Context: an optimization exercise on an open-source flow, tuned for small area and a short achievable clock period. The choices shown serve that exercise and are no tape-out recipe.
At most, simulation tests tie the RTL to the original design; equivalence was not proved.
The series may have gaps, and a smaller design here may also do less where the tests do not look.
For runs 8 and 9, only the layout was checked, not whether the RTL still works.

==> run_1/met4.png <==
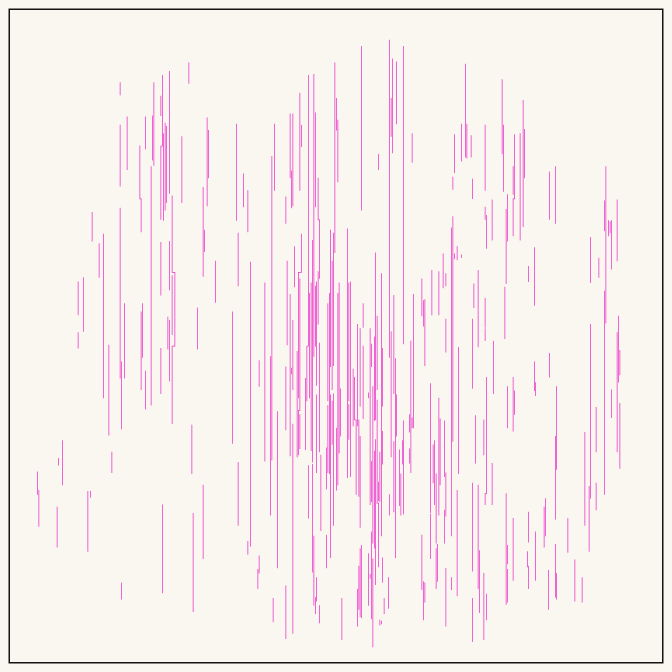
==> run_1/final_clocks.png <==
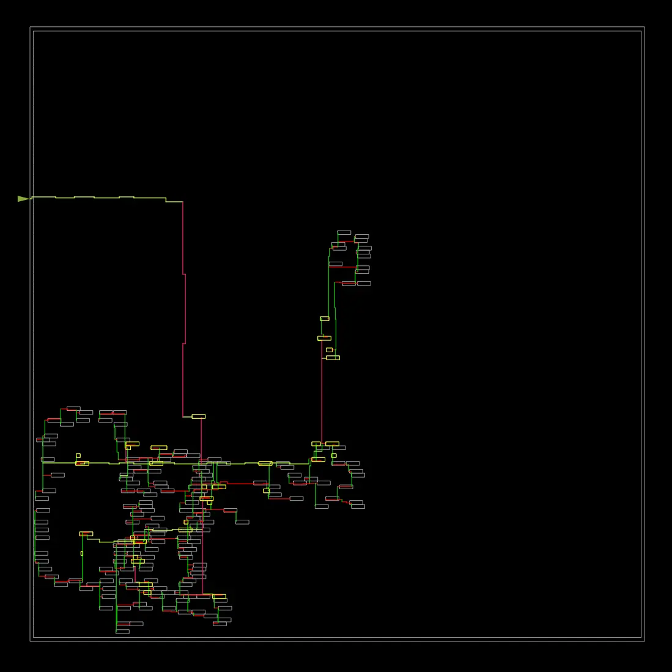
==> run_1/wire_density.png <==
Bar = 100 um. The die is cut into 21 by 21 equal tiles; black is low, pale yellow is high, scaled to the fullest tile. Values are wire area over tile area, all layers added.
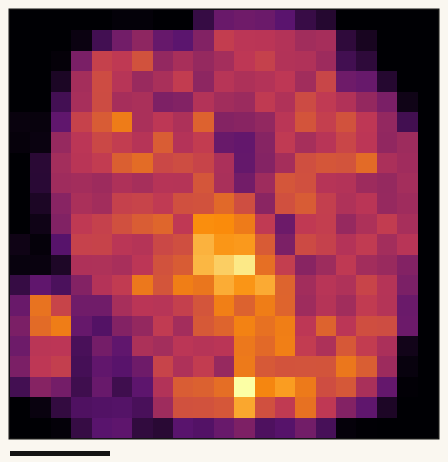
`design/flow/config.mk`:
```
export PLATFORM = sky130hd
export DESIGN_NAME = ipod_player
export DESIGN_NICKNAME = ipod_player
export VERILOG_FILES = /design/flow/design.v
export SDC_FILE = /design/flow/constraint.sdc
export NUM_CORES = 4
export LEC_CHECK = 0
export CAP_MARGIN = 20
export CORE_MARGIN = 2
export CORE_UTILIZATION = 40
export SETUP_SLACK_MARGIN = 5
export SLEW_MARGIN = 20
```
`design/flow/constraint.sdc`:
```
create_clock -name core_clock -period 100.0 [get_ports {clk}]
set_input_delay 20.0000 -clock core_clock [delete_from_list [all_inputs] [get_ports {clk}]]
set_output_delay 20.0000 -clock core_clock [all_outputs]
set_load 0.01 [all_outputs]
```
`design/flow/design.v`:
```
module fsm(
input logic CLK_50M,
output logic [15:0] audiodata,
input logic [31:0] flash_mem_readdata,
input logic flash_mem_readdatavalid,
input logic reset,
input logic direction,
output logic [6:0] state,
input logic newclock1,
output flash_mem_read,
input logic idle,
output logic [15:0] out,
output [3:0] flash_mem_byteenable
);
parameter [6:0] start = 7'b000_0000;
parameter [6:0] read = 7'b010_0000;
parameter [6:0] waitread = 7'b110_1111;
parameter [6:0] play1 = 7'b101_1111;
parameter [6:0] play2 = 7'b111_1111;
always_ff @ (posedge CLK_50M, posedge reset)
	begin
	if (reset) begin
		state<=start;
		audiodata<=16'b0;
		end
	else 
		begin
		case(state)
		start: if(idle)begin
			state<=read;
			end
			else
			state<=start;
		read:begin
			state<=waitread;
			end
		waitread:begin
			if ( flash_mem_readdatavalid==1'b1) state<= play1;
			end	
		play1:
			begin 
			if (direction)
				begin
				if(newclock1) 
					begin
					state<=start;
					audiodata<= flash_mem_readdata [31:16];
					end
				else 
				audiodata<= flash_mem_readdata [31:16];
				end
			else
				begin 
				if(newclock1) 
					begin
					audiodata<= flash_mem_readdata [15:0];
					state<=play2;
					end
				else
				audiodata<= flash_mem_readdata [15:0];
				end
			end
		play2:
			begin 
			if (direction)
				begin
				if(newclock1) 
					begin
					state<=start;
					audiodata<= flash_mem_readdata [15:0];
					end
				else 
				audiodata<= flash_mem_readdata [15:0];
				end
			else
				begin
				if(newclock1) 
					begin
					state<=start;
					audiodata<= flash_mem_readdata [31:16];
					end
				else 
				audiodata<= flash_mem_readdata [31:16];
				end
			end
		default: state<=start;
		endcase
end 
		end 
assign flash_mem_read=~state[4];
assign flash_mem_byteenable={~state[3],~state[2],~state[1],~state[0]};
assign out =flash_mem_readdata[15:0];
endmodule 
module clockdiv (input logic [31:0] d,input logic [31:0] desiredfreq,input logic clk, input logic rst, output logic reset, output logic newclock);
always_ff @ (posedge clk, posedge rst)
begin
	if (rst)
		begin
		newclock<=1'b0;
		reset<=1'b0;
		end
	else if (d==((32'd25000000/(desiredfreq))-32'd1))
		begin
		newclock<=1'b1;
		reset<=1'b0;
		end
	else if (d>=((32'd50000000/(desiredfreq))-32'b1))
		begin
		newclock<=1'b0;
		reset<=1'b1;
		end
	else
		begin
		newclock<= newclock;
		reset<=1'b0;
		end
end
endmodule
module counter(input logic clk, input logic rst, input logic reset, output logic [31:0] Q);
always_ff @ (posedge clk, posedge rst)
begin 
	if (rst)
		Q<=32'b0;
	else if (reset)
		begin
		Q<=32'b1;
		end
	else
		Q<=Q+32'b1;
end
endmodule
module flipflop #(parameter width = 23)(input logic clk, input logic rst, input logic [width-1:0] d, output logic [width-1:0] q);
always_ff @(posedge clk, posedge rst)
if (rst) q<={width{1'b0}};
else q<=d;
endmodule
module keyboardaddr (input logic [22:0]  currentaddr,
	input logic D, E, B, F, R,
	output logic [1:0] state,
	input logic clk,
	input logic rst,
	input logic en,
output logic idle,
	output logic [22:0] nextaddr
	);
	parameter idleFW = 2'b00;
	parameter idleBW = 2'b01;
	parameter FW = 2'b10;
	parameter BW = 2'b11;
assign idle=state[1];	
	always_ff @ (posedge clk, posedge rst)
	begin
				if (rst) begin
					state<=idleFW;
					nextaddr<=23'b0;
				end
				else if (en)
					case(state)
					idleFW:	 
							if(R) begin		 
								state<=idleFW;
								nextaddr<=1'b0;
								end
							else if(B) begin  
								state<=idleBW;
								nextaddr<=currentaddr;	
								end
							else if(E) begin	 
								state<=FW;
								nextaddr<=currentaddr+1'b1;
								end
							else begin		 
								state<=idleFW;
								nextaddr<=currentaddr;
								end
					idleBW:
							if(R) begin		 
								state<=idleBW;
								nextaddr<=1'b0;
								end
							else if(F) begin		 
								state<=idleFW;
								nextaddr<=currentaddr;	
								end
							else if(B) begin		 
								state<=BW;
								nextaddr<=currentaddr+1'b1;
								end
							else begin		 
								state<=idleBW;
								nextaddr<=currentaddr;
								end
					FW:			
							if(currentaddr==32'h7ffff) begin
						nextaddr<=32'b0;
							end
							else if(R) begin		 
									state<=FW;
									nextaddr<=32'b0;
								end
								else if(B) begin		 
									state<=BW;
									nextaddr<=currentaddr-1'b1;	
								end
								else if(D) begin		 
									state<=idleFW;
									nextaddr<=currentaddr;
								end
								else begin		 
									state<=FW;
									nextaddr<=currentaddr+1'b1;						
								end
					BW:
			if(currentaddr==32'b0) begin
				nextaddr<=32'h7ffff;
				end
							else if(R) begin 
								state<=BW;
								nextaddr<=32'h7ffff;
								end
							else if(F) begin		 
								state<=FW;
								nextaddr<=currentaddr+1'b1;	
								end
							else if(D) begin		 
								state<=idleBW;
								nextaddr<=currentaddr;
								end
							else begin		 
								state<=BW;
								nextaddr<=currentaddr-1'b1;
								end
						default: state<= idleFW;
				endcase
			end
endmodule
module vDFF(clk, rst, en, in, out);
	input logic clk;
	input logic rst;
	input logic en;
	input logic [22:0] in;
	output logic [22:0] out;
	always_ff @(posedge clk, posedge rst)
		if (rst) out<=23'b0;
		else if (en) out<=in;
endmodule 
module keyboardint(kbd, D,E,B,F,R);
	input logic [7:0] kbd;
	output D,E,B,F,R;
parameter character_B =8'h42;
parameter character_D =8'h44;
parameter character_E =8'h45;
parameter character_F =8'h46;
parameter character_R =8'h52;
parameter character_lowercase_b= 8'h62;
parameter character_lowercase_d= 8'h64;
parameter character_lowercase_e= 8'h65;
parameter character_lowercase_f= 8'h66;
parameter character_lowercase_r= 8'h72;
		assign D = (character_D == kbd)| (character_lowercase_d == kbd);
		assign E = (character_E == kbd)| (character_lowercase_e == kbd);
		assign B = (character_B == kbd)| (character_lowercase_b == kbd);
		assign F = (character_F == kbd)| (character_lowercase_f == kbd);
		assign R = (character_R == kbd)| (character_lowercase_r == kbd);
endmodule
module keyintegration(clk,rst,addvalue,prevaddvalue,keys);
	input logic clk;
	input logic rst;
	input logic [2:0] keys;
	output logic [31:0] addvalue;
	input logic [31:0] prevaddvalue;
	always_ff @(posedge clk, posedge rst)begin
			if(rst) begin
				addvalue<=0;
			end
			else if(keys[2]) begin
				addvalue<=0;
			end
			else if(keys[1]) begin
				addvalue<=prevaddvalue+32'd1000;
			end
			else if(keys[0]) begin
				addvalue<=prevaddvalue-32'd1000;
			end
			else begin
				addvalue<=prevaddvalue;
			end
		end
endmodule
`default_nettype none
module ipod_player(
    input  logic        clk,
    input  logic        reset,
    input  logic [7:0]  kbd_ascii,
    input  logic        speed_up,
    input  logic        speed_down,
    input  logic        speed_reset,
    input  logic        direction,
    input  logic [31:0] flash_readdata,
    input  logic        flash_readdatavalid,
    output logic        flash_read,
    output logic [3:0]  flash_byteenable,
    output logic [22:0] flash_address,
    output logic [15:0] audio_data,
    output logic        sample_clk
);
logic D,B,E,F,R;
logic [1:0] state2;
logic idle;
logic [6:0] state;
logic [15:0] out;
logic [22:0] nextaddress;
logic [22:0] currentaddress;
logic newclock1;
logic newclock1_q;
logic addr_en;
logic [31:0] d1;
logic resetcounter1;
logic [31:0] prevaddvalue;
logic [31:0] addvalue;
logic edgeclock1;
keyintegration speedcontrol(.clk(clk),.rst(reset),.addvalue(addvalue),.prevaddvalue(prevaddvalue),.keys({speed_reset,speed_up,speed_down}));
flipflop #(32) addvalueff (.clk(clk), .rst(reset), .d(addvalue), .q(prevaddvalue));
clockdiv div1 (.d(d1),.desiredfreq(32'd22000+addvalue),.clk(clk),.rst(reset),.reset(resetcounter1),.newclock(newclock1));
counter counter1 (.clk(clk), .rst(reset), .reset(resetcounter1), .Q(d1));
always_ff @(posedge clk, posedge reset)
    if (reset) newclock1_q <= 1'b0;
    else       newclock1_q <= newclock1;
assign addr_en = newclock1 & ~newclock1_q;
keyboardaddr addressset (.currentaddr(currentaddress),.clk(clk),.rst(reset),.en(addr_en),.idle(idle),.state(state2),.D(D),.E(E),.B(B),.F(F),.R(R),.nextaddr(nextaddress));
keyboardint keyboardinput (.kbd(kbd_ascii), .D(D), .E(E), .B(B), .F(F), .R(R));
vDFF addrVDFF(.clk(clk),.rst(reset),.en(addr_en),.in(nextaddress),.out(currentaddress));
doublesync newclock_doublsync(.indata(newclock1), .outdata(edgeclock1), .clk(clk), .reset(reset));
fsm flash(
.CLK_50M(clk),
.direction(direction),
.audiodata(audio_data),
.flash_mem_readdata(flash_readdata),
.flash_mem_readdatavalid(flash_readdatavalid),
.reset(reset),
.state(state),
.out(out),
.idle(idle),
.newclock1(edgeclock1),
.flash_mem_byteenable(flash_byteenable),
.flash_mem_read(flash_read)
);
assign flash_address = currentaddress[22:0];
assign sample_clk = newclock1;
endmodule
module doublesync(input logic indata, input logic clk, input logic reset, output logic outdata);
logic reg1;
always_ff @(posedge clk, posedge reset)
    if (reset) begin
        reg1 <= 1'b0;
        outdata <= 1'b0;
    end else begin
        reg1 <= indata;
        outdata <= reg1;
    end
endmodule
`default_nettype wire
```
`design/flow/run.sh`:
```
#!/bin/bash
# synth_recipe.tcl (not shown) runs the flow's synth.tcl, then flattens the netlist and writes it again
# the make line also repeats each setting of config.mk as NAME=value (left out here)
make -C /OpenROAD-flow-scripts/flow DESIGN_CONFIG=/design/flow/config.mk WORK_HOME=/design/flow/orfs CLKGATE_MAP_FILE= SYNTH_SCRIPT=/design/flow/synth_recipe.tcl finish
```
==> notes.md, run 1 <==
FF+latch area 4290 um^2; Final Wtd Congestion around 1.0; Pre-antenna DRT Iters 6; routed wl met2 129,000 um; fmax 11.1 MHz; Final non-clock buffer share 3.63%; worst r2r dst div1.reset; worst hold path type reg2reg; RSZ-0062 raised after global routing no; starting density of the core 40.2%; crit start category register; Bufs and invs on worst path 26; cts hold-fix bufs 0; Relative slew margins 25.1%; Final Cycle Share 90.3%; end-of-flow core utilization 43.3%; core region area approximately 180,000 um^2; fraction of area in multi-input gates about 84%; area of the multi-input gates 65,200 um^2; YS warnings 9; grt total ovfl 0; # diodes 1; met2 Resource Use GR 49.6%; port bufs 90; clk slew on worst S/H paths 70 ps; crit path to div1.reset; crit-path max FO 35; post-DP HPWL about 230,000 um; met1 WL 127,000 um; Mapped Cells 10,500; xor and xnor area share after synthesis 10.8%; total setup buffers inserted after CTS 0; count of pins over their slew limit 0; sequential-to-total area share from yosys stat 5.97%; CP top delay family compound AO/OA/AOI/OAI gates; FFs & Latches 171; Synth area leader ha_1; WS Path Type reg2reg; I/O pin count approximately 90; die area between 150,000 and 200,000 um^2; Post-DP Area 76,100 um^2; DR DRC count 0; post-synthesis cell area 71,700 um^2; chip width roughly 430 um; CTS tree done; WP data arrival 90,640 ps; Bufs on Longest Clock Path 2; setup TNS 0 ps; element type at the critical path end register; status complete, no violations; Final ANT Viol Nets 0; Worst R2R Start speedcontrol.addvalue[4]; final std cells w/o fill around 13,000; Hold Crit Endpoint newclock_doublsync.outdata; most common cell in the netlist nor2_1; min Tclk post-route about 90,000 ps; largest net degree at the start of global routing 98; FFs w/ async S/R, synth 100%; Hold Crit Start newclock1_q; Hold Path Depth 0; Multi-Input Combinational 9,605; Reg2Reg Depth 329; max cap viols 0; clock root cell clkbuf_16; Synth Area in Compound Gates around a third; Largest regs addvalueff.q x32, counter1.Q x32, speedcontrol.addvalue x32; Setup violations, final 0; Non-CTS buffers around 340; Via density 6.39; met1 Use GR 41.1%; fraction of synthesized area in multiplexers 3.01%; layer with the highest usage met2; vias in the first global route approximately 76,000; Critical Path Most Common Cell ha_1; CP max-delay cell o31ai_1; most frequent cells in the layout nor2_1 (1,179), nand2_1 (1,094), ha_1 (1,010); clock-cell share of area 0.770%; num rows 155; hold slack 412 ps; Synth cell types between 100 and 150; layout filler cell count 18,300; Worst Path Required 100,330 ps; commonest non-fill, non-tap cell in the layout nor2_1; Yosys reg bits around 170; fin nets 11,600; Biggest Area Class multi-input combinational cells; H-tree depth 4; Syn Area/Cell 6.81 um^2; DR WL met3 22,400 um
## Picture notes: met4.png
main direction: vertical
nets with wire on the layer: 200

## Picture notes: final_clocks.png
Clock Skew: 14.6 ps
CTS sink cnt: 171
cts bufs inserted: 17
CLK BUF: 19

## Picture notes: wire_density.png
nearly empty tiles: 15%
mean over tiles: 0.27
fullest tile: 0.71
tiles over half the peak: 33%
Total GRT Usage: 30.8%
WL/cell: 22.8 um
drt total wl: 293,000 um
routed vias: 82,200

--- run 2 (changed files replaced; the others as in run 1) ---
==> design/flow/design.v <==
`default_nettype none
module rate_divider(
    input  logic clk,
    input  logic rst,
    input  logic speed_up,
    input  logic speed_down,
    input  logic speed_reset,
    output logic newclock
);
localparam logic [16:0] SAT = 17'h1FFFF;
logic [15:0] mA, mP;
logic [31:0] d;
logic        rc;
logic [16:0] WA, WP;
function automatic logic [16:0] sat17(input logic [17:0] x);
    sat17 = x[17] ? SAT : x[16:0];
endfunction
logic [15:0] mA_n;
always_comb
    if (speed_reset)     mA_n = 16'd22;
    else if (speed_up)   mA_n = mP + 16'd1;
    else if (speed_down) mA_n = mP - 16'd1;
    else                 mA_n = mP;
wire [31:0] e    = d + 32'd1;
wire        dmax = &d;
wire        ebig = |e[31:16];
wire [17:0] VA       = {1'b0, WA} + {2'b0, mA};       
wire        mA_gt25k = mA > 16'd25000;
wire        mA_gt50k = mA > 16'd50000;
wire        mP_gt50k = mP > 16'd50000;
wire        E1 = dmax ? mA_gt25k
                      : (~mA_gt50k & ~ebig & (WA <= 17'd25000) & (VA > 18'd25000));
wire        E2 = dmax | (~mA_gt50k & (ebig | (VA > 18'd50000)));
wire [17:0] B   = {1'b0, WP} + {2'b0, mP};                  
wire [17:0] Gp  = B + {2'b0, e[15:0]} + 18'd1;              
wire [17:0] Gm  = B + {2'b11, ~e[15:0]};                    
wire [12:0] x13 = {1'b0, e[11:0]} + 13'd1;                  
wire [17:0] T22 = {5'b0, x13} * 18'd22;                     
logic [16:0] WA_n;
always_comb
    if (rc)                   WA_n = {mA_n, 1'b0};
    else if (speed_reset)     WA_n = (|e[31:12]) ? SAT : T22[16:0];
    else if (mP_gt50k | ebig) WA_n = SAT;
    else if (speed_up)        WA_n = sat17(Gp);
    else if (speed_down)      WA_n = sat17(Gm);
    else                      WA_n = sat17(B);
always_ff @(posedge clk, posedge rst)
    if (rst) begin
        mA <= 16'd22;
        mP <= 16'd22;
        d  <= 32'd0;
        rc <= 1'b0;
        newclock <= 1'b0;
        WA <= 17'd22;
        WP <= 17'd22;
    end else begin
        mA <= mA_n;
        mP <= mA;
        d  <= rc ? 32'd1 : e;
        WA <= WA_n;
        WP <= rc ? {mA, 1'b0} : sat17(VA);
        if (E1) begin
            newclock <= 1'b1;
            rc <= 1'b0;
        end else if (E2) begin
            newclock <= 1'b0;
            rc <= 1'b1;
        end else begin
            rc <= 1'b0;
        end
    end
endmodule
module address_gen(
    input  logic        clk,
    input  logic        rst,
    input  logic        en,
    input  logic [7:0]  kbd,
    output logic        idle,
    output logic [22:0] addr
);
localparam logic [1:0] idleFW = 2'b00, idleBW = 2'b01, FW = 2'b10, BW = 2'b11;
logic [1:0]  state;
logic [22:0] nextaddr;
wire D = (kbd == 8'h44) | (kbd == 8'h64);
wire E = (kbd == 8'h45) | (kbd == 8'h65);
wire B = (kbd == 8'h42) | (kbd == 8'h62);
wire F = (kbd == 8'h46) | (kbd == 8'h66);
wire R = (kbd == 8'h52) | (kbd == 8'h72);
wire wrapF = addr == 23'h7ffff;
wire wrapB = addr == 23'd0;
assign idle = state[1];
logic [1:0] state_n;
logic       clear, top, step, down;
always_comb begin
    state_n = state;
    clear = 1'b0; top = 1'b0; step = 1'b0; down = 1'b0;
    case (state)
    idleFW:
        if (R)      clear = 1'b1;
        else if (B) state_n = idleBW;
        else if (E) begin state_n = FW; step = 1'b1; end
    idleBW:
        if (R)      clear = 1'b1;
        else if (F) state_n = idleFW;
        else if (B) begin state_n = BW; step = 1'b1; end
    FW:
        if (wrapF | R) clear = 1'b1;
        else if (B) begin state_n = BW; step = 1'b1; down = 1'b1; end
        else if (D) state_n = idleFW;
        else        step = 1'b1;
    default:  
        if (wrapB | R) top = 1'b1;
        else if (F) begin state_n = FW; step = 1'b1; end
        else if (D) state_n = idleBW;
        else        begin step = 1'b1; down = 1'b1; end
    endcase
end
wire [22:0] t = addr ^ {23{down}};
logic [22:0] flip;
always_comb begin
    flip[0] = 1'b1;
    for (int i = 1; i < 23; i++) flip[i] = flip[i-1] & t[i-1];
end
wire [22:0] next_n = clear ? 23'd0 :
                     top   ? 23'h7ffff :
                     addr ^ (flip & {23{step}});
always_ff @(posedge clk, posedge rst)
    if (rst) begin
        state    <= idleFW;
        nextaddr <= 23'd0;
        addr     <= 23'd0;
    end else if (en) begin
        addr     <= nextaddr;
        nextaddr <= next_n;
        state    <= state_n;
    end
endmodule
module flash_fsm(
    input  logic        clk,
    input  logic        rst,
    input  logic        direction,
    input  logic [31:0] readdata,
    input  logic        readdatavalid,
    input  logic        idle,
    input  logic        newclock1,
    output logic [15:0] audiodata,
    output logic        flash_read,
    output logic [3:0]  flash_byteenable
);
localparam logic [2:0] START = 3'b110, READ = 3'b111, WAITREAD = 3'b100,
                       PLAY1 = 3'b000, PLAY2 = 3'b001;
logic [2:0] state;
always_ff @(posedge clk, posedge rst)
    if (rst) begin
        state     <= START;
        audiodata <= 16'b0;
    end else
        case (state)
        START:    if (idle) state <= READ;
        READ:     state <= WAITREAD;
        WAITREAD: if (readdatavalid) state <= PLAY1;
        PLAY1: begin
            audiodata <= direction ? readdata[31:16] : readdata[15:0];
            if (newclock1) state <= direction ? START : PLAY2;
        end
        PLAY2: begin
            audiodata <= direction ? readdata[15:0] : readdata[31:16];
            if (newclock1) state <= START;
        end
        default:  state <= START;
        endcase
assign flash_read       = state[2];
assign flash_byteenable = {4{state[1]}};
endmodule
`default_nettype wire
`default_nettype none
module ipod_player(
    input  logic        clk,
    input  logic        reset,
    input  logic [7:0]  kbd_ascii,
    input  logic        speed_up,
    input  logic        speed_down,
    input  logic        speed_reset,
    input  logic        direction,
    input  logic [31:0] flash_readdata,
    input  logic        flash_readdatavalid,
    output logic        flash_read,
    output logic [3:0]  flash_byteenable,
    output logic [22:0] flash_address,
    output logic [15:0] audio_data,
    output logic        sample_clk
);
logic newclock1;      
logic newclock1_q;    
logic edgeclock1;     
logic idle;
rate_divider div1 (
    .clk(clk), .rst(reset),
    .speed_up(speed_up), .speed_down(speed_down), .speed_reset(speed_reset),
    .newclock(newclock1)
);
always_ff @(posedge clk, posedge reset)
    if (reset) begin
        newclock1_q <= 1'b0;
        edgeclock1  <= 1'b0;
    end else begin
        newclock1_q <= newclock1;
        edgeclock1  <= newclock1_q;
    end
address_gen addressset (
    .clk(clk), .rst(reset),
    .en(newclock1 & ~newclock1_q),
    .kbd(kbd_ascii),
    .idle(idle),
    .addr(flash_address)
);
flash_fsm flash (
    .clk(clk), .rst(reset),
    .direction(direction),
    .readdata(flash_readdata),
    .readdatavalid(flash_readdatavalid),
    .idle(idle),
    .newclock1(edgeclock1),
    .audiodata(audio_data),
    .flash_read(flash_read),
    .flash_byteenable(flash_byteenable)
);
assign sample_clk = newclock1;
endmodule
`default_nettype wire
==> run 2 against run 1 <==
Still clean; maximum frequency grew to 3.9 times the previous value; non-clock buffer count shrank 242; register-to-register slack gained 85000 ps; via count is 86% lower; first-iteration DRC count fell by 91%; synthesized cell count down 85%; final area decreased by 80%; critical path type is now in2reg.
==> notes.md, run 2 <==
Syn Area/Cell 8.71 um^2; fraction of area in multi-input gates 55.5%; Final Wtd Congestion 0.856; Hold Crit Endpoint edgeclock1; I/O pin count 92; hold slack 373 ps; clock-cell share of area 3.76%; Worst Path Required 100,350 ps; sequential-to-total area share from yosys stat 31.6%; fmax 43.7 MHz; clock root cell clkbuf_16; most frequent cells in the layout dfrtp_1 (154), nor2_1 (138), nand2_1 (118); Synth Area in Compound Gates 19.4%; Synth top area share between 20% and 30%; final std cells w/o fill between 2,000 and 2,500; Post-DP Area 14,700 um^2; # diodes 0; Multi-Input Combinational 1,193; element type at the critical path end register; CTS resizes 0; Relative slew margins 37.7%; vias in the first global route 11,000; cts hold-fix bufs 0; largest net degree at the start of global routing 99; count of pins over their slew limit 0; Die H 187 um; end-of-flow core utilization 45.9%; Biggest Area Class multi-input combinational cells; YS warnings 4; Hold Crit Start newclock1_q; drt total wl roughly 34,000 um; setup TNS 0 ps; grt total ovfl 0; num rows 67; DR WL met3 between 1000 and 1500 um; starting density of the core between 40% and 50%; WP data arrival 23,250 ps; WL/cell 16.6 um; clk slew on worst S/H paths around 60 ps; Mapped Cells 1,543; Synth cell types 90; Pre-antenna DRT Iters 6; chip width 187 um; crit path to addressset.nextaddr[22]; fin nets around 1,800; die area between 30,000 and 40,000 um^2; worst r2r dst div1.WA[16]; area of the multi-input gates about 8500 um^2; worst hold path type reg2reg; commonest non-fill, non-tap cell in the layout dfrtp_1; post-synthesis cell area around 13,000 um^2; routed wl met2 16,100 um; Critical Path Most Common Cell nor3b_1; Largest regs div1.d x32, addressset.addr x23, addressset.nextaddr x23; cts bufs inserted 17; Bufs on Longest Clock Path 2; Worst R2R Start div1.d[0]; Yosys reg bits 169; DR DRC count 0; Hold Path Depth 0; Via density 5.46; FFs w/ async S/R, synth 100%; Reg2Reg Depth 22; Bufs and invs on worst path 2; min Tclk post-route between 20,000 and 25,000 ps; Total GRT Usage 19.9%; total setup buffers inserted after CTS 0; FF+latch area 4250 um^2; CTS sink cnt 169; met1 Use GR 26.7%; Final Cycle Share 22.9%; met2 Resource Use GR 33.6%; max cap viols 0; fraction of synthesized area in multiplexers 3.92%; most common cell in the netlist dfrtp_1; Final non-clock buffer share roughly 6.3%; met1 WL 16,100 um; Setup violations, final 0; crit start category input pin; FFs & Latches 169; Non-CTS buffers 99; post-DP HPWL roughly 26,000 um; WS Path Type in2reg; CP top delay family simple AND/OR/NAND/NOR gates; CTS tree done; layer with the highest usage met2; H-tree depth 4; CP max-delay cell nor4b_1; crit-path max FO 28; core region area 33,300 um^2; status complete, no violations; CLK BUF 20; xor and xnor area share after synthesis slightly below 10%; RSZ-0062 raised after global routing no; layout filler cell count 3,289; port bufs 90; Final ANT Viol Nets 0; Non-clk invs ~120
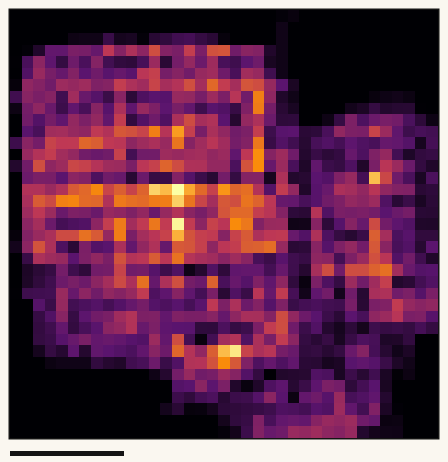
(run_2/wire_density.png)
Bar = 50 um. The die is cut into 37 by 37 equal tiles; black is low, pale yellow is high, scaled to the fullest tile. Values are wire area over tile area, all layers added.
densest ninth of the die: middle
nearly empty tiles: 23%
emptiest ninth of the die: top right
mean over tiles: 0.15
tiles over half the peak: 11%
fullest tile: 0.63

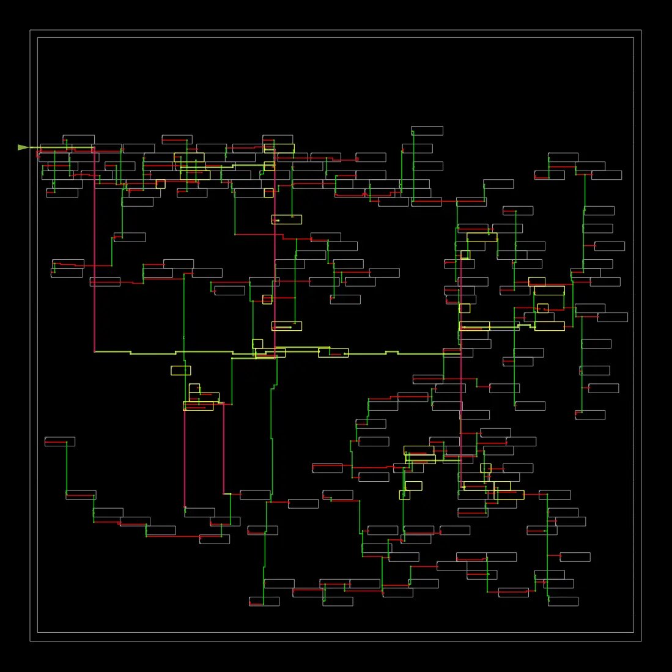
(run_2/final_clocks.png)
worst skew pair latency: 440 ps
Clock Skew: 15.4 ps

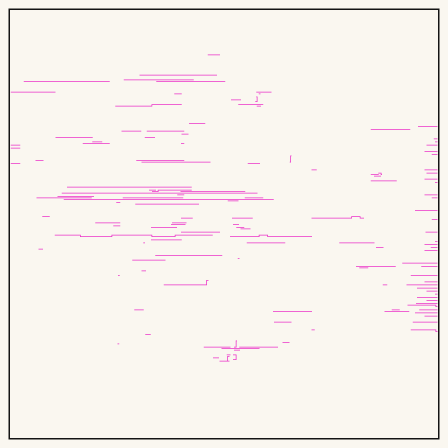
(run_2/met3.png)
share of all routed wire: 4.3%
longest straight run: 91.5 um
wire length on this layer: 1,470 um
routed vias: 11,200
met3 GRT Util: 3.21%

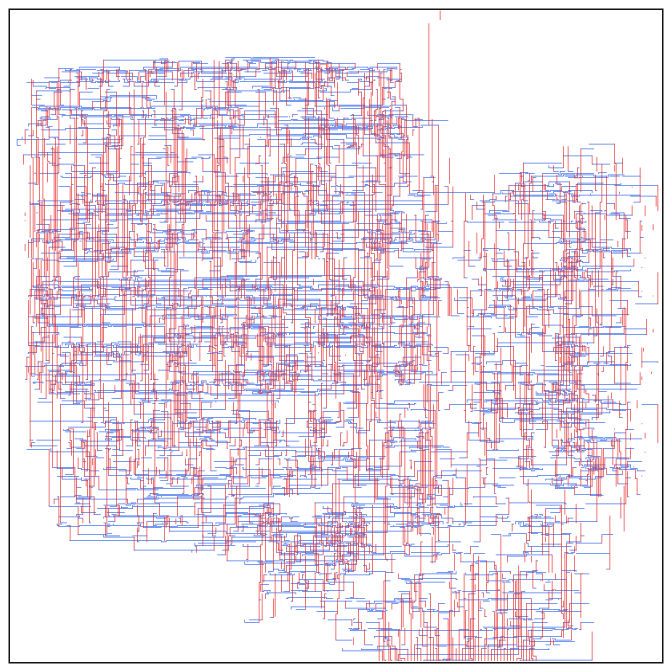
(run_2/metal_stack.png)
Two of the layers only.
[red] met2 | wire length: 16,100 um
[blue] met1 | wire length: 16,100 um

## Run 3: what changed since run 2
--- a/design/flow/design.v
+++ b/design/flow/design.v
@@ -7,13 +7,13 @@
     input  logic speed_reset,
     output logic newclock
 );
-localparam logic [16:0] SAT = 17'h1FFFF;
+localparam logic [15:0] SAT = 16'hFFFF;
 logic [15:0] mA, mP;
 logic [31:0] d;
 logic        rc;
-logic [16:0] WA, WP;
-function automatic logic [16:0] sat17(input logic [17:0] x);
-    sat17 = x[17] ? SAT : x[16:0];
+logic [15:0] WA, WP;
+function automatic logic [15:0] sat16(input logic [17:0] x);
+    sat16 = (|x[17:16]) ? SAT : x[15:0];
 endfunction
 logic [15:0] mA_n;
 always_comb
@@ -21,29 +21,30 @@
     else if (speed_up)   mA_n = mP + 16'd1;
     else if (speed_down) mA_n = mP - 16'd1;
     else                 mA_n = mP;
-wire [31:0] e    = d + 32'd1;
-wire        dmax = &d;
+wire [32:0] e33  = {1'b0, d} + 33'd1;
+wire [31:0] e    = e33[31:0];
+wire        dmax = e33[32];
 wire        ebig = |e[31:16];
-wire [17:0] VA       = {1'b0, WA} + {2'b0, mA};       
+wire [16:0] VA       = {1'b0, WA} + {1'b0, mA};       
 wire        mA_gt25k = mA > 16'd25000;
 wire        mA_gt50k = mA > 16'd50000;
 wire        mP_gt50k = mP > 16'd50000;
 wire        E1 = dmax ? mA_gt25k
-                      : (~mA_gt50k & ~ebig & (WA <= 17'd25000) & (VA > 18'd25000));
-wire        E2 = dmax | (~mA_gt50k & (ebig | (VA > 18'd50000)));
-wire [17:0] B   = {1'b0, WP} + {2'b0, mP};                  
+                      : (~mA_gt50k & ~ebig & (WA <= 16'd25000) & (VA > 17'd25000));
+wire        E2 = dmax | (~mA_gt50k & (ebig | (VA > 17'd50000)));
+wire [17:0] B   = {2'b0, WP} + {2'b0, mP};                  
 wire [17:0] Gp  = B + {2'b0, e[15:0]} + 18'd1;              
 wire [17:0] Gm  = B + {2'b11, ~e[15:0]};                    
 wire [12:0] x13 = {1'b0, e[11:0]} + 13'd1;                  
 wire [17:0] T22 = {5'b0, x13} * 18'd22;                     
-logic [16:0] WA_n;
+logic [15:0] WA_n;
 always_comb
-    if (rc)                   WA_n = {mA_n, 1'b0};
-    else if (speed_reset)     WA_n = (|e[31:12]) ? SAT : T22[16:0];
+    if (rc)                   WA_n = (mA_n[15]) ? SAT : {mA_n[14:0], 1'b0};
+    else if (speed_reset)     WA_n = (|e[31:12]) ? SAT : sat16(T22);
     else if (mP_gt50k | ebig) WA_n = SAT;
-    else if (speed_up)        WA_n = sat17(Gp);
-    else if (speed_down)      WA_n = sat17(Gm);
-    else                      WA_n = sat17(B);
+    else if (speed_up)        WA_n = sat16(Gp);
+    else if (speed_down)      WA_n = sat16(Gm);
+    else                      WA_n = sat16(B);
 always_ff @(posedge clk, posedge rst)
     if (rst) begin
         mA <= 16'd22;
@@ -51,14 +52,14 @@
         d  <= 32'd0;
         rc <= 1'b0;
         newclock <= 1'b0;
-        WA <= 17'd22;
-        WP <= 17'd22;
+        WA <= 16'd22;
+        WP <= 16'd22;
     end else begin
         mA <= mA_n;
         mP <= mA;
         d  <= rc ? 32'd1 : e;
         WA <= WA_n;
-        WP <= rc ? {mA, 1'b0} : sat17(VA);
+        WP <= rc ? ((mA[15]) ? SAT : {mA[14:0], 1'b0}) : sat16({1'b0, VA});
         if (E1) begin
             newclock <= 1'b1;
             rc <= 1'b0;
@@ -115,15 +116,18 @@
         else        begin step = 1'b1; down = 1'b1; end
     endcase
 end
-wire [22:0] t = addr ^ {23{down}};
-logic [22:0] flip;
+logic [22:0] flip_up, flip_dn;
 always_comb begin
-    flip[0] = 1'b1;
-    for (int i = 1; i < 23; i++) flip[i] = flip[i-1] & t[i-1];
+    flip_up[0] = 1'b1;
+    flip_dn[0] = 1'b1;
+    for (int i = 1; i < 23; i++) begin
+        flip_up[i] = flip_up[i-1] & addr[i-1];
+        flip_dn[i] = flip_dn[i-1] & ~addr[i-1];
+    end
 end
 wire [22:0] next_n = clear ? 23'd0 :
                      top   ? 23'h7ffff :
-                     addr ^ (flip & {23{step}});
+                     addr ^ ((flip_up & {23{step & ~down}}) | (flip_dn & {23{step & down}}));
 always_ff @(posedge clk, posedge rst)
     if (rst) begin
         state    <= idleFW;
==> run 3 against run 2 <==
Still clean on timing, DRC and antenna; critical path depth fell by 2; maximum frequency fell by 0.48%; die area rose by 0.53%.
==> notes.md, run 3 <==
largest net degree at the start of global routing 101; worst hold path type reg2reg; Non-CTS buffers 103; max cap viols 0; Syn Area/Cell around 8.6 um^2; element type at the critical path end register; fin nets 1,779; Die H between 150 and 200 um; die area 35,300 um^2; port bufs 90; layout filler cell count 3,243; Largest regs div1.d x32, addressset.addr x23, addressset.nextaddr x23; xor and xnor area share after synthesis 8.43%; Setup violations, final 0; status complete, no violations; crit path to div1.WA[0]; cts bufs inserted 17; CTS tree done; most frequent cells in the layout dfrtp_1 (153), nor2_1 (136), nand2_1 (117); crit start category input pin; count of pins over their slew limit 0; fraction of area in multi-input gates 56.0%; vias in the first global route 11,400; FFs w/ async S/R, synth 100%; Hold Crit Endpoint div1.mP[4]; Non-clk invs 104; Yosys reg bits 167; Synth area leader dfrtp_1; Final Cycle Share 23.0%; Via density 5.62; # diodes 0; Synth Area in Compound Gates about a fifth; fmax 43.5 MHz; worst skew pair latency approximately 430 ps; core region area about 33,000 um^2; Multi-Input Combinational approximately 1,200; WL/cell 17.3 um; total setup buffers inserted after CTS 0; number of synthesized flops with an enable pin 0; clk slew on worst S/H paths 70 ps; CP max-delay cell clkdlybuf4s50_1; Final ANT Viol Nets 0; most common cell in the netlist dfrtp_1; crit path from speed_down; clock root cell clkbuf_16; cts hold-fix bufs 0; end-of-flow core utilization 46.0%; Hold Crit Start div1.mA[4]; clock-cell share of area under 10%; routed wl met2 ~17,000 um; Hold Path Depth 0; Relative slew margins 40.5%; Synth cell types 95; met1 WL 17,000 um; crit-path max FO 16; area of the multi-input gates 8610 um^2; Biggest Area Class multi-input combinational cells; max layer used met4; final std cells w/o fill around 2,100; chip width 188 um; Bufs on Longest Clock Path 2; post-synthesis cell area 13,500 um^2; commonest non-fill, non-tap cell in the layout dfrtp_1; Total GRT Usage 20.6%; setup TNS 0 ps; RSZ-0062 raised after global routing no; WS Path Type in2reg; Synth top area share 28.3%; sequential-to-total area share from yosys stat 31.1%; YS warnings 4; Post-DP Area 14,800 um^2; min Tclk post-route 23,010 ps; hold slack between 400 and 500 ps; WP data arrival 23,280 ps; Post-Synth Adder-Cell Area between 10% and 20%; layer with the highest usage met2; met1 Use GR 28.0%; Worst R2R Start div1.d[0]; CTS resizes 0; Final Wtd Congestion 0.869; DR DRC count 0; FF+latch area 4200 um^2; num rows between 60 and 70; met2 Resource Use GR roughly a third; Mapped Cells approximately 1,600; Reg2Reg Depth 24; I/O pin count 92; DR WL met3 1530 um; Final non-clock buffer share 6.52%; Worst Path Required 100,280 ps; starting density of the core 40.5%; worst r2r dst div1.WA[5]; H-tree depth 4; CP top delay family simple AND/OR/NAND/NOR gates; fraction of synthesized area in multiplexers under 10%; Pre-antenna DRT Iters 5; grt total ovfl 0; post-DP HPWL 27,300 um
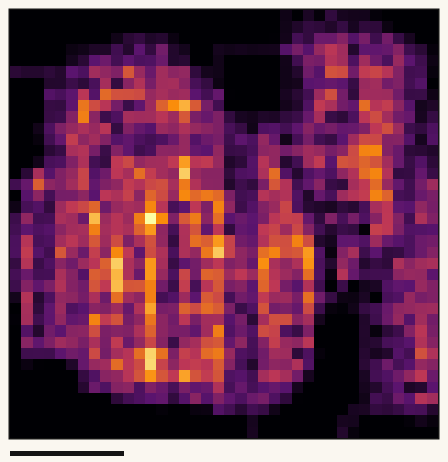
(run_3/wire_density.png)
Bar = 50 um. The die is cut into 38 by 38 equal tiles; black is low, pale yellow is high, scaled to the fullest tile. Values are wire area over tile area, all layers added.
fullest tile: 0.62
mean over tiles: 0.16
nearly empty tiles: 21%
densest ninth of the die: middle

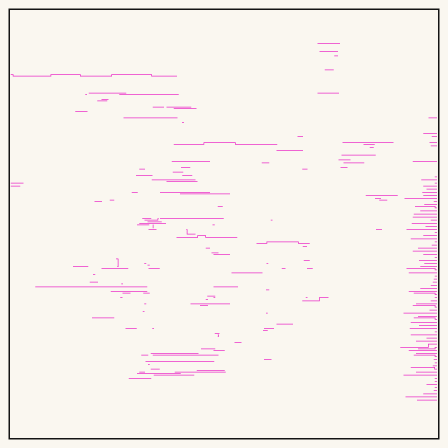
(run_3/met3.png)
wire length on this layer: 1,530 um
share of all routed wire: 4.3%
nets with wire on the layer: 165
routed vias: 11,700
drt total wl: 36,000 um
met3 GRT Util: 2.70%

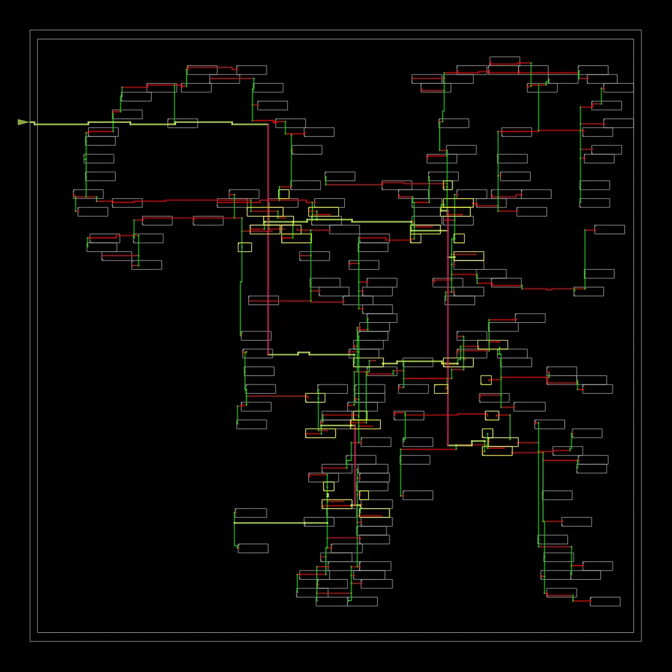
(run_3/final_clocks.png)
CTS sink cnt: 167
CLK BUF: 17
Clock Skew: 18.8 ps
FFs & Latches: 167

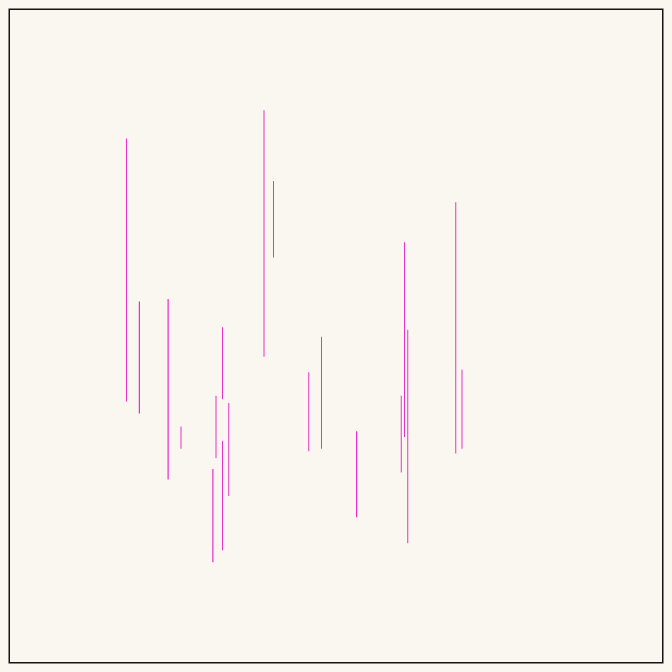
(run_3/met4.png)
longest straight run: 75.5 um
share of all routed wire: 1.9%
main direction: vertical

## Run 4: what changed since run 3
--- a/design/flow/config.mk
+++ b/design/flow/config.mk
@@ -5,6 +5,7 @@
 export SDC_FILE = /design/flow/constraint.sdc
 export NUM_CORES = 4
 export LEC_CHECK = 0
+export ABC_AREA = 1
 export CAP_MARGIN = 20
 export CORE_MARGIN = 2
 export CORE_UTILIZATION = 40
==> run 4 against run 3 <==
Highest routed layer unchanged; via count up 21%; sequential share of layout area shrank 1.6 points; routed wire length up 17%; utilization decreased by 0.051 points; sequential cell count is the same; synthesized cell count up 39%.
==> notes.md, run 4 <==
status complete, no violations; Final non-clock buffer share 5.93%; vias in the first global route 13,600; Reg2Reg Depth 24; layout filler cell count 3,709; DR DRC count 0; num rows 69; crit path from speed_down; FF+latch area 4200 um^2; Die H ~190 um; Yosys reg bits 167; YS warnings 4; CTS sink cnt between 150 and 200; met3 GRT Util approximately 2.7%; post-synthesis cell area 14,400 um^2; CP top delay family buffers and inverters; fin nets 2,405; met1 Use GR approximately a third; end-of-flow core utilization 46.0%; area of the multi-input gates 8770 um^2; crit path to div1.WA[6]; Synth Area in Compound Gates 13.3%; port bufs 90; Synth top area share 26.6%; most common cell in the netlist nand2_1; routed vias 14,200; Post-Synth Adder-Cell Area 10.5%; largest net degree at the start of global routing 94; Mapped Cells ~2,200; WL/cell approximately 15 um; commonest non-fill, non-tap cell in the layout nand2_1; worst hold path type reg2reg; crit start category input pin; starting density of the core 40.6%
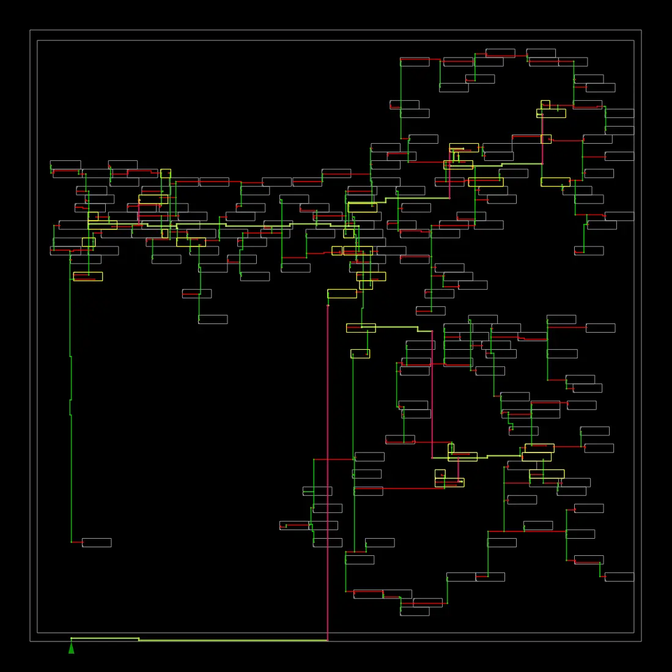
(run_4/final_clocks.png)
Clock Skew: 17.1 ps
CLK BUF: 18

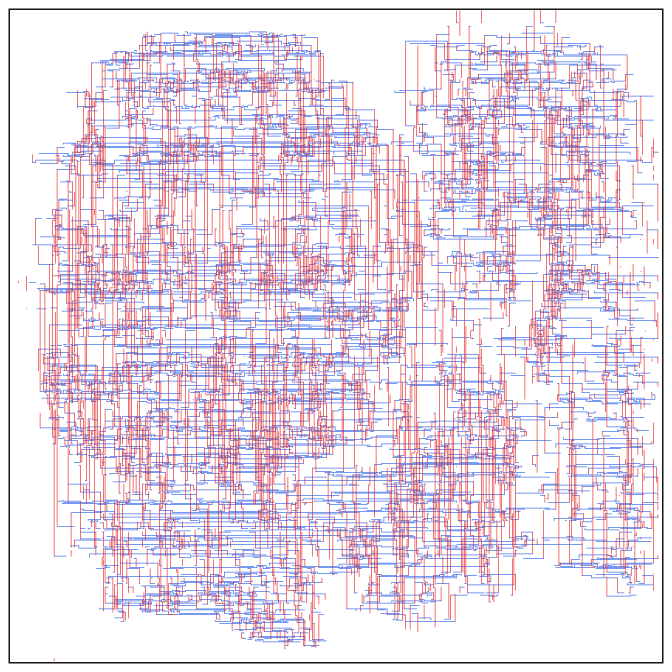
(run_4/metal_stack.png)
Two of the layers only.
[blue] met1 | wire length: 20.1 mm
[red] met2 | wire length: 19,000 um

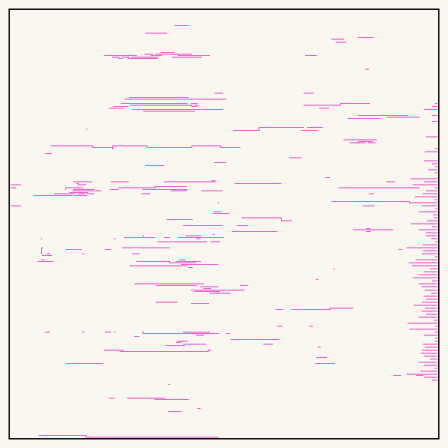
(run_4/met3.png)
nets with wire on the layer: 209
main direction: horizontal
share of all routed wire: 5.3%
longest straight run: 59.8 um
wire length on this layer: 2,210 um

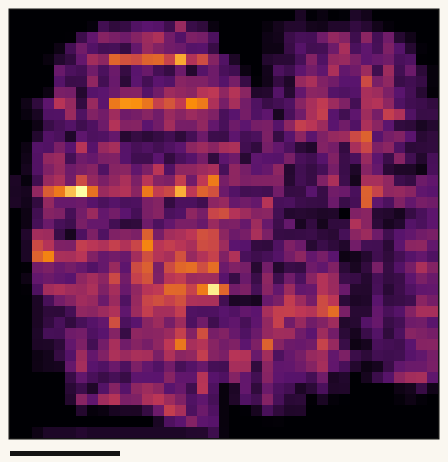
(run_4/wire_density.png)
Bar = 50 um. The die is cut into 39 by 39 equal tiles; black is low, pale yellow is high, scaled to the fullest tile. Values are wire area over tile area, all layers added.
mean over tiles: 0.18
nearly empty tiles: 16%
tiles over half the peak: 6.7%

## Run 5: files that changed since run 4, shown whole
removed: design/flow/run.sh
==> design/flow/design.v <==
`default_nettype none
module rate_divider(
    input  logic clk,
    input  logic rst,
    input  logic speed_up,
    input  logic speed_down,
    input  logic speed_reset,
    output logic newclock
);
localparam logic [15:0] SAT = 16'hFFFF;
logic [15:0] mA, mP;
logic [31:0] d;
logic        rc;
logic [15:0] WA, WP;
function automatic logic gt16(input logic [15:0] a, input logic [15:0] c);
    logic g;
    g = 1'b0;
    for (int i = 0; i < 16; i++) g = c[i] ? (a[i] & g) : (a[i] | g);
    gt16 = g;
endfunction
function automatic logic gt17(input logic [16:0] a, input logic [16:0] c);
    logic g;
    g = 1'b0;
    for (int i = 0; i < 17; i++) g = c[i] ? (a[i] & g) : (a[i] | g);
    gt17 = g;
endfunction
logic [15:0] mP_inc, mP_dec;
logic [16:0] ci, cd;
always_comb begin
    ci[0] = 1'b1;
    cd[0] = 1'b1;
    for (int i = 0; i < 16; i++) begin
        mP_inc[i] = mP[i] ^ ci[i];
        mP_dec[i] = mP[i] ^ cd[i];
        ci[i+1] = ci[i] & mP[i];
        cd[i+1] = cd[i] & ~mP[i];
    end
end
logic [15:0] mA_n;
always_comb
    if (speed_reset)     mA_n = 16'd22;
    else if (speed_up)   mA_n = mP_inc;
    else if (speed_down) mA_n = mP_dec;
    else                 mA_n = mP;
logic [31:0] e;
logic [32:0] ce;
always_comb begin
    ce[0] = 1'b1;
    for (int i = 0; i < 32; i++) begin
        e[i] = d[i] ^ ce[i];
        ce[i+1] = ce[i] & d[i];
    end
end
wire dmax = ce[32];
wire ebig = |e[31:16];
wire [15:0] VA_s;
wire        VA_c;
rca #(16) addVA (.a(WA), .b(mA), .ci(1'b0), .s(VA_s), .co(VA_c));
wire [16:0] VA = {VA_c, VA_s};                           
wire        mA_gt25k = gt16(mA, 16'd25000);
wire        mA_gt50k = gt16(mA, 16'd50000);
wire        mP_gt50k = gt16(mP, 16'd50000);
wire        E1 = dmax ? mA_gt25k
                      : (~mA_gt50k & ~ebig & ~gt16(WA, 16'd25000) & gt17(VA, 17'd25000));
wire        E2 = dmax | (~mA_gt50k & (ebig | gt17(VA, 17'd50000)));
wire [15:0] B_s;
wire        B_c;
rca #(16) addB (.a(WP), .b(mP), .ci(1'b0), .s(B_s), .co(B_c));
wire [16:0] B = {B_c, B_s};                              
wire [16:0] Gp_s, Gm_s;
wire        Gp_c, Gm_c;
rca #(17) addGp (.a(B), .b({1'b0, e[15:0]}), .ci(1'b1), .s(Gp_s), .co(Gp_c));   
rca #(17) addGm (.a(B), .b({1'b1, ~e[15:0]}), .ci(1'b0), .s(Gm_s), .co(Gm_c));   
logic [12:0] x;
logic [12:0] cx;
always_comb begin
    cx[0] = 1'b1;
    for (int i = 0; i < 12; i++) begin
        x[i] = e[i] ^ cx[i];
        cx[i+1] = cx[i] & e[i];
    end
    x[12] = cx[12];
end
wire [13:0] x3_s;
wire        x3_c;
rca #(14) add3x (.a({1'b0, x}), .b({x, 1'b0}), .ci(1'b0), .s(x3_s), .co(x3_c));
wire [12:0] x11_s;
wire        x11_c;
rca #(13) add11x (.a({x3_c, x3_s[13:3]}), .b(x), .ci(1'b0), .s(x11_s), .co(x11_c));
wire [16:0] x11 = {x11_c, x11_s, x3_s[2:0]};             
logic [15:0] WA_n;
always_comb
    if (rc)                   WA_n = mA_n[15] ? SAT : {mA_n[14:0], 1'b0};
    else if (speed_reset)     WA_n = ((|e[31:12]) | x11[16] | x11[15]) ? SAT : {x11[14:0], 1'b0};
    else if (mP_gt50k | ebig) WA_n = SAT;
    else if (speed_up)        WA_n = (Gp_c | Gp_s[16]) ? SAT : Gp_s[15:0];
    else if (speed_down)      WA_n = Gm_s[16] ? SAT : Gm_s[15:0];
    else                      WA_n = B_c ? SAT : B_s;
always_ff @(posedge clk, posedge rst)
    if (rst) begin
        mA <= 16'd22;
        mP <= 16'd22;
        d  <= 32'd0;
        rc <= 1'b0;
        newclock <= 1'b0;
        WA <= 16'd22;
        WP <= 16'd22;
    end else begin
        mA <= mA_n;
        mP <= mA;
        d  <= rc ? 32'd1 : e;
        WA <= WA_n;
        WP <= rc ? (mA[15] ? SAT : {mA[14:0], 1'b0}) : (VA_c ? SAT : VA_s);
        if (E1) begin
            newclock <= 1'b1;
            rc <= 1'b0;
        end else if (E2) begin
            newclock <= 1'b0;
            rc <= 1'b1;
        end else begin
            rc <= 1'b0;
        end
    end
endmodule
module rca #(parameter int N = 8) (
    input  logic [N-1:0] a,
    input  logic [N-1:0] b,
    input  logic         ci,
    output logic [N-1:0] s,
    output logic         co
);
logic [N:0] c;
assign c[0] = ci;
for (genvar i = 0; i < N; i++) begin : g_bit
    assign s[i]   = a[i] ^ b[i] ^ c[i];
    assign c[i+1] = (a[i] & b[i]) | (c[i] & (a[i] ^ b[i]));
end
assign co = c[N];
endmodule
module address_gen(
    input  logic        clk,
    input  logic        rst,
    input  logic        en,
    input  logic [7:0]  kbd,
    output logic        idle,
    output logic [22:0] addr
);
localparam logic [1:0] idleFW = 2'b00, idleBW = 2'b01, FW = 2'b10, BW = 2'b11;
logic [1:0]  state;
logic [22:0] nextaddr;
wire D = (kbd == 8'h44) | (kbd == 8'h64);
wire E = (kbd == 8'h45) | (kbd == 8'h65);
wire B = (kbd == 8'h42) | (kbd == 8'h62);
wire F = (kbd == 8'h46) | (kbd == 8'h66);
wire R = (kbd == 8'h52) | (kbd == 8'h72);
wire wrapF = addr == 23'h7ffff;
wire wrapB = addr == 23'd0;
assign idle = state[1];
logic [1:0] state_n;
logic       clear, top, step, down;
always_comb begin
    state_n = state;
    clear = 1'b0; top = 1'b0; step = 1'b0; down = 1'b0;
    case (state)
    idleFW:
        if (R)      clear = 1'b1;
        else if (B) state_n = idleBW;
        else if (E) begin state_n = FW; step = 1'b1; end
    idleBW:
        if (R)      clear = 1'b1;
        else if (F) state_n = idleFW;
        else if (B) begin state_n = BW; step = 1'b1; end
    FW:
        if (wrapF | R) clear = 1'b1;
        else if (B) begin state_n = BW; step = 1'b1; down = 1'b1; end
        else if (D) state_n = idleFW;
        else        step = 1'b1;
    default:  
        if (wrapB | R) top = 1'b1;
        else if (F) begin state_n = FW; step = 1'b1; end
        else if (D) state_n = idleBW;
        else        begin step = 1'b1; down = 1'b1; end
    endcase
end
logic [22:0] flip_up, flip_dn;
always_comb begin
    flip_up[0] = 1'b1;
    flip_dn[0] = 1'b1;
    for (int i = 1; i < 23; i++) begin
        flip_up[i] = flip_up[i-1] & addr[i-1];
        flip_dn[i] = flip_dn[i-1] & ~addr[i-1];
    end
end
wire [22:0] next_n = clear ? 23'd0 :
                     top   ? 23'h7ffff :
                     addr ^ ((flip_up & {23{step & ~down}}) | (flip_dn & {23{step & down}}));
always_ff @(posedge clk, posedge rst)
    if (rst) begin
        state    <= idleFW;
        nextaddr <= 23'd0;
        addr     <= 23'd0;
    end else if (en) begin
        addr     <= nextaddr;
        nextaddr <= next_n;
        state    <= state_n;
    end
endmodule
module flash_fsm(
    input  logic        clk,
    input  logic        rst,
    input  logic        direction,
    input  logic [31:0] readdata,
    input  logic        readdatavalid,
    input  logic        idle,
    input  logic        newclock1,
    output logic [15:0] audiodata,
    output logic        flash_read,
    output logic [3:0]  flash_byteenable
);
localparam logic [2:0] START = 3'b110, READ = 3'b111, WAITREAD = 3'b100,
                       PLAY1 = 3'b000, PLAY2 = 3'b001;
logic [2:0] state;
always_ff @(posedge clk, posedge rst)
    if (rst) begin
        state     <= START;
        audiodata <= 16'b0;
    end else
        case (state)
        START:    if (idle) state <= READ;
        READ:     state <= WAITREAD;
        WAITREAD: if (readdatavalid) state <= PLAY1;
        PLAY1: begin
            audiodata <= direction ? readdata[31:16] : readdata[15:0];
            if (newclock1) state <= direction ? START : PLAY2;
        end
        PLAY2: begin
            audiodata <= direction ? readdata[15:0] : readdata[31:16];
            if (newclock1) state <= START;
        end
        default:  state <= START;
        endcase
assign flash_read       = state[2];
assign flash_byteenable = {4{state[1]}};
endmodule
`default_nettype wire
`default_nettype none
module ipod_player(
    input  logic        clk,
    input  logic        reset,
    input  logic [7:0]  kbd_ascii,
    input  logic        speed_up,
    input  logic        speed_down,
    input  logic        speed_reset,
    input  logic        direction,
    input  logic [31:0] flash_readdata,
    input  logic        flash_readdatavalid,
    output logic        flash_read,
    output logic [3:0]  flash_byteenable,
    output logic [22:0] flash_address,
    output logic [15:0] audio_data,
    output logic        sample_clk
);
logic newclock1;      
logic newclock1_q;    
logic edgeclock1;     
logic idle;
rate_divider div1 (
    .clk(clk), .rst(reset),
    .speed_up(speed_up), .speed_down(speed_down), .speed_reset(speed_reset),
    .newclock(newclock1)
);
always_ff @(posedge clk, posedge reset)
    if (reset) begin
        newclock1_q <= 1'b0;
        edgeclock1  <= 1'b0;
    end else begin
        newclock1_q <= newclock1;
        edgeclock1  <= newclock1_q;
    end
address_gen addressset (
    .clk(clk), .rst(reset),
    .en(newclock1 & ~newclock1_q),
    .kbd(kbd_ascii),
    .idle(idle),
    .addr(flash_address)
);
flash_fsm flash (
    .clk(clk), .rst(reset),
    .direction(direction),
    .readdata(flash_readdata),
    .readdatavalid(flash_readdatavalid),
    .idle(idle),
    .newclock1(edgeclock1),
    .audiodata(audio_data),
    .flash_read(flash_read),
    .flash_byteenable(flash_byteenable)
);
assign sample_clk = newclock1;
endmodule
`default_nettype wire
==> design/flow/flow/run.sh <==
#!/bin/bash
# The standard layout, with the port buffers made from the smallest
# buffer cell (buf_1) instead of the one buffer_ports picks by itself.
set -euo pipefail
export BUFFER_PORTS_ARGS="-buffer_cell sky130_fd_sc_hd__buf_1"
bash standard.sh finish > standard_flow.log 2>&1
==> design/flow/standard.sh <==
#!/bin/bash
# synth_recipe.tcl (not shown) runs the flow's synth.tcl, then flattens the netlist and writes it again
# the make line also repeats each setting of config.mk as NAME=value (left out here)
make -C /OpenROAD-flow-scripts/flow DESIGN_CONFIG=/design/flow/config.mk WORK_HOME=/design/flow/orfs CLKGATE_MAP_FILE= SYNTH_SCRIPT=/design/flow/synth_recipe.tcl "${@:-finish}"
==> design/flow/config.mk <==
export PLATFORM = sky130hd
export DESIGN_NAME = ipod_player
export DESIGN_NICKNAME = ipod_player
export VERILOG_FILES = /design/flow/design.v
export SDC_FILE = /design/flow/constraint.sdc
export NUM_CORES = 4
export LEC_CHECK = 0
export CAP_MARGIN = 20
export CORE_MARGIN = 2
export CORE_UTILIZATION = 40
export SETUP_SLACK_MARGIN = 5
export SLEW_MARGIN = 20
==> run 5 against run 4 <==
Count of clock-buffer cells in the layout stayed put; clock skew down 5.5 ps; final area shrank 22%; setup slack better by 150 ps.
==> notes.md, run 5 <==
status complete, no violations; Largest regs div1.d x32, addressset.addr x23, addressset.nextaddr x23; Synth Area in Compound Gates 13.4%; hold slack 368 ps; Worst R2R Start div1.mP[1]; Pre-antenna DRT Iters 5; port bufs 90; Multi-Input Combinational 786; post-synthesis cell area 11,600 um^2; met1 WL 12,500 um; CLK BUF 18; I/O pin count between 90 and 100; xor and xnor area share after synthesis 1.59%; vias in the first global route 8,551; DR WL met3 1360 um; Worst Path Required 100,310 ps; setup TNS 0 ps; Synth cell types between 70 and 80; fin nets 1,402; final std cells w/o fill 1,590; worst hold path type reg2reg; crit path to addressset.nextaddr[15]; Non-clk invs 125; sequential-to-total area share from yosys stat around 36%; Synth area leader dfrtp_1; Final Cycle Share between 20% and 30%; Post-Synth Adder-Cell Area 22.6%; cts bufs inserted 17; Setup violations, final 0; Post-DP Area 12,200 um^2; number of synthesized flops with an enable pin 0; crit-path max FO 12; crit path from kbd_ascii[3]; Total GRT Usage between 10% and 20%; routed vias 8,514; largest net degree at the start of global routing 93; # diodes 0; max layer used met4; Final Wtd Congestion 0.837; most frequent cells in the layout dfrtp_1 (152), inv_1 (124), buf_1 (89); starting density of the core 40.5%; WS Path Type in2reg; fraction of area in multi-input gates 52.2%
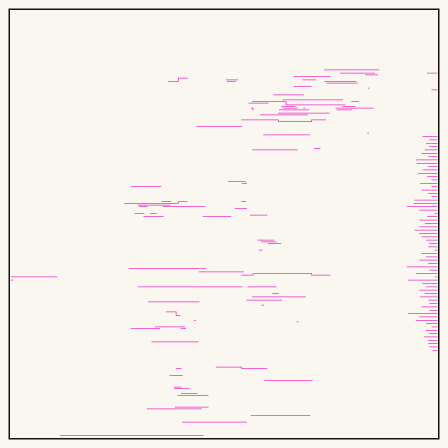
(run_5/met3.png)
share of all routed wire: 5.3%
main direction: horizontal
wire length on this layer: 1,360 um
longest straight run: 58.2 um
met3 GRT Util: 2.84%
drt total wl: 25,800 um

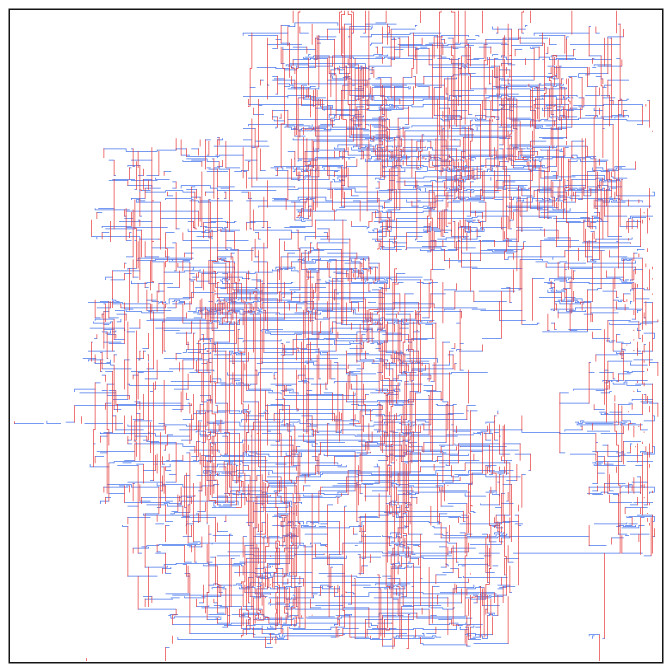
(run_5/metal_stack.png)
Two of the layers only.
[red] met2 | wire length: 11,600 um
[blue] met1 | wire length: 12,500 um

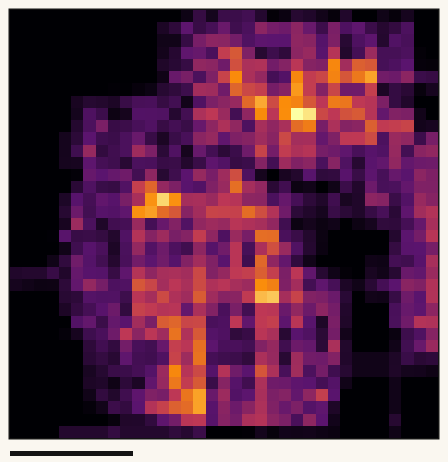
(run_5/wire_density.png)
Bar = 50 um. The die is cut into 35 by 35 equal tiles; black is low, pale yellow is high, scaled to the fullest tile. Values are wire area over tile area, all layers added.
emptiest ninth of the die: top left
tiles over half the peak: 9.6%
mean over tiles: 0.13
fullest tile: 0.61
nearly empty tiles: 25%

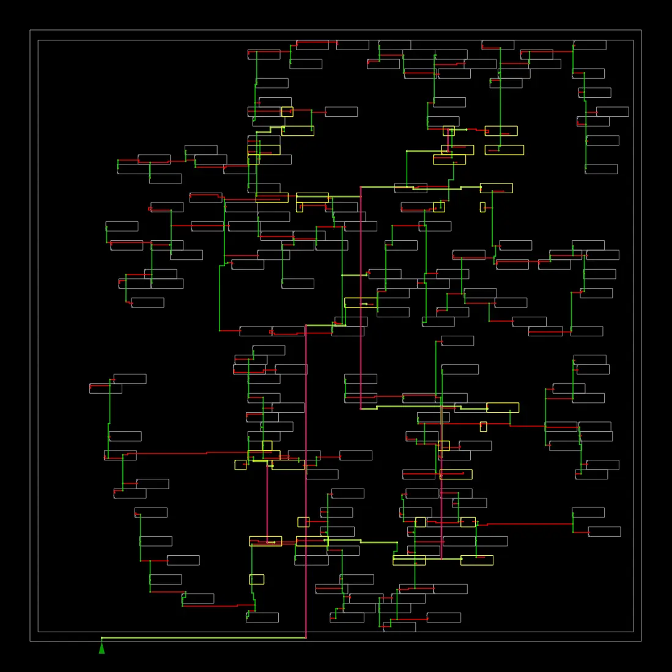
(run_5/final_clocks.png)
Clock Skew: 11.6 ps

## Run 6: what changed since run 5
--- a/design/flow/config.mk
+++ b/design/flow/config.mk
@@ -8,5 +8,6 @@
 export CAP_MARGIN = 20
 export CORE_MARGIN = 2
 export CORE_UTILIZATION = 40
+export CTS_BUF_LIST = sky130_fd_sc_hd__clkbuf_8
 export SETUP_SLACK_MARGIN = 5
 export SLEW_MARGIN = 20
==> run 6 against run 5 <==
Synthesized cell count unchanged; area after synthesis unchanged; routed wire length down 0.33%; largest cell class unchanged; highest routed layer unchanged; worst hold slack better by 7.2 ps; still clean; final cell count unchanged; final area down 1.5%; maximum frequency up 0.19%; critical path depth unchanged.
==> notes.md, run 6 <==
CTS tree done; max layer used met4; Top FF cell, synth dfrtp_1; min Tclk post-route 22,510 ps; Syn Area/Cell 10.2 um^2; grt total ovfl 0; crit-path max FO 12; Worst R2R Start div1.mP[1]; chip width roughly 170 um; crit path from kbd_ascii[3]; post-DP HPWL roughly 19,000 um; status complete, no violations; CTS sink cnt roughly 170; final std cells w/o fill ~1,600; most frequent cells in the layout dfrtp_1 (152), inv_1 (125), buf_1 (89); count of pins over their slew limit 0; clock-cell share of area 2.99%; CP max stage delay 600 ps; FF+latch area 4200 um^2; met3 GRT Util 3.06%; clk slew on worst S/H paths 100 ps; Bufs on Longest Clock Path 2; Synth Area in Compound Gates 13.4%; Relative slew margins 29.3%; Setup violations, final 0; die area 30,400 um^2; Hold Crit Start newclock1_q; Die H 174 um; RSZ-0062 raised after global routing no; xor and xnor area share after synthesis 1.59%; Final Cycle Share a little under a quarter; port bufs 90; I/O pin count 92; FFs w/ async S/R, synth 100%; Final Wtd Congestion 0.837; Mapped Cells 1,141; worst hold path type reg2reg; clock root cell clkbuf_8; layout filler cell count around 2,700; Non-CTS buffers 96; fraction of area in multi-input gates 53.0%; WP data arrival approximately 23,000 ps; Hold Crit Endpoint edgeclock1; # diodes 0; cts hold-fix bufs 0; fraction of synthesized area in multiplexers 5.03%; Bufs and invs on worst path 1; end-of-flow core utilization 44.0%; starting density of the core roughly two fifths; met1 Use GR 25.8%; most common cell in the netlist dfrtp_1; fmax 44.4 MHz; H-tree depth 4; CTS resizes 0; Multi-Input Combinational 786; Post-Synth Adder-Cell Area 22.6%; max cap viols 0; Non-clk invs 125; Via density ~5.4; sequential-to-total area share from yosys stat 36.2%; WS Path Type in2reg; Post-DP Area around 12,000 um^2; routed wl met2 11,600 um; fin nets 1,402; number of synthesized flops with an enable pin 0; met1 WL 12,300 um; vias in the first global route 8,535; YS warnings 5; Synth top area share 33.0%; commonest non-fill, non-tap cell in the layout dfrtp_1; DR WL met3 around 1500 um; Biggest Area Class multi-input combinational cells; post-synthesis cell area 11,600 um^2; CP top delay family simple AND/OR/NAND/NOR gates; total setup buffers inserted after CTS 0; core region area 28,600 um^2; crit start category input pin; crit path to addressset.nextaddr[15]; num rows 62; FFs & Latches between 150 and 200; element type at the critical path end register; layer with the highest usage met2; largest net degree at the start of global routing between 90 and 100; worst r2r dst div1.WA[3]; Synth area leader dfrtp_1; met2 Resource Use GR between 20 and 30%
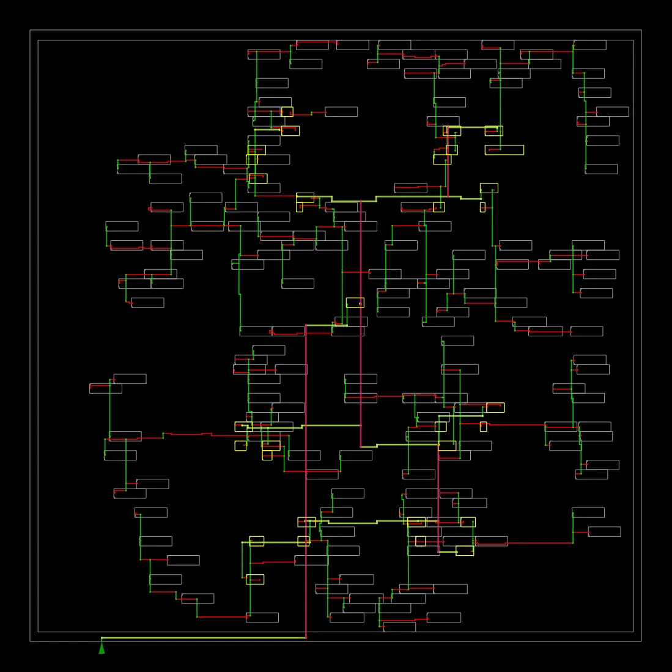
(run_6/final_clocks.png)
Clock Skew: 18.0 ps
worst skew pair latency: 490 ps
CLK BUF: 17

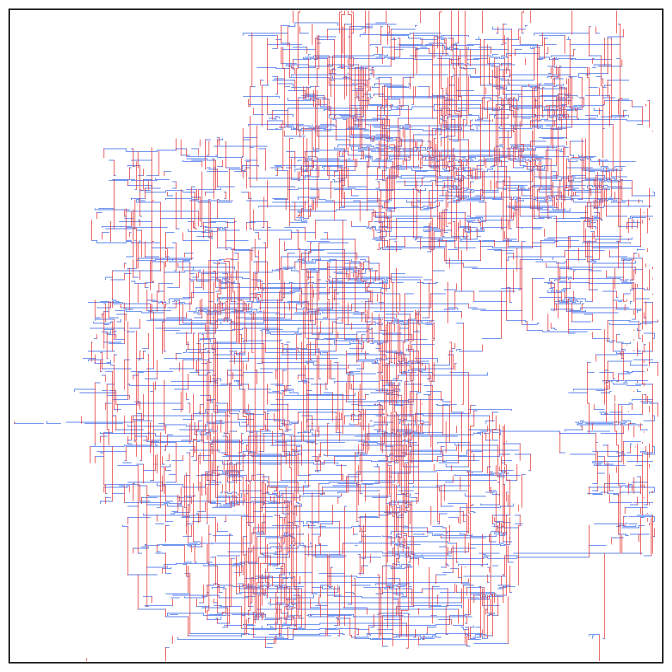
(run_6/metal_stack.png)
Two of the layers only.
[red] met2 | wire length: 11,600 um
[blue] met1 | wire length: 12,300 um
drt total wl: 25,700 um
routed vias: 8,542
Total GRT Usage: 17.9%
WL/cell: 16.1 um

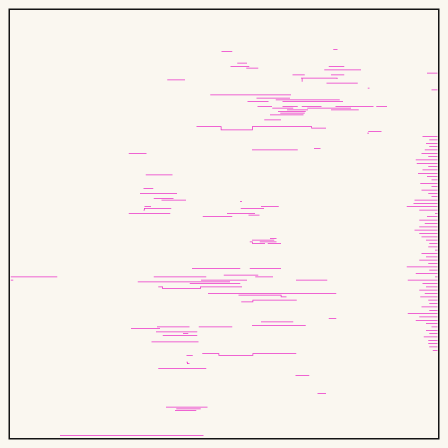
(run_6/met3.png)
wire length on this layer: 1,510 um
main direction: horizontal
share of all routed wire: 5.9%
longest straight run: 58.2 um

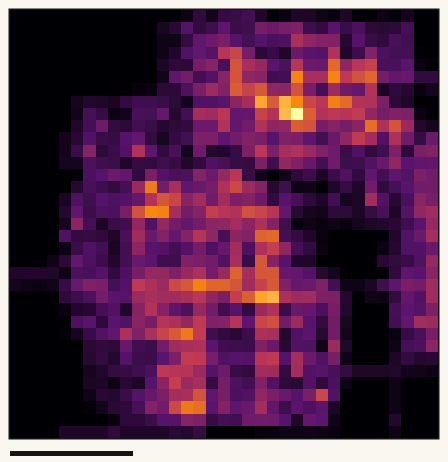
(run_6/wire_density.png)
Bar = 50 um. The die is cut into 35 by 35 equal tiles; black is low, pale yellow is high, scaled to the fullest tile. Values are wire area over tile area, all layers added.
tiles over half the peak: 6.3%
densest ninth of the die: middle
mean over tiles: 0.13

## Run 7: what changed since run 6
==> design/flow/run.sh (new file) <==
#!/bin/bash
# synth_recipe.tcl (not shown) runs the flow's synth.tcl, then flattens the netlist and writes it again
# the make line also repeats each setting of config.mk as NAME=value (left out here)
make -C /OpenROAD-flow-scripts/flow DESIGN_CONFIG=/design/flow/config.mk WORK_HOME=/design/flow/orfs CLKGATE_MAP_FILE= SYNTH_SCRIPT=/design/flow/synth_recipe.tcl finish
--- a/design/flow/config.mk
+++ b/design/flow/config.mk
@@ -8,6 +8,5 @@
 export CAP_MARGIN = 20
 export CORE_MARGIN = 2
 export CORE_UTILIZATION = 40
-export CTS_BUF_LIST = sky130_fd_sc_hd__clkbuf_8
 export SETUP_SLACK_MARGIN = 5
 export SLEW_MARGIN = 20
removed: design/flow/flow/run.sh
removed: design/flow/standard.sh
==> run 7 against run 6 <==
Still clean on timing, DRC and antenna; maximum frequency shrank 1.7%; final cell count hardly changed; routed wire length grew 1.5%; critical path type unchanged; critical endpoint unchanged.
==> notes.md, run 7 <==
most frequent cells in the layout dfrtp_1 (152), inv_1 (124), clkdlybuf4s50_1 (90); Multi-Input Combinational 786; element type at the critical path end register; Top FF cell, synth dfrtp_1; area of the multi-input gates 6680 um^2; Non-CTS buffers 97; WS Path Type in2reg; starting density of the core between 40 and 50%; Final non-clock buffer share 7.13%; H-tree depth 4; CLK BUF 17; WL/cell around 16 um; Final Cycle Share 22.9%; cts bufs inserted 17; core region area 28,600 um^2; clock-cell share of area under 10%; fin nets 1,403; met3 GRT Util 3.13%; Relative slew margins 37.4%; worst hold path type reg2reg; fmax 43.7 MHz; Final ANT Viol Nets 0; met1 WL roughly 13,000 um; num rows 62; Yosys reg bits 167; Synth top area share 33.0%; clk slew on worst S/H paths 70 ps; DR DRC count 0; min Tclk post-route 22,890 ps; # diodes 0; Hold Path Depth 0; die area 30,400 um^2; max layer used met4; Reg2Reg Depth 26; grt total ovfl 0; number of synthesized flops with an enable pin 0; most common cell in the netlist dfrtp_1; cts hold-fix bufs 0; Post-Synth Adder-Cell Area 22.6%; crit path from kbd_ascii[6]; commonest non-fill, non-tap cell in the layout dfrtp_1; Die H 174 um; Synth area leader dfrtp_1; I/O pin count just over 90; Syn Area/Cell 10.2 um^2; met2 Resource Use GR 28.3%; Worst Path Required 100,300 ps; CP top delay family simple AND/OR/NAND/NOR gates; Largest regs div1.d x32, addressset.addr x23, addressset.nextaddr x23; CTS resizes 0; Synth cell types between 70 and 80; port bufs 90; max cap viols 0; FFs w/ async S/R, synth 100%; worst r2r dst div1.WA[15]; layout filler cell count 2,649; status complete, no violations; WP data arrival about 23,000 ps; DR WL met3 around 1400 um; largest net degree at the start of global routing 100; end-of-flow core utilization 46.7%; Final Wtd Congestion 0.847; count of pins over their slew limit 0; Post-DP Area 12,800 um^2; layer with the highest usage met2; Bufs and invs on worst path 1; setup TNS 0 ps; chip width approximately 170 um; total setup buffers inserted after CTS 0; CP max-delay cell nor4b_1; Non-clk invs 125; Hold Crit Start newclock1_q; CTS tree done; fraction of synthesized area in multiplexers 5.03%; FFs & Latches 167; final std cells w/o fill ~1,600; RSZ-0062 raised after global routing no; YS warnings 5; Hold Crit Endpoint edgeclock1; Setup violations, final 0; post-synthesis cell area 11,600 um^2; CTS sink cnt 167; met1 Use GR 26.5%
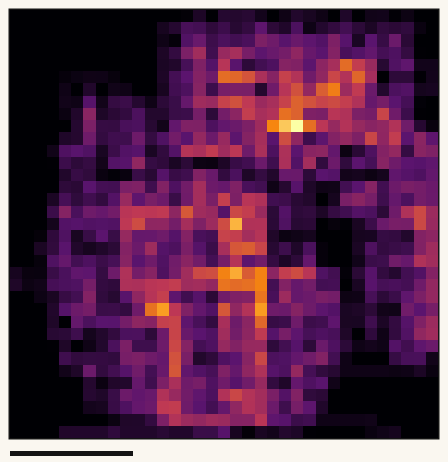
(run_7/wire_density.png)
Bar = 50 um. The die is cut into 35 by 35 equal tiles; black is low, pale yellow is high, scaled to the fullest tile. Values are wire area over tile area, all layers added.
fullest tile: 0.66
emptiest ninth of the die: top left
nearly empty tiles: 21%
mean over tiles: 0.14
tiles over half the peak: 6.6%

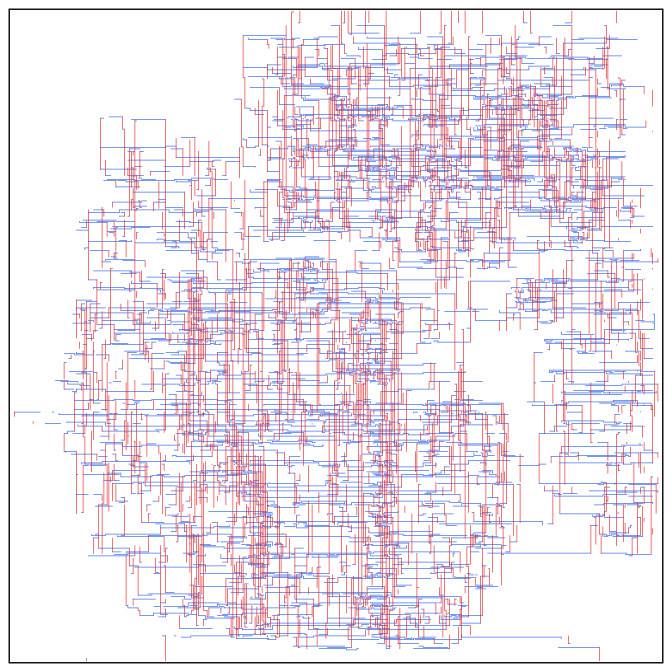
(run_7/metal_stack.png)
Two of the layers only.
[red] met2 | wire length: 11,600 um
[blue] met1 | wire length: 12,800 um
drt total wl: 26,000 um
routed vias: 8,530
Total GRT Usage: 18.2%

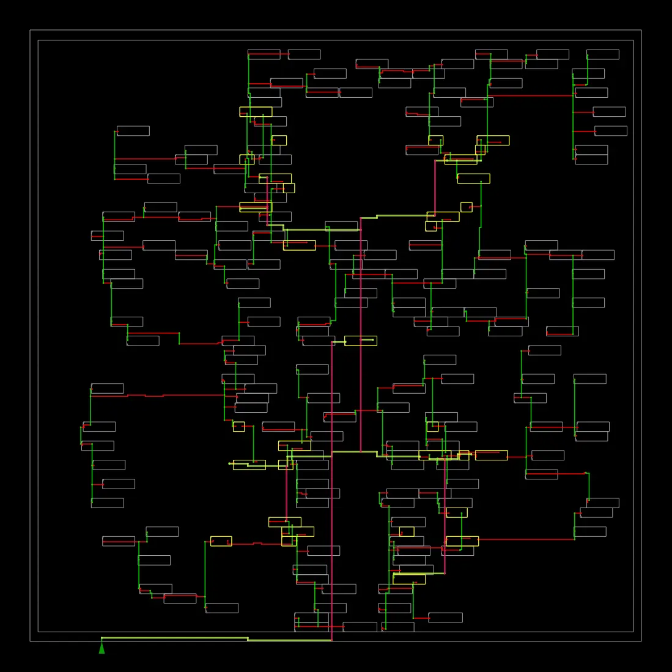
(run_7/final_clocks.png)
Clock Skew: 17.7 ps
worst skew pair latency: 440 ps

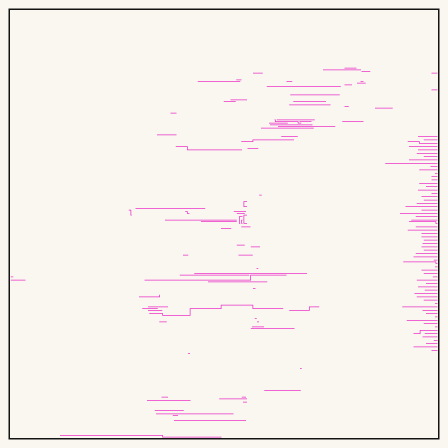
(run_7/met3.png)
nets with wire on the layer: 124
main direction: horizontal
wire length on this layer: 1,380 um
longest straight run: 45.5 um
share of all routed wire: 5.3%

## Run 8: what changed since run 7
--- a/design/flow/design.v
+++ b/design/flow/design.v
@@ -9,7 +9,8 @@
 );
 localparam logic [15:0] SAT = 16'hFFFF;
 logic [15:0] mA, mP;
-logic [31:0] d;
+logic [15:0] d;        
+logic        hi;       
 logic        rc;
 logic [15:0] WA, WP;
 function automatic logic gt16(input logic [15:0] a, input logic [15:0] c);
@@ -42,13 +43,14 @@
     else if (speed_up)   mA_n = mP_inc;
     else if (speed_down) mA_n = mP_dec;
     else                 mA_n = mP;
+wire [15:0] d_hi = hi ? WP : 16'd0;
 logic [31:0] e;
 logic [32:0] ce;
 always_comb begin
     ce[0] = 1'b1;
     for (int i = 0; i < 32; i++) begin
-        e[i] = d[i] ^ ce[i];
-        ce[i+1] = ce[i] & d[i];
+        e[i] = (i < 16 ? d[i % 16] : d_hi[i % 16]) ^ ce[i];
+        ce[i+1] = ce[i] & (i < 16 ? d[i % 16] : d_hi[i % 16]);
     end
 end
 wire dmax = ce[32];
@@ -88,19 +90,23 @@
 wire        x11_c;
 rca #(13) add11x (.a({x3_c, x3_s[13:3]}), .b(x), .ci(1'b0), .s(x11_s), .co(x11_c));
 wire [16:0] x11 = {x11_c, x11_s, x3_s[2:0]};             
-logic [15:0] WA_n;
-always_comb
-    if (rc)                   WA_n = mA_n[15] ? SAT : {mA_n[14:0], 1'b0};
-    else if (speed_reset)     WA_n = ((|e[31:12]) | x11[16] | x11[15]) ? SAT : {x11[14:0], 1'b0};
-    else if (mP_gt50k | ebig) WA_n = SAT;
-    else if (speed_up)        WA_n = (Gp_c | Gp_s[16]) ? SAT : Gp_s[15:0];
-    else if (speed_down)      WA_n = Gm_s[16] ? SAT : Gm_s[15:0];
-    else                      WA_n = B_c ? SAT : B_s;
+wire [15:0] W_rc  = mA_n[15] ? SAT : {mA_n[14:0], 1'b0};
+wire [15:0] W_sr  = ((|e[31:12]) | x11[16] | x11[15]) ? SAT : {x11[14:0], 1'b0};
+wire        big   = mP_gt50k | ebig;
+wire [15:0] W_up  = (big | Gp_c | Gp_s[16]) ? SAT : Gp_s[15:0];
+wire [15:0] W_dn  = (big | Gm_s[16]) ? SAT : Gm_s[15:0];
+wire [15:0] W_hd  = (big | B_c) ? SAT : B_s;
+wire [15:0] WA_n  = rc ? W_rc
+                  : ({16{speed_reset}} & W_sr)
+                  | ({16{~speed_reset & speed_up}} & W_up)
+                  | ({16{~speed_reset & ~speed_up & speed_down}} & W_dn)
+                  | ({16{~speed_reset & ~speed_up & ~speed_down}} & W_hd);
 always_ff @(posedge clk, posedge rst)
     if (rst) begin
         mA <= 16'd22;
         mP <= 16'd22;
-        d  <= 32'd0;
+        d  <= 16'd0;
+        hi <= 1'b0;
         rc <= 1'b0;
         newclock <= 1'b0;
         WA <= 16'd22;
@@ -108,9 +114,10 @@
     end else begin
         mA <= mA_n;
         mP <= mA;
-        d  <= rc ? 32'd1 : e;
+        d  <= rc ? 16'd1 : e[15:0];
+        hi <= ~rc & ebig;
         WA <= WA_n;
-        WP <= rc ? (mA[15] ? SAT : {mA[14:0], 1'b0}) : (VA_c ? SAT : VA_s);
+        WP <= rc ? (mA[15] ? SAT : {mA[14:0], 1'b0}) : ebig ? e[31:16] : (VA_c ? SAT : VA_s);
         if (E1) begin
             newclock <= 1'b1;
             rc <= 1'b0;
@@ -156,30 +163,28 @@
 wire wrapF = addr == 23'h7ffff;
 wire wrapB = addr == 23'd0;
 assign idle = state[1];
+wire s_iF = state == idleFW;
+wire s_iB = state == idleBW;
+wire s_F  = state == FW;
+wire s_B  = state == BW;
+wire sel_up   = (s_iF & E) | (s_iB & B) | (s_F & ~wrapF & ~R & ~B & ~D)
+              | (s_B & ~wrapB & ~R & F);
+wire sel_dn   = (s_F & ~wrapF & ~R & B) | (s_B & ~wrapB & ~R & ~F & ~D);
+wire sel_top  = s_B & (wrapB | R);
+wire sel_hold = ((s_iF | s_iB) & ~R & ~sel_up)
+              | ((s_F | s_B) & ~(s_F ? wrapF : wrapB) & ~R & D);
 logic [1:0] state_n;
-logic       clear, top, step, down;
 always_comb begin
     state_n = state;
-    clear = 1'b0; top = 1'b0; step = 1'b0; down = 1'b0;
     case (state)
-    idleFW:
-        if (R)      clear = 1'b1;
-        else if (B) state_n = idleBW;
-        else if (E) begin state_n = FW; step = 1'b1; end
-    idleBW:
-        if (R)      clear = 1'b1;
-        else if (F) state_n = idleFW;
-        else if (B) begin state_n = BW; step = 1'b1; end
-    FW:
-        if (wrapF | R) clear = 1'b1;
-        else if (B) begin state_n = BW; step = 1'b1; down = 1'b1; end
-        else if (D) state_n = idleFW;
-        else        step = 1'b1;
-    default:  
-        if (wrapB | R) top = 1'b1;
-        else if (F) begin state_n = FW; step = 1'b1; end
-        else if (D) state_n = idleBW;
-        else        begin step = 1'b1; down = 1'b1; end
+    idleFW: if (~R & B) state_n = idleBW;
+            else if (~R & E) state_n = FW;
+    idleBW: if (~R & F) state_n = idleFW;
+            else if (~R & B) state_n = BW;
+    FW:     if (~wrapF & ~R & B) state_n = BW;
+            else if (~wrapF & ~R & D) state_n = idleFW;
+    default: if (~wrapB & ~R & F) state_n = FW;
+            else if (~wrapB & ~R & D) state_n = idleBW;
     endcase
 end
 logic [22:0] flip_up, flip_dn;
@@ -191,9 +196,10 @@
         flip_dn[i] = flip_dn[i-1] & ~addr[i-1];
     end
 end
-wire [22:0] next_n = clear ? 23'd0 :
-                     top   ? 23'h7ffff :
-                     addr ^ ((flip_up & {23{step & ~down}}) | (flip_dn & {23{step & down}}));
+wire [22:0] next_n = ({23{sel_up}}   & (addr ^ flip_up))
+                   | ({23{sel_dn}}   & (addr ^ flip_dn))
+                   | ({23{sel_hold}} & addr)
+                   | ({23{sel_top}}  & 23'h7ffff);
 always_ff @(posedge clk, posedge rst)
     if (rst) begin
         state    <= idleFW;
==> design/flow/flow/run.sh (new file) <==
#!/bin/bash
# The standard layout, with the port buffers made from the smallest
# buffer cell (buf_1), and timing repair aimed at a larger setup margin so
# that it also works on the paths from the inputs and to the outputs.
set -euo pipefail
export BUFFER_PORTS_ARGS="-buffer_cell sky130_fd_sc_hd__buf_1"
bash standard.sh finish SETUP_SLACK_MARGIN=78.8 > standard_flow.log 2>&1
==> design/flow/standard.sh (new file) <==
#!/bin/bash
# synth_recipe.tcl (not shown) runs the flow's synth.tcl, then flattens the netlist and writes it again
# the make line also repeats each setting of config.mk as NAME=value (left out here)
make -C /OpenROAD-flow-scripts/flow DESIGN_CONFIG=/design/flow/config.mk WORK_HOME=/design/flow/orfs CLKGATE_MAP_FILE= SYNTH_SCRIPT=/design/flow/synth_recipe.tcl "${@:-finish}"
--- a/design/flow/config.mk
+++ b/design/flow/config.mk
@@ -8,5 +8,6 @@
 export CAP_MARGIN = 20
 export CORE_MARGIN = 2
 export CORE_UTILIZATION = 40
+export CTS_BUF_LIST = sky130_fd_sc_hd__clkbuf_8
 export SETUP_SLACK_MARGIN = 5
 export SLEW_MARGIN = 20
removed: design/flow/run.sh
==> run 8 against run 7 <==
Still clean on timing, DRC and antenna; area after synthesis fell by 3.4%; die area fell by 3.3%; sequential share of layout area fell by 1.6 points; count of clock-buffer cells in the layout did not move.
==> notes.md, run 8 <==
port bufs 90; Syn Area/Cell 9.66 um^2; Yosys reg bits 152; WP data arrival approximately 22,000 ps; met2 Resource Use GR slightly below 30%; clock root cell clkbuf_8; Post-DP Area 11,900 um^2; count of pins over their slew limit 0; end-of-flow core utilization 46.3%; Bufs and invs on worst path 4; WL/cell 15.7 um; commonest non-fill, non-tap cell in the layout inv_1; starting density of the core 40.4%; most frequent cells in the layout inv_1 (145), dfrtp_1 (135), ha_1 (129); CLK BUF 17; DR DRC count 0; Bufs on Longest Clock Path 2; min Tclk post-route 21,510 ps; Non-CTS buffers 120; Biggest Area Class multi-input combinational cells; CP max stage delay approximately 560 ps; CTS tree done; RSZ-0062 raised after global routing yes; chip width roughly 170 um; Top FF cell, synth dfrtp_1; cts bufs inserted 17; CP max-delay cell or4b_4; met1 Use GR 25.1%; Via density ~5.2; routed wl met2 11,700 um; Reg2Reg Depth 27; clk slew on worst S/H paths 100 ps; Final non-clock buffer share 5.56%; layer with the highest usage met2; YS warnings 5; clock-cell share of area 3.24%; Hold Path Depth 0; xor and xnor area share after synthesis 0.625%; Total GRT Usage 18.4%; crit path to addressset.nextaddr[5]; vias in the first global route 8,573; element type at the critical path end register; fmax 46.5 MHz; worst r2r dst div1.WA[5]; Setup violations, final 0; Hold Crit Start div1.mA[4]; Non-clk invs 146; sequential-to-total area share from yosys stat 34.1%; max cap viols 0; fraction of area in multi-input gates 53.4%; Pre-antenna DRT Iters 5; Die H 171 um; CTS resizes 37; I/O pin count 92; Synth cell types 66; number of synthesized flops with an enable pin 0; hold slack 398 ps; status complete, no violations; core region area 27,700 um^2; H-tree depth 4; Post-Synth Adder-Cell Area 28.7%; met1 WL roughly 12,000 um; WS Path Type in2reg; Synth area leader dfrtp_1; Mapped Cells 1,160; FFs w/ async S/R, synth 100%; die area approximately 29,000 um^2; largest net degree at the start of global routing 74; # diodes 0; crit-path max FO 6; Final Wtd Congestion 0.878; setup TNS 0 ps; crit start category input pin; num rows 61; Final ANT Viol Nets 0; grt total ovfl 0; post-DP HPWL 18,900 um; Worst Path Required roughly 100,000 ps; worst hold path type reg2reg; Synth top area share 30.8%; Multi-Input Combinational 811
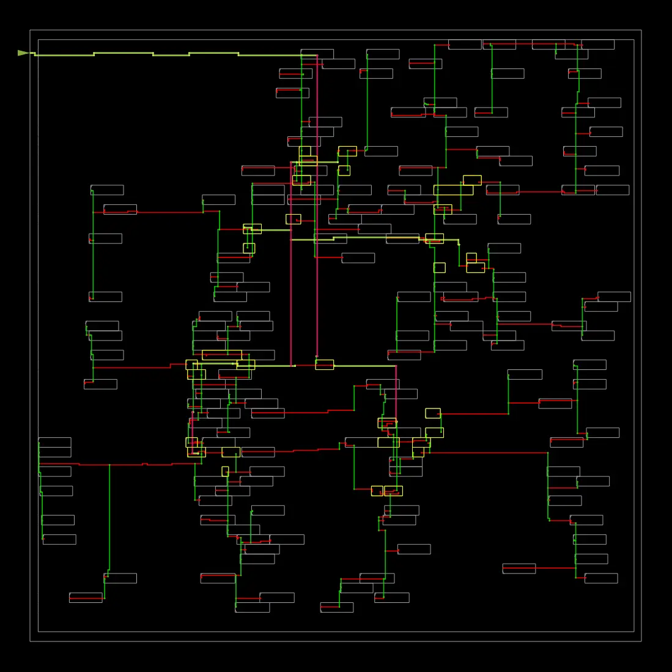
(run_8/final_clocks.png)
Clock Skew: 21.2 ps
CTS sink cnt: 152
worst skew pair latency: 470 ps
FFs & Latches: 152

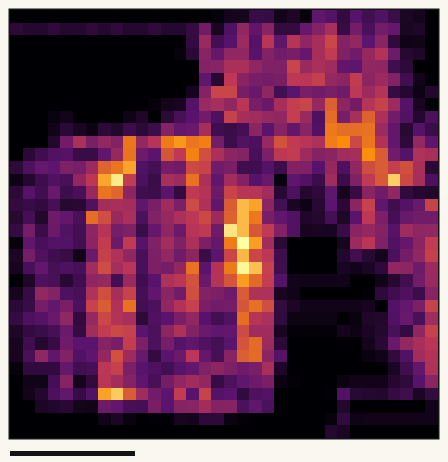
(run_8/wire_density.png)
Bar = 50 um. The die is cut into 34 by 34 equal tiles; black is low, pale yellow is high, scaled to the fullest tile. Values are wire area over tile area, all layers added.
mean over tiles: 0.14
fullest tile: 0.57
tiles over half the peak: 11%
nearly empty tiles: 21%
densest ninth of the die: middle
emptiest ninth of the die: top left

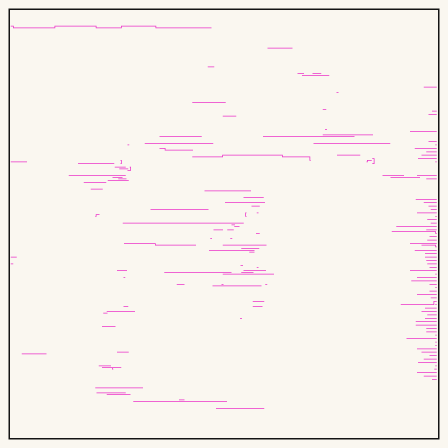
(run_8/met3.png)
main direction: horizontal
nets with wire on the layer: 131
wire length on this layer: 1,220 um
longest straight run: 48.1 um
share of all routed wire: 4.8%
drt total wl: 25,800 um
met3 GRT Util: 3.41%

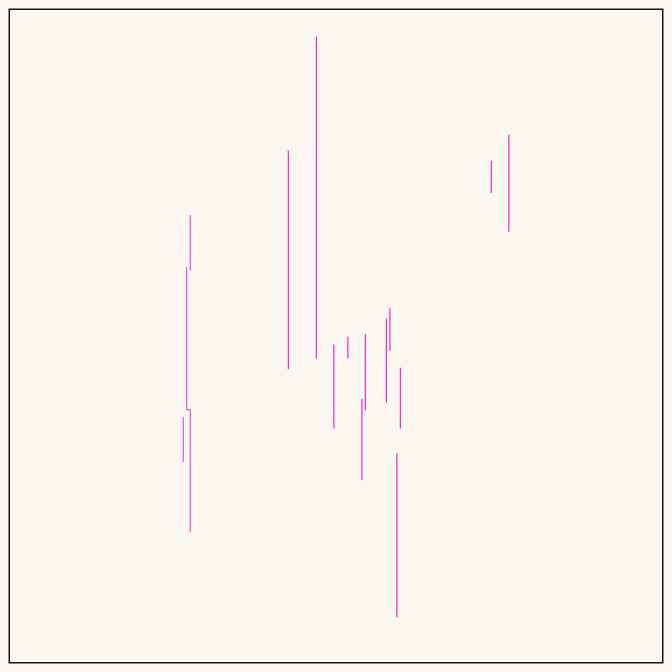
(run_8/met4.png)
nets with wire on the layer: 13
main direction: vertical
share of all routed wire: 1.7%
longest straight run: 84.3 um
routed vias: 8,471

## Run 9: what changed since run 8
==> design/flow/flow/run.sh (replaced) <==
#!/bin/bash
# The standard layout, with the port buffers made from the smallest
# buffer cell (buf_1) instead of the one buffer_ports picks by itself.
set -euo pipefail
export BUFFER_PORTS_ARGS="-buffer_cell sky130_fd_sc_hd__buf_1"
bash standard.sh finish > standard_flow.log 2>&1
==> run 9 against run 8 <==
Final area down 4.3%; final cell count down 1.5%; maximum frequency down 3.1%; synthesized cell count unchanged; area after synthesis unchanged; global-route usage down 0.50 points; critical path depth down 3; clock skew down 7.5 ps; sequential share of layout area up 1.3 points; via count down 2.0%; non-clock buffer count down 22; highest routed layer unchanged.
==> notes.md, run 9 <==
FFs & Latches approximately 150; Bufs and invs on worst path 1; Non-clk invs 146; min Tclk post-route 22,200 ps; setup TNS 0 ps; Top FF cell, synth dfrtp_1; cts hold-fix bufs 0; CP max stage delay approximately 900 ps; Reg2Reg Depth 27; cts bufs inserted 17; clock root cell clkbuf_8; Hold Crit Start div1.mA[4]; Synth cell types 66; Setup violations, final 0; DR DRC count 0; Via density 5.14; starting density of the core roughly 40%; worst hold path type reg2reg; crit path to addressset.nextaddr[22]; Final ANT Viol Nets 0; max cap viols 0; total setup buffers inserted after CTS 0; status complete, no violations; FFs w/ async S/R, synth 100%; CLK BUF 19; number of synthesized flops with an enable pin 0; crit start category input pin; Worst R2R Start div1.WP[0]; worst r2r dst div1.WA[9]; Syn Area/Cell 9.66 um^2; CTS resizes 0; Synth area leader dfrtp_1; H-tree depth 4; Yosys reg bits around 150; fraction of synthesized area in multiplexers under 10%; CP max-delay cell a311o_1; Die H 171 um; I/O pin count 92; Synth top area share between 30% and 40%; post-synthesis cell area 11,200 um^2; Multi-Input Combinational 809; # diodes 0; crit-path max FO 24; CTS sink cnt 152; Post-DP Area 11,900 um^2; post-DP HPWL 18,800 um; Final Cycle Share 22.2%; Final non-clock buffer share approximately 3.3%; Hold Path Depth 0; element type at the critical path end register; YS warnings 5; layout filler cell count 2,683; max layer used met4; layer with the highest usage met2; Largest regs addressset.addr x23, addressset.nextaddr x23; area of the multi-input gates between 6000 and 7000 um^2; Post-Synth Adder-Cell Area between 20% and 30%; Hold Crit Endpoint div1.mP[4]; most common cell in the netlist inv_1; Synth Area in Compound Gates between 10 and 15%; fmax ~45 MHz; commonest non-fill, non-tap cell in the layout inv_1; hold slack 397 ps; fraction of area in multi-input gates a little over half; grt total ovfl 0; Non-CTS buffers 98; WP data arrival 22,560 ps; final std cells w/o fill 1,615; num rows 61; fin nets 1,480; Pre-antenna DRT Iters 5; die area 29,400 um^2; port bufs 90; end-of-flow core utilization 44.3%; vias in the first global route roughly 8,400; Relative slew margins 27.2%; CTS tree done
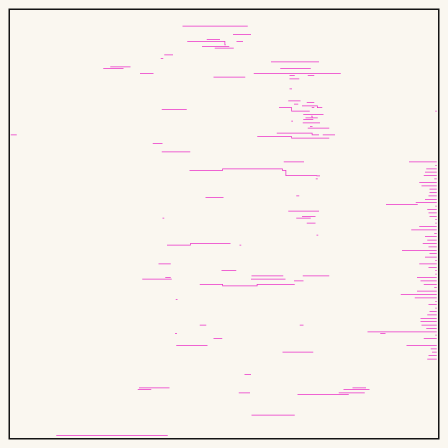
(run_9/met3.png)
nets with wire on the layer: 112
wire length on this layer: 996 um
drt total wl: 24,700 um
met3 GRT Util: 2.55%
routed vias: 8,300

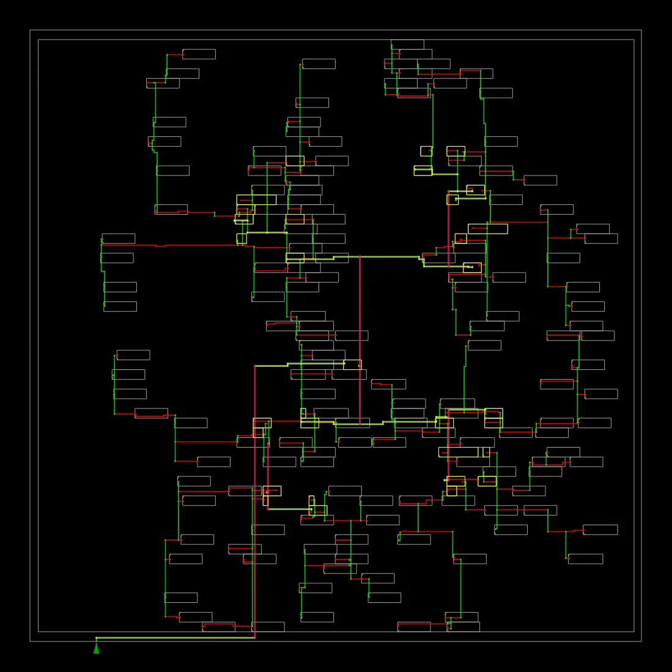
(run_9/final_clocks.png)
worst skew pair latency: 460 ps
Clock Skew: 13.7 ps

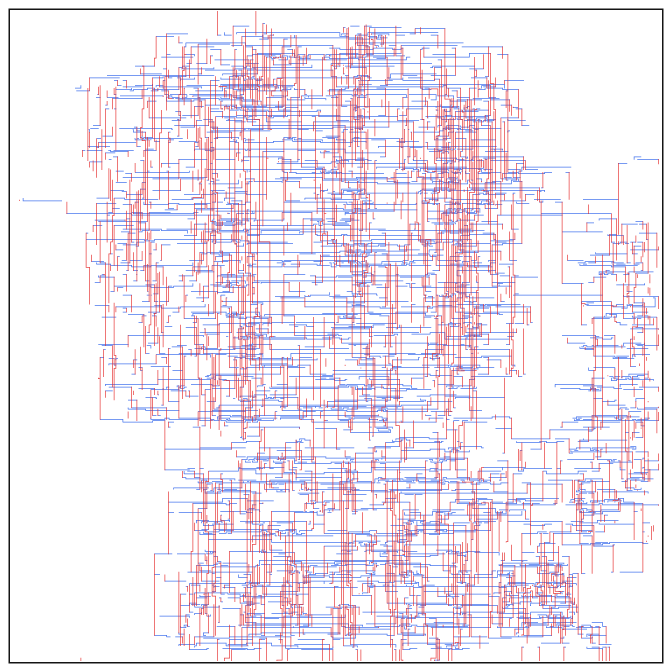
(run_9/metal_stack.png)
Two of the layers only.
[blue] met1 | wire length: 12,300 um
[red] met2 | wire length: 11,100 um

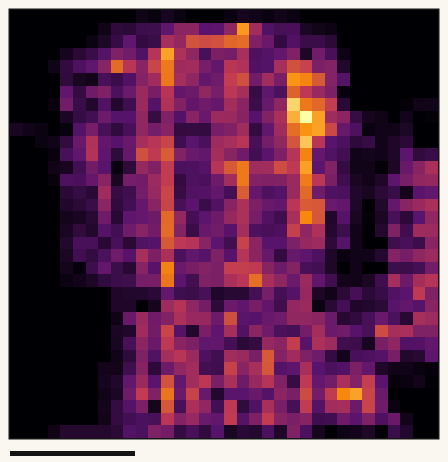
(run_9/wire_density.png)
Bar = 50 um. The die is cut into 34 by 34 equal tiles; black is low, pale yellow is high, scaled to the fullest tile. Values are wire area over tile area, all layers added.
emptiest ninth of the die: bottom left
tiles over half the peak: 7.8%
mean over tiles: 0.13
WL/cell: 15.3 um
Total GRT Usage: 17.9%

## Run 10: what changed since run 9
--- a/design/flow/design.v
+++ b/design/flow/design.v
@@ -9,8 +9,7 @@
 );
 localparam logic [15:0] SAT = 16'hFFFF;
 logic [15:0] mA, mP;
-logic [15:0] d;        
-logic        hi;       
+logic [31:0] d;
 logic        rc;
 logic [15:0] WA, WP;
 function automatic logic gt16(input logic [15:0] a, input logic [15:0] c);
@@ -43,14 +42,13 @@
     else if (speed_up)   mA_n = mP_inc;
     else if (speed_down) mA_n = mP_dec;
     else                 mA_n = mP;
-wire [15:0] d_hi = hi ? WP : 16'd0;
 logic [31:0] e;
 logic [32:0] ce;
 always_comb begin
     ce[0] = 1'b1;
     for (int i = 0; i < 32; i++) begin
-        e[i] = (i < 16 ? d[i % 16] : d_hi[i % 16]) ^ ce[i];
-        ce[i+1] = ce[i] & (i < 16 ? d[i % 16] : d_hi[i % 16]);
+        e[i] = d[i] ^ ce[i];
+        ce[i+1] = ce[i] & d[i];
     end
 end
 wire dmax = ce[32];
@@ -105,8 +103,7 @@
     if (rst) begin
         mA <= 16'd22;
         mP <= 16'd22;
-        d  <= 16'd0;
-        hi <= 1'b0;
+        d  <= 32'd0;
         rc <= 1'b0;
         newclock <= 1'b0;
         WA <= 16'd22;
@@ -114,10 +111,9 @@
     end else begin
         mA <= mA_n;
         mP <= mA;
-        d  <= rc ? 16'd1 : e[15:0];
-        hi <= ~rc & ebig;
+        d  <= rc ? 32'd1 : e;
         WA <= WA_n;
-        WP <= rc ? (mA[15] ? SAT : {mA[14:0], 1'b0}) : ebig ? e[31:16] : (VA_c ? SAT : VA_s);
+        WP <= rc ? (mA[15] ? SAT : {mA[14:0], 1'b0}) : (VA_c ? SAT : VA_s);
         if (E1) begin
             newclock <= 1'b1;
             rc <= 1'b0;
==> run 10 against run 9 <==
Via count fell by 2.7%; critical path depth increased by 1; worst hold slack got worse by 8.9 ps; count of clock-buffer cells in the layout shrank 2; setup slack got worse by 100 ps.
==> notes.md, run 10 <==
routed wl met2 11,300 um; FFs & Latches 167; fin nets 1,446; cts bufs inserted 17; Reg2Reg Depth 24; met2 Resource Use GR 28.5%; WL/cell 15.4 um; Bufs on Longest Clock Path 2; hold slack 388 ps; Synth Area in Compound Gates 14.3%; grt total ovfl 0; post-synthesis cell area 11,400 um^2; Hold Crit Endpoint div1.mP[4]; clock-cell share of area 3.24%; # diodes 0; crit start category input pin; Worst R2R Start div1.mP[1]; Final Cycle Share 22.3%; Multi-Input Combinational around 760; Relative slew margins between 20 and 30%; largest net degree at the start of global routing 95; Final Wtd Congestion 0.812; met1 WL ~12,000 um; CP max stage delay approximately 900 ps; Hold Path Depth 0; Post-DP Area 12,100 um^2; cts hold-fix bufs 0; Synth area leader dfrtp_1; post-DP HPWL 18,000 um; setup TNS 0 ps; worst r2r dst div1.WA[15]; DR DRC count 0; crit path to addressset.nextaddr[22]; fraction of area in multi-input gates 51.8%; final std cells w/o fill 1,581; Die H around 170 um; status complete, no violations; crit path from kbd_ascii[3]; max cap viols 0; most common cell in the netlist dfrtp_1; Hold Crit Start div1.mA[4]; xor and xnor area share after synthesis 0.613%; end-of-flow core utilization between 40% and 50%; area of the multi-input gates 6490 um^2; Final non-clock buffer share between 3 and 4%; max layer used met4; sequential-to-total area share from yosys stat 36.7%; Total GRT Usage around 17%; YS warnings 5; layer with the highest usage met2; Non-clk invs 149; RSZ-0062 raised after global routing no; Critical Path Most Common Cell nor4b_2; count of pins over their slew limit 0; Pre-antenna DRT Iters 5; CTS tree done; Mapped Cells 1,126; num rows 61; WP data arrival between 20,000 and 25,000 ps
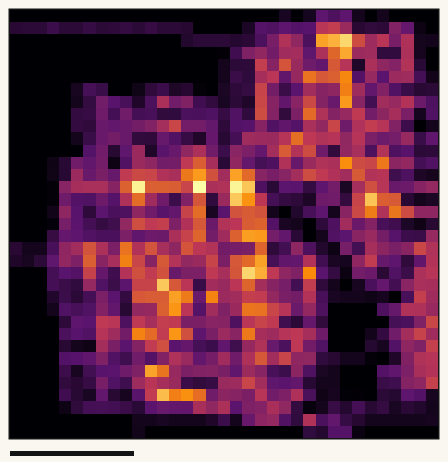
(run_10/wire_density.png)
Bar = 50 um. The die is cut into 35 by 35 equal tiles; black is low, pale yellow is high, scaled to the fullest tile. Values are wire area over tile area, all layers added.
mean over tiles: 0.13
nearly empty tiles: 22%
tiles over half the peak: 13%
densest ninth of the die: middle

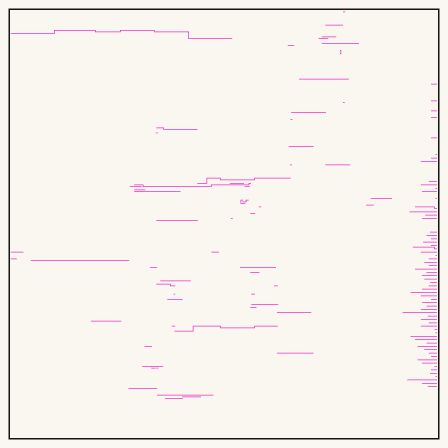
(run_10/met3.png)
nets with wire on the layer: 101
main direction: horizontal
routed vias: 8,076
met3 GRT Util: 3.03%
drt total wl: 24,400 um

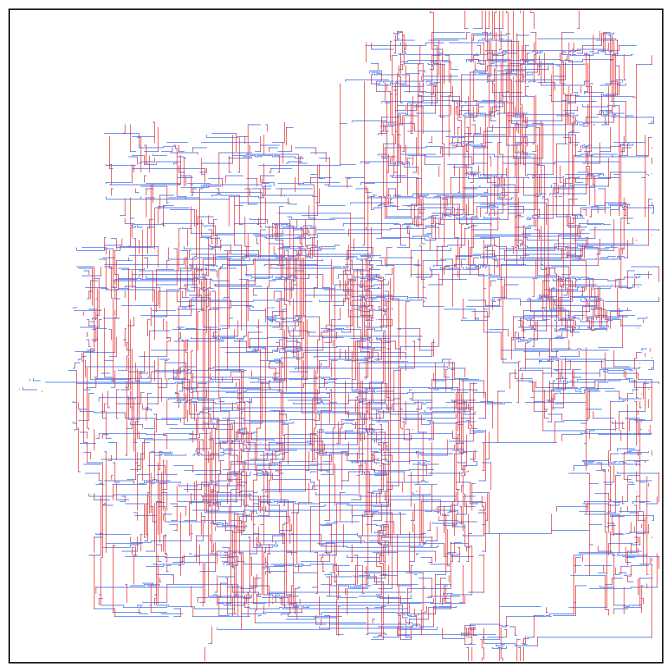
(run_10/metal_stack.png)
Two of the layers only.
[blue] met1 | wire length: 11,900 um
[red] met2 | wire length: 11,300 um

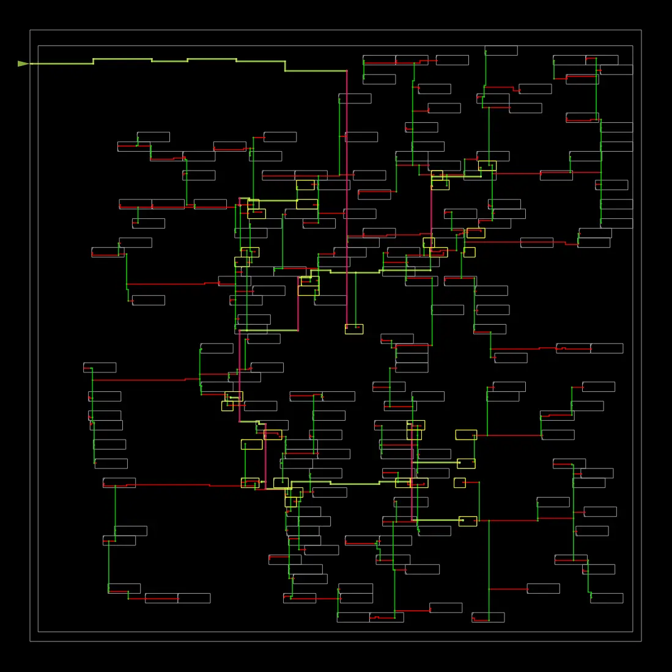
(run_10/final_clocks.png)
CTS sink cnt: 167
Clock Skew: 24.1 ps
worst skew pair latency: 490 ps

## Run 11: what changed since run 10
--- a/design/flow/design.v
+++ b/design/flow/design.v
@@ -9,7 +9,8 @@
 );
 localparam logic [15:0] SAT = 16'hFFFF;
 logic [15:0] mA, mP;
-logic [31:0] d;
+logic [15:0] el;       
+logic        hi;       
 logic        rc;
 logic [15:0] WA, WP;
 function automatic logic gt16(input logic [15:0] a, input logic [15:0] c);
@@ -42,17 +43,20 @@
     else if (speed_up)   mA_n = mP_inc;
     else if (speed_down) mA_n = mP_dec;
     else                 mA_n = mP;
-logic [31:0] e;
-logic [32:0] ce;
+wire [15:0] e_hi = hi ? WP : 16'd0;
+wire [31:0] e    = {e_hi, el};
+logic [31:0] x;
+logic [32:0] cx;
 always_comb begin
-    ce[0] = 1'b1;
+    cx[0] = 1'b1;
     for (int i = 0; i < 32; i++) begin
-        e[i] = d[i] ^ ce[i];
-        ce[i+1] = ce[i] & d[i];
+        x[i] = e[i] ^ cx[i];
+        cx[i+1] = cx[i] & e[i];
     end
 end
-wire dmax = ce[32];
-wire ebig = |e[31:16];
+wire dmax  = ~hi & ~(|el);
+wire ebig  = hi;
+wire xbig  = |x[31:16];    
 wire [15:0] VA_s;
 wire        VA_c;
 rca #(16) addVA (.a(WA), .b(mA), .ci(1'b0), .s(VA_s), .co(VA_c));
@@ -71,25 +75,15 @@
 wire        Gp_c, Gm_c;
 rca #(17) addGp (.a(B), .b({1'b0, e[15:0]}), .ci(1'b1), .s(Gp_s), .co(Gp_c));   
 rca #(17) addGm (.a(B), .b({1'b1, ~e[15:0]}), .ci(1'b0), .s(Gm_s), .co(Gm_c));   
-logic [12:0] x;
-logic [12:0] cx;
-always_comb begin
-    cx[0] = 1'b1;
-    for (int i = 0; i < 12; i++) begin
-        x[i] = e[i] ^ cx[i];
-        cx[i+1] = cx[i] & e[i];
-    end
-    x[12] = cx[12];
-end
 wire [13:0] x3_s;
 wire        x3_c;
-rca #(14) add3x (.a({1'b0, x}), .b({x, 1'b0}), .ci(1'b0), .s(x3_s), .co(x3_c));
+rca #(14) add3x (.a({1'b0, x[12:0]}), .b({x[12:0], 1'b0}), .ci(1'b0), .s(x3_s), .co(x3_c));
 wire [12:0] x11_s;
 wire        x11_c;
-rca #(13) add11x (.a({x3_c, x3_s[13:3]}), .b(x), .ci(1'b0), .s(x11_s), .co(x11_c));
+rca #(13) add11x (.a({1'b0, x3_c, x3_s[13:3]}), .b(x[12:0]), .ci(1'b0), .s(x11_s), .co(x11_c));
 wire [16:0] x11 = {x11_c, x11_s, x3_s[2:0]};             
 wire [15:0] W_rc  = mA_n[15] ? SAT : {mA_n[14:0], 1'b0};
-wire [15:0] W_sr  = ((|e[31:12]) | x11[16] | x11[15]) ? SAT : {x11[14:0], 1'b0};
+wire [15:0] W_sr  = ((|x[31:12]) | x11[16] | x11[15]) ? SAT : {x11[14:0], 1'b0};
 wire        big   = mP_gt50k | ebig;
 wire [15:0] W_up  = (big | Gp_c | Gp_s[16]) ? SAT : Gp_s[15:0];
 wire [15:0] W_dn  = (big | Gm_s[16]) ? SAT : Gm_s[15:0];
@@ -103,7 +97,8 @@
     if (rst) begin
         mA <= 16'd22;
         mP <= 16'd22;
-        d  <= 32'd0;
+        el <= 16'd1;
+        hi <= 1'b0;
         rc <= 1'b0;
         newclock <= 1'b0;
         WA <= 16'd22;
@@ -111,9 +106,10 @@
     end else begin
         mA <= mA_n;
         mP <= mA;
-        d  <= rc ? 32'd1 : e;
+        el <= rc ? 16'd2 : x[15:0];
+        hi <= ~rc & xbig;
         WA <= WA_n;
-        WP <= rc ? (mA[15] ? SAT : {mA[14:0], 1'b0}) : (VA_c ? SAT : VA_s);
+        WP <= rc ? (mA[15] ? SAT : {mA[14:0], 1'b0}) : xbig ? x[31:16] : (VA_c ? SAT : VA_s);
         if (E1) begin
             newclock <= 1'b1;
             rc <= 1'b0;
--- a/design/flow/config.mk
+++ b/design/flow/config.mk
@@ -8,6 +8,8 @@
 export CAP_MARGIN = 20
 export CORE_MARGIN = 2
 export CORE_UTILIZATION = 40
-export CTS_BUF_LIST = sky130_fd_sc_hd__clkbuf_8
+export CTS_BUF_LIST = sky130_fd_sc_hd__clkbuf_16
+export CTS_CLUSTER_DIAMETER = 100
+export CTS_CLUSTER_SIZE = 40
 export SETUP_SLACK_MARGIN = 5
 export SLEW_MARGIN = 20
==> run 11 against run 10 <==
First-iteration DRC count fell by 17%; sequential cell count fell by 15; synthesized cell count barely moved; count of clock-buffer cells in the layout did not move; area after synthesis fell by 2.9%.
==> notes.md, run 11 <==
status complete, no violations; WS Path Type in2reg; Final non-clock buffer share 3.43%; Via density 5.11; most common cell in the netlist inv_1; H-tree depth 4; # diodes 0; largest net degree at the start of global routing 84; setup TNS 0 ps; Post-DP Area 11,800 um^2; Hold Path Depth 0; Worst Path Required 100,360 ps; worst hold path type reg2reg; commonest non-fill, non-tap cell in the layout inv_1; Setup violations, final 0; chip width 171 um; DR WL met3 878 um; number of synthesized flops with an enable pin 0; cts bufs inserted 17; FFs w/ async S/R, synth 100%; crit-path max FO 23; Syn Area/Cell roughly 9.9 um^2; crit start category input pin; total setup buffers inserted after CTS 0; Non-clk invs 153; RSZ-0062 raised after global routing no; CTS tree done; final std cells w/o fill approximately 1,600; fmax between 40 and 50 MHz; Mapped Cells ~1,100; YS warnings 4; worst r2r dst div1.WA[6]; Synth Area in Compound Gates 15.5%; clk slew on worst S/H paths about 70 ps; die area approximately 29,000 um^2; num rows 61; Die H 171 um
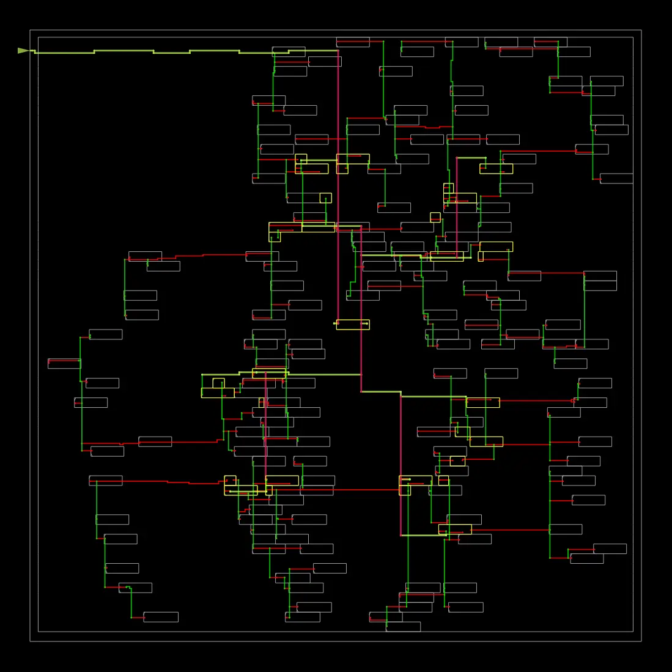
(run_11/final_clocks.png)
CTS sink cnt: 152
Clock Skew: 13.3 ps
worst skew pair latency: 440 ps

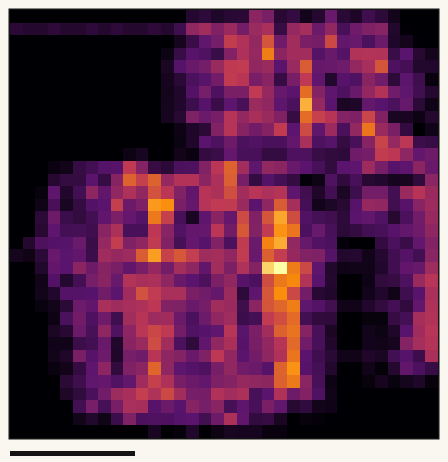
(run_11/wire_density.png)
Bar = 50 um. The die is cut into 34 by 34 equal tiles; black is low, pale yellow is high, scaled to the fullest tile. Values are wire area over tile area, all layers added.
tiles over half the peak: 7.9%
emptiest ninth of the die: top left
mean over tiles: 0.13
densest ninth of the die: middle

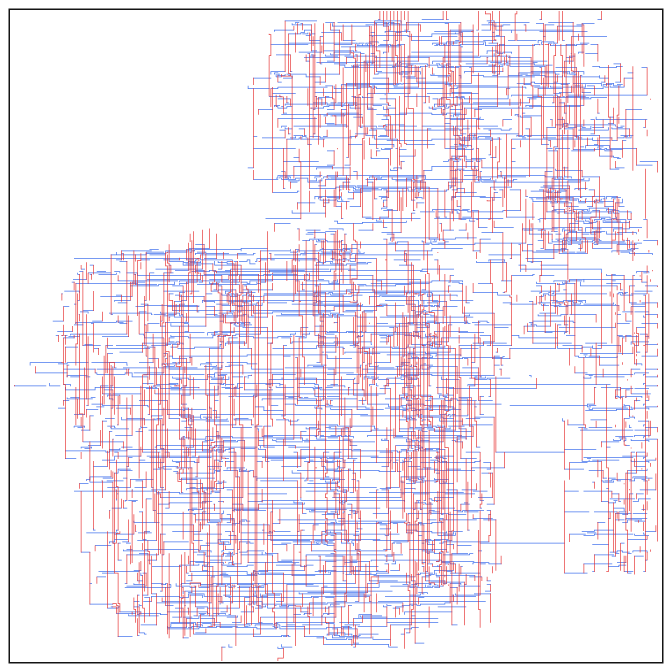
(run_11/metal_stack.png)
Two of the layers only.
[blue] met1 | wire length: 12,200 um
[red] met2 | wire length: 11,100 um

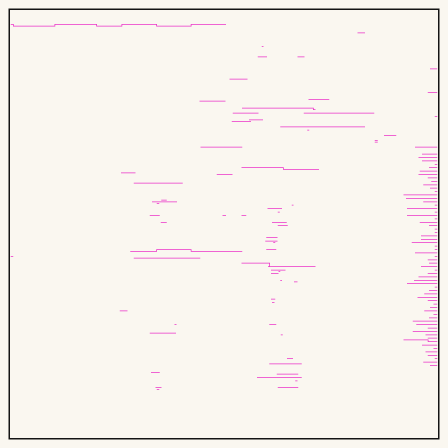
(run_11/met3.png)
main direction: horizontal
share of all routed wire: 3.5%
longest straight run: 33.6 um
met3 GRT Util: 3.26%
routed vias: 8,096


==> gallery <==
Signal wires by layer.
Two of the layers only.
(a)
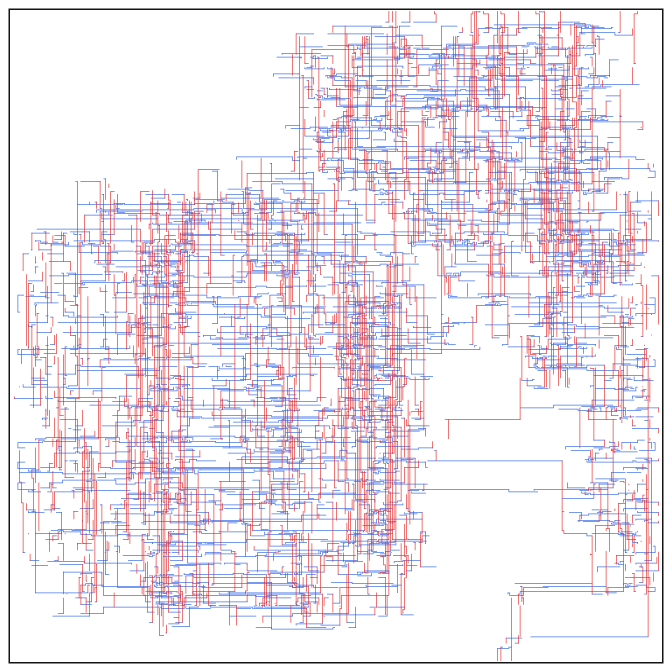
(b)
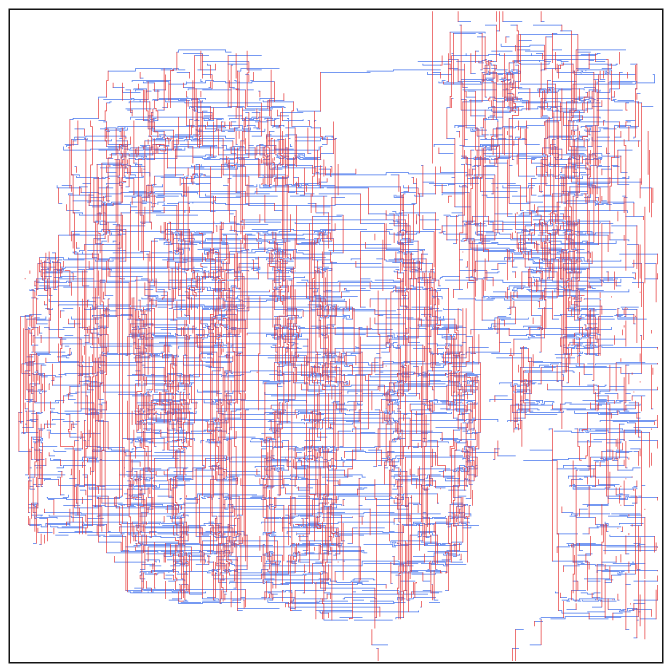
(c)
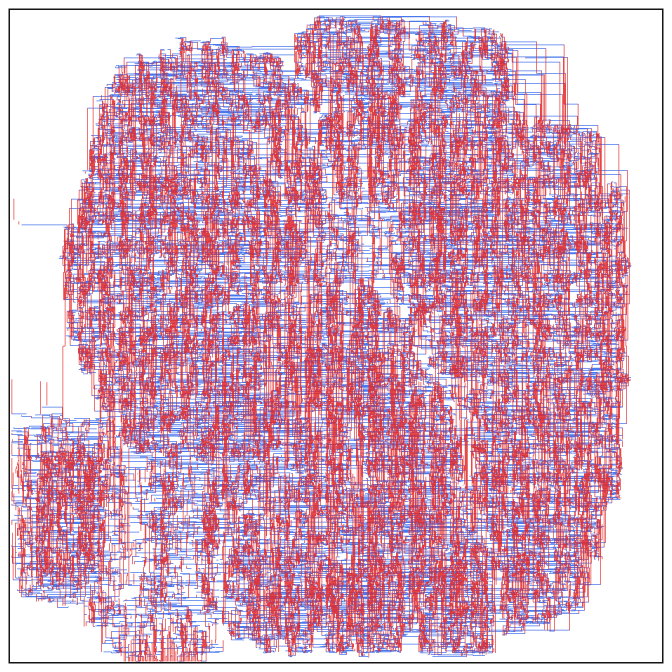
(b) comes from run 3.
(a) comes from run 8.
(c) comes from run 1.
Of these, least wire: (a)

Key to (a):
[red] met2 | wire length: 11,700 um
[blue] met1 | wire length: 12,400 um

==> port drivers added, routing unchanged <==
How much do the figures lean on ideal ports? The routed layouts below were timed once more, with nothing changed but the port constraints. Step 1, drivers: a clkbuf_16 drives clk and a buf_2 each remaining input, both assumed. Step 2, shift: input delay + t, output delay - t, t = (earliest + latest rising clock arrival at the registers) / 2. This alone moves slack from input paths to output paths. Three values: ideal, step 1, step 2; two values: the first two.
run	t (ns)	setup slack, ns	cell pins on the clock port's net
run 1	0.533	9.683 / 9.683 / 9.683	1
run 2	0.479	77.102 / 77.128 / 76.649	1
run 3	0.475	76.992 / 77.022 / 76.547	1
run 4	0.481	77.299 / 77.323 / 76.841	1
run 5	0.478	77.448 / 77.473 / 76.994	1
run 6	0.523	77.491 / 77.513 / 76.990	1
run 7	0.481	77.109 / 77.125 / 76.644	1
run 8	0.501	78.486 / 78.488 / 77.987	1
run 9	0.498	77.800 / 77.821 / 77.323	1
run 10	0.518	77.699 / 77.721 / 77.203	1
run 11	0.479	78.109 / 78.137 / 77.658	1
After both steps every run listed still meets setup and hold. For run 6, which loses most, drivers alone change the setup slack by +0.022 ns; drivers and shift together by -0.501 ns.
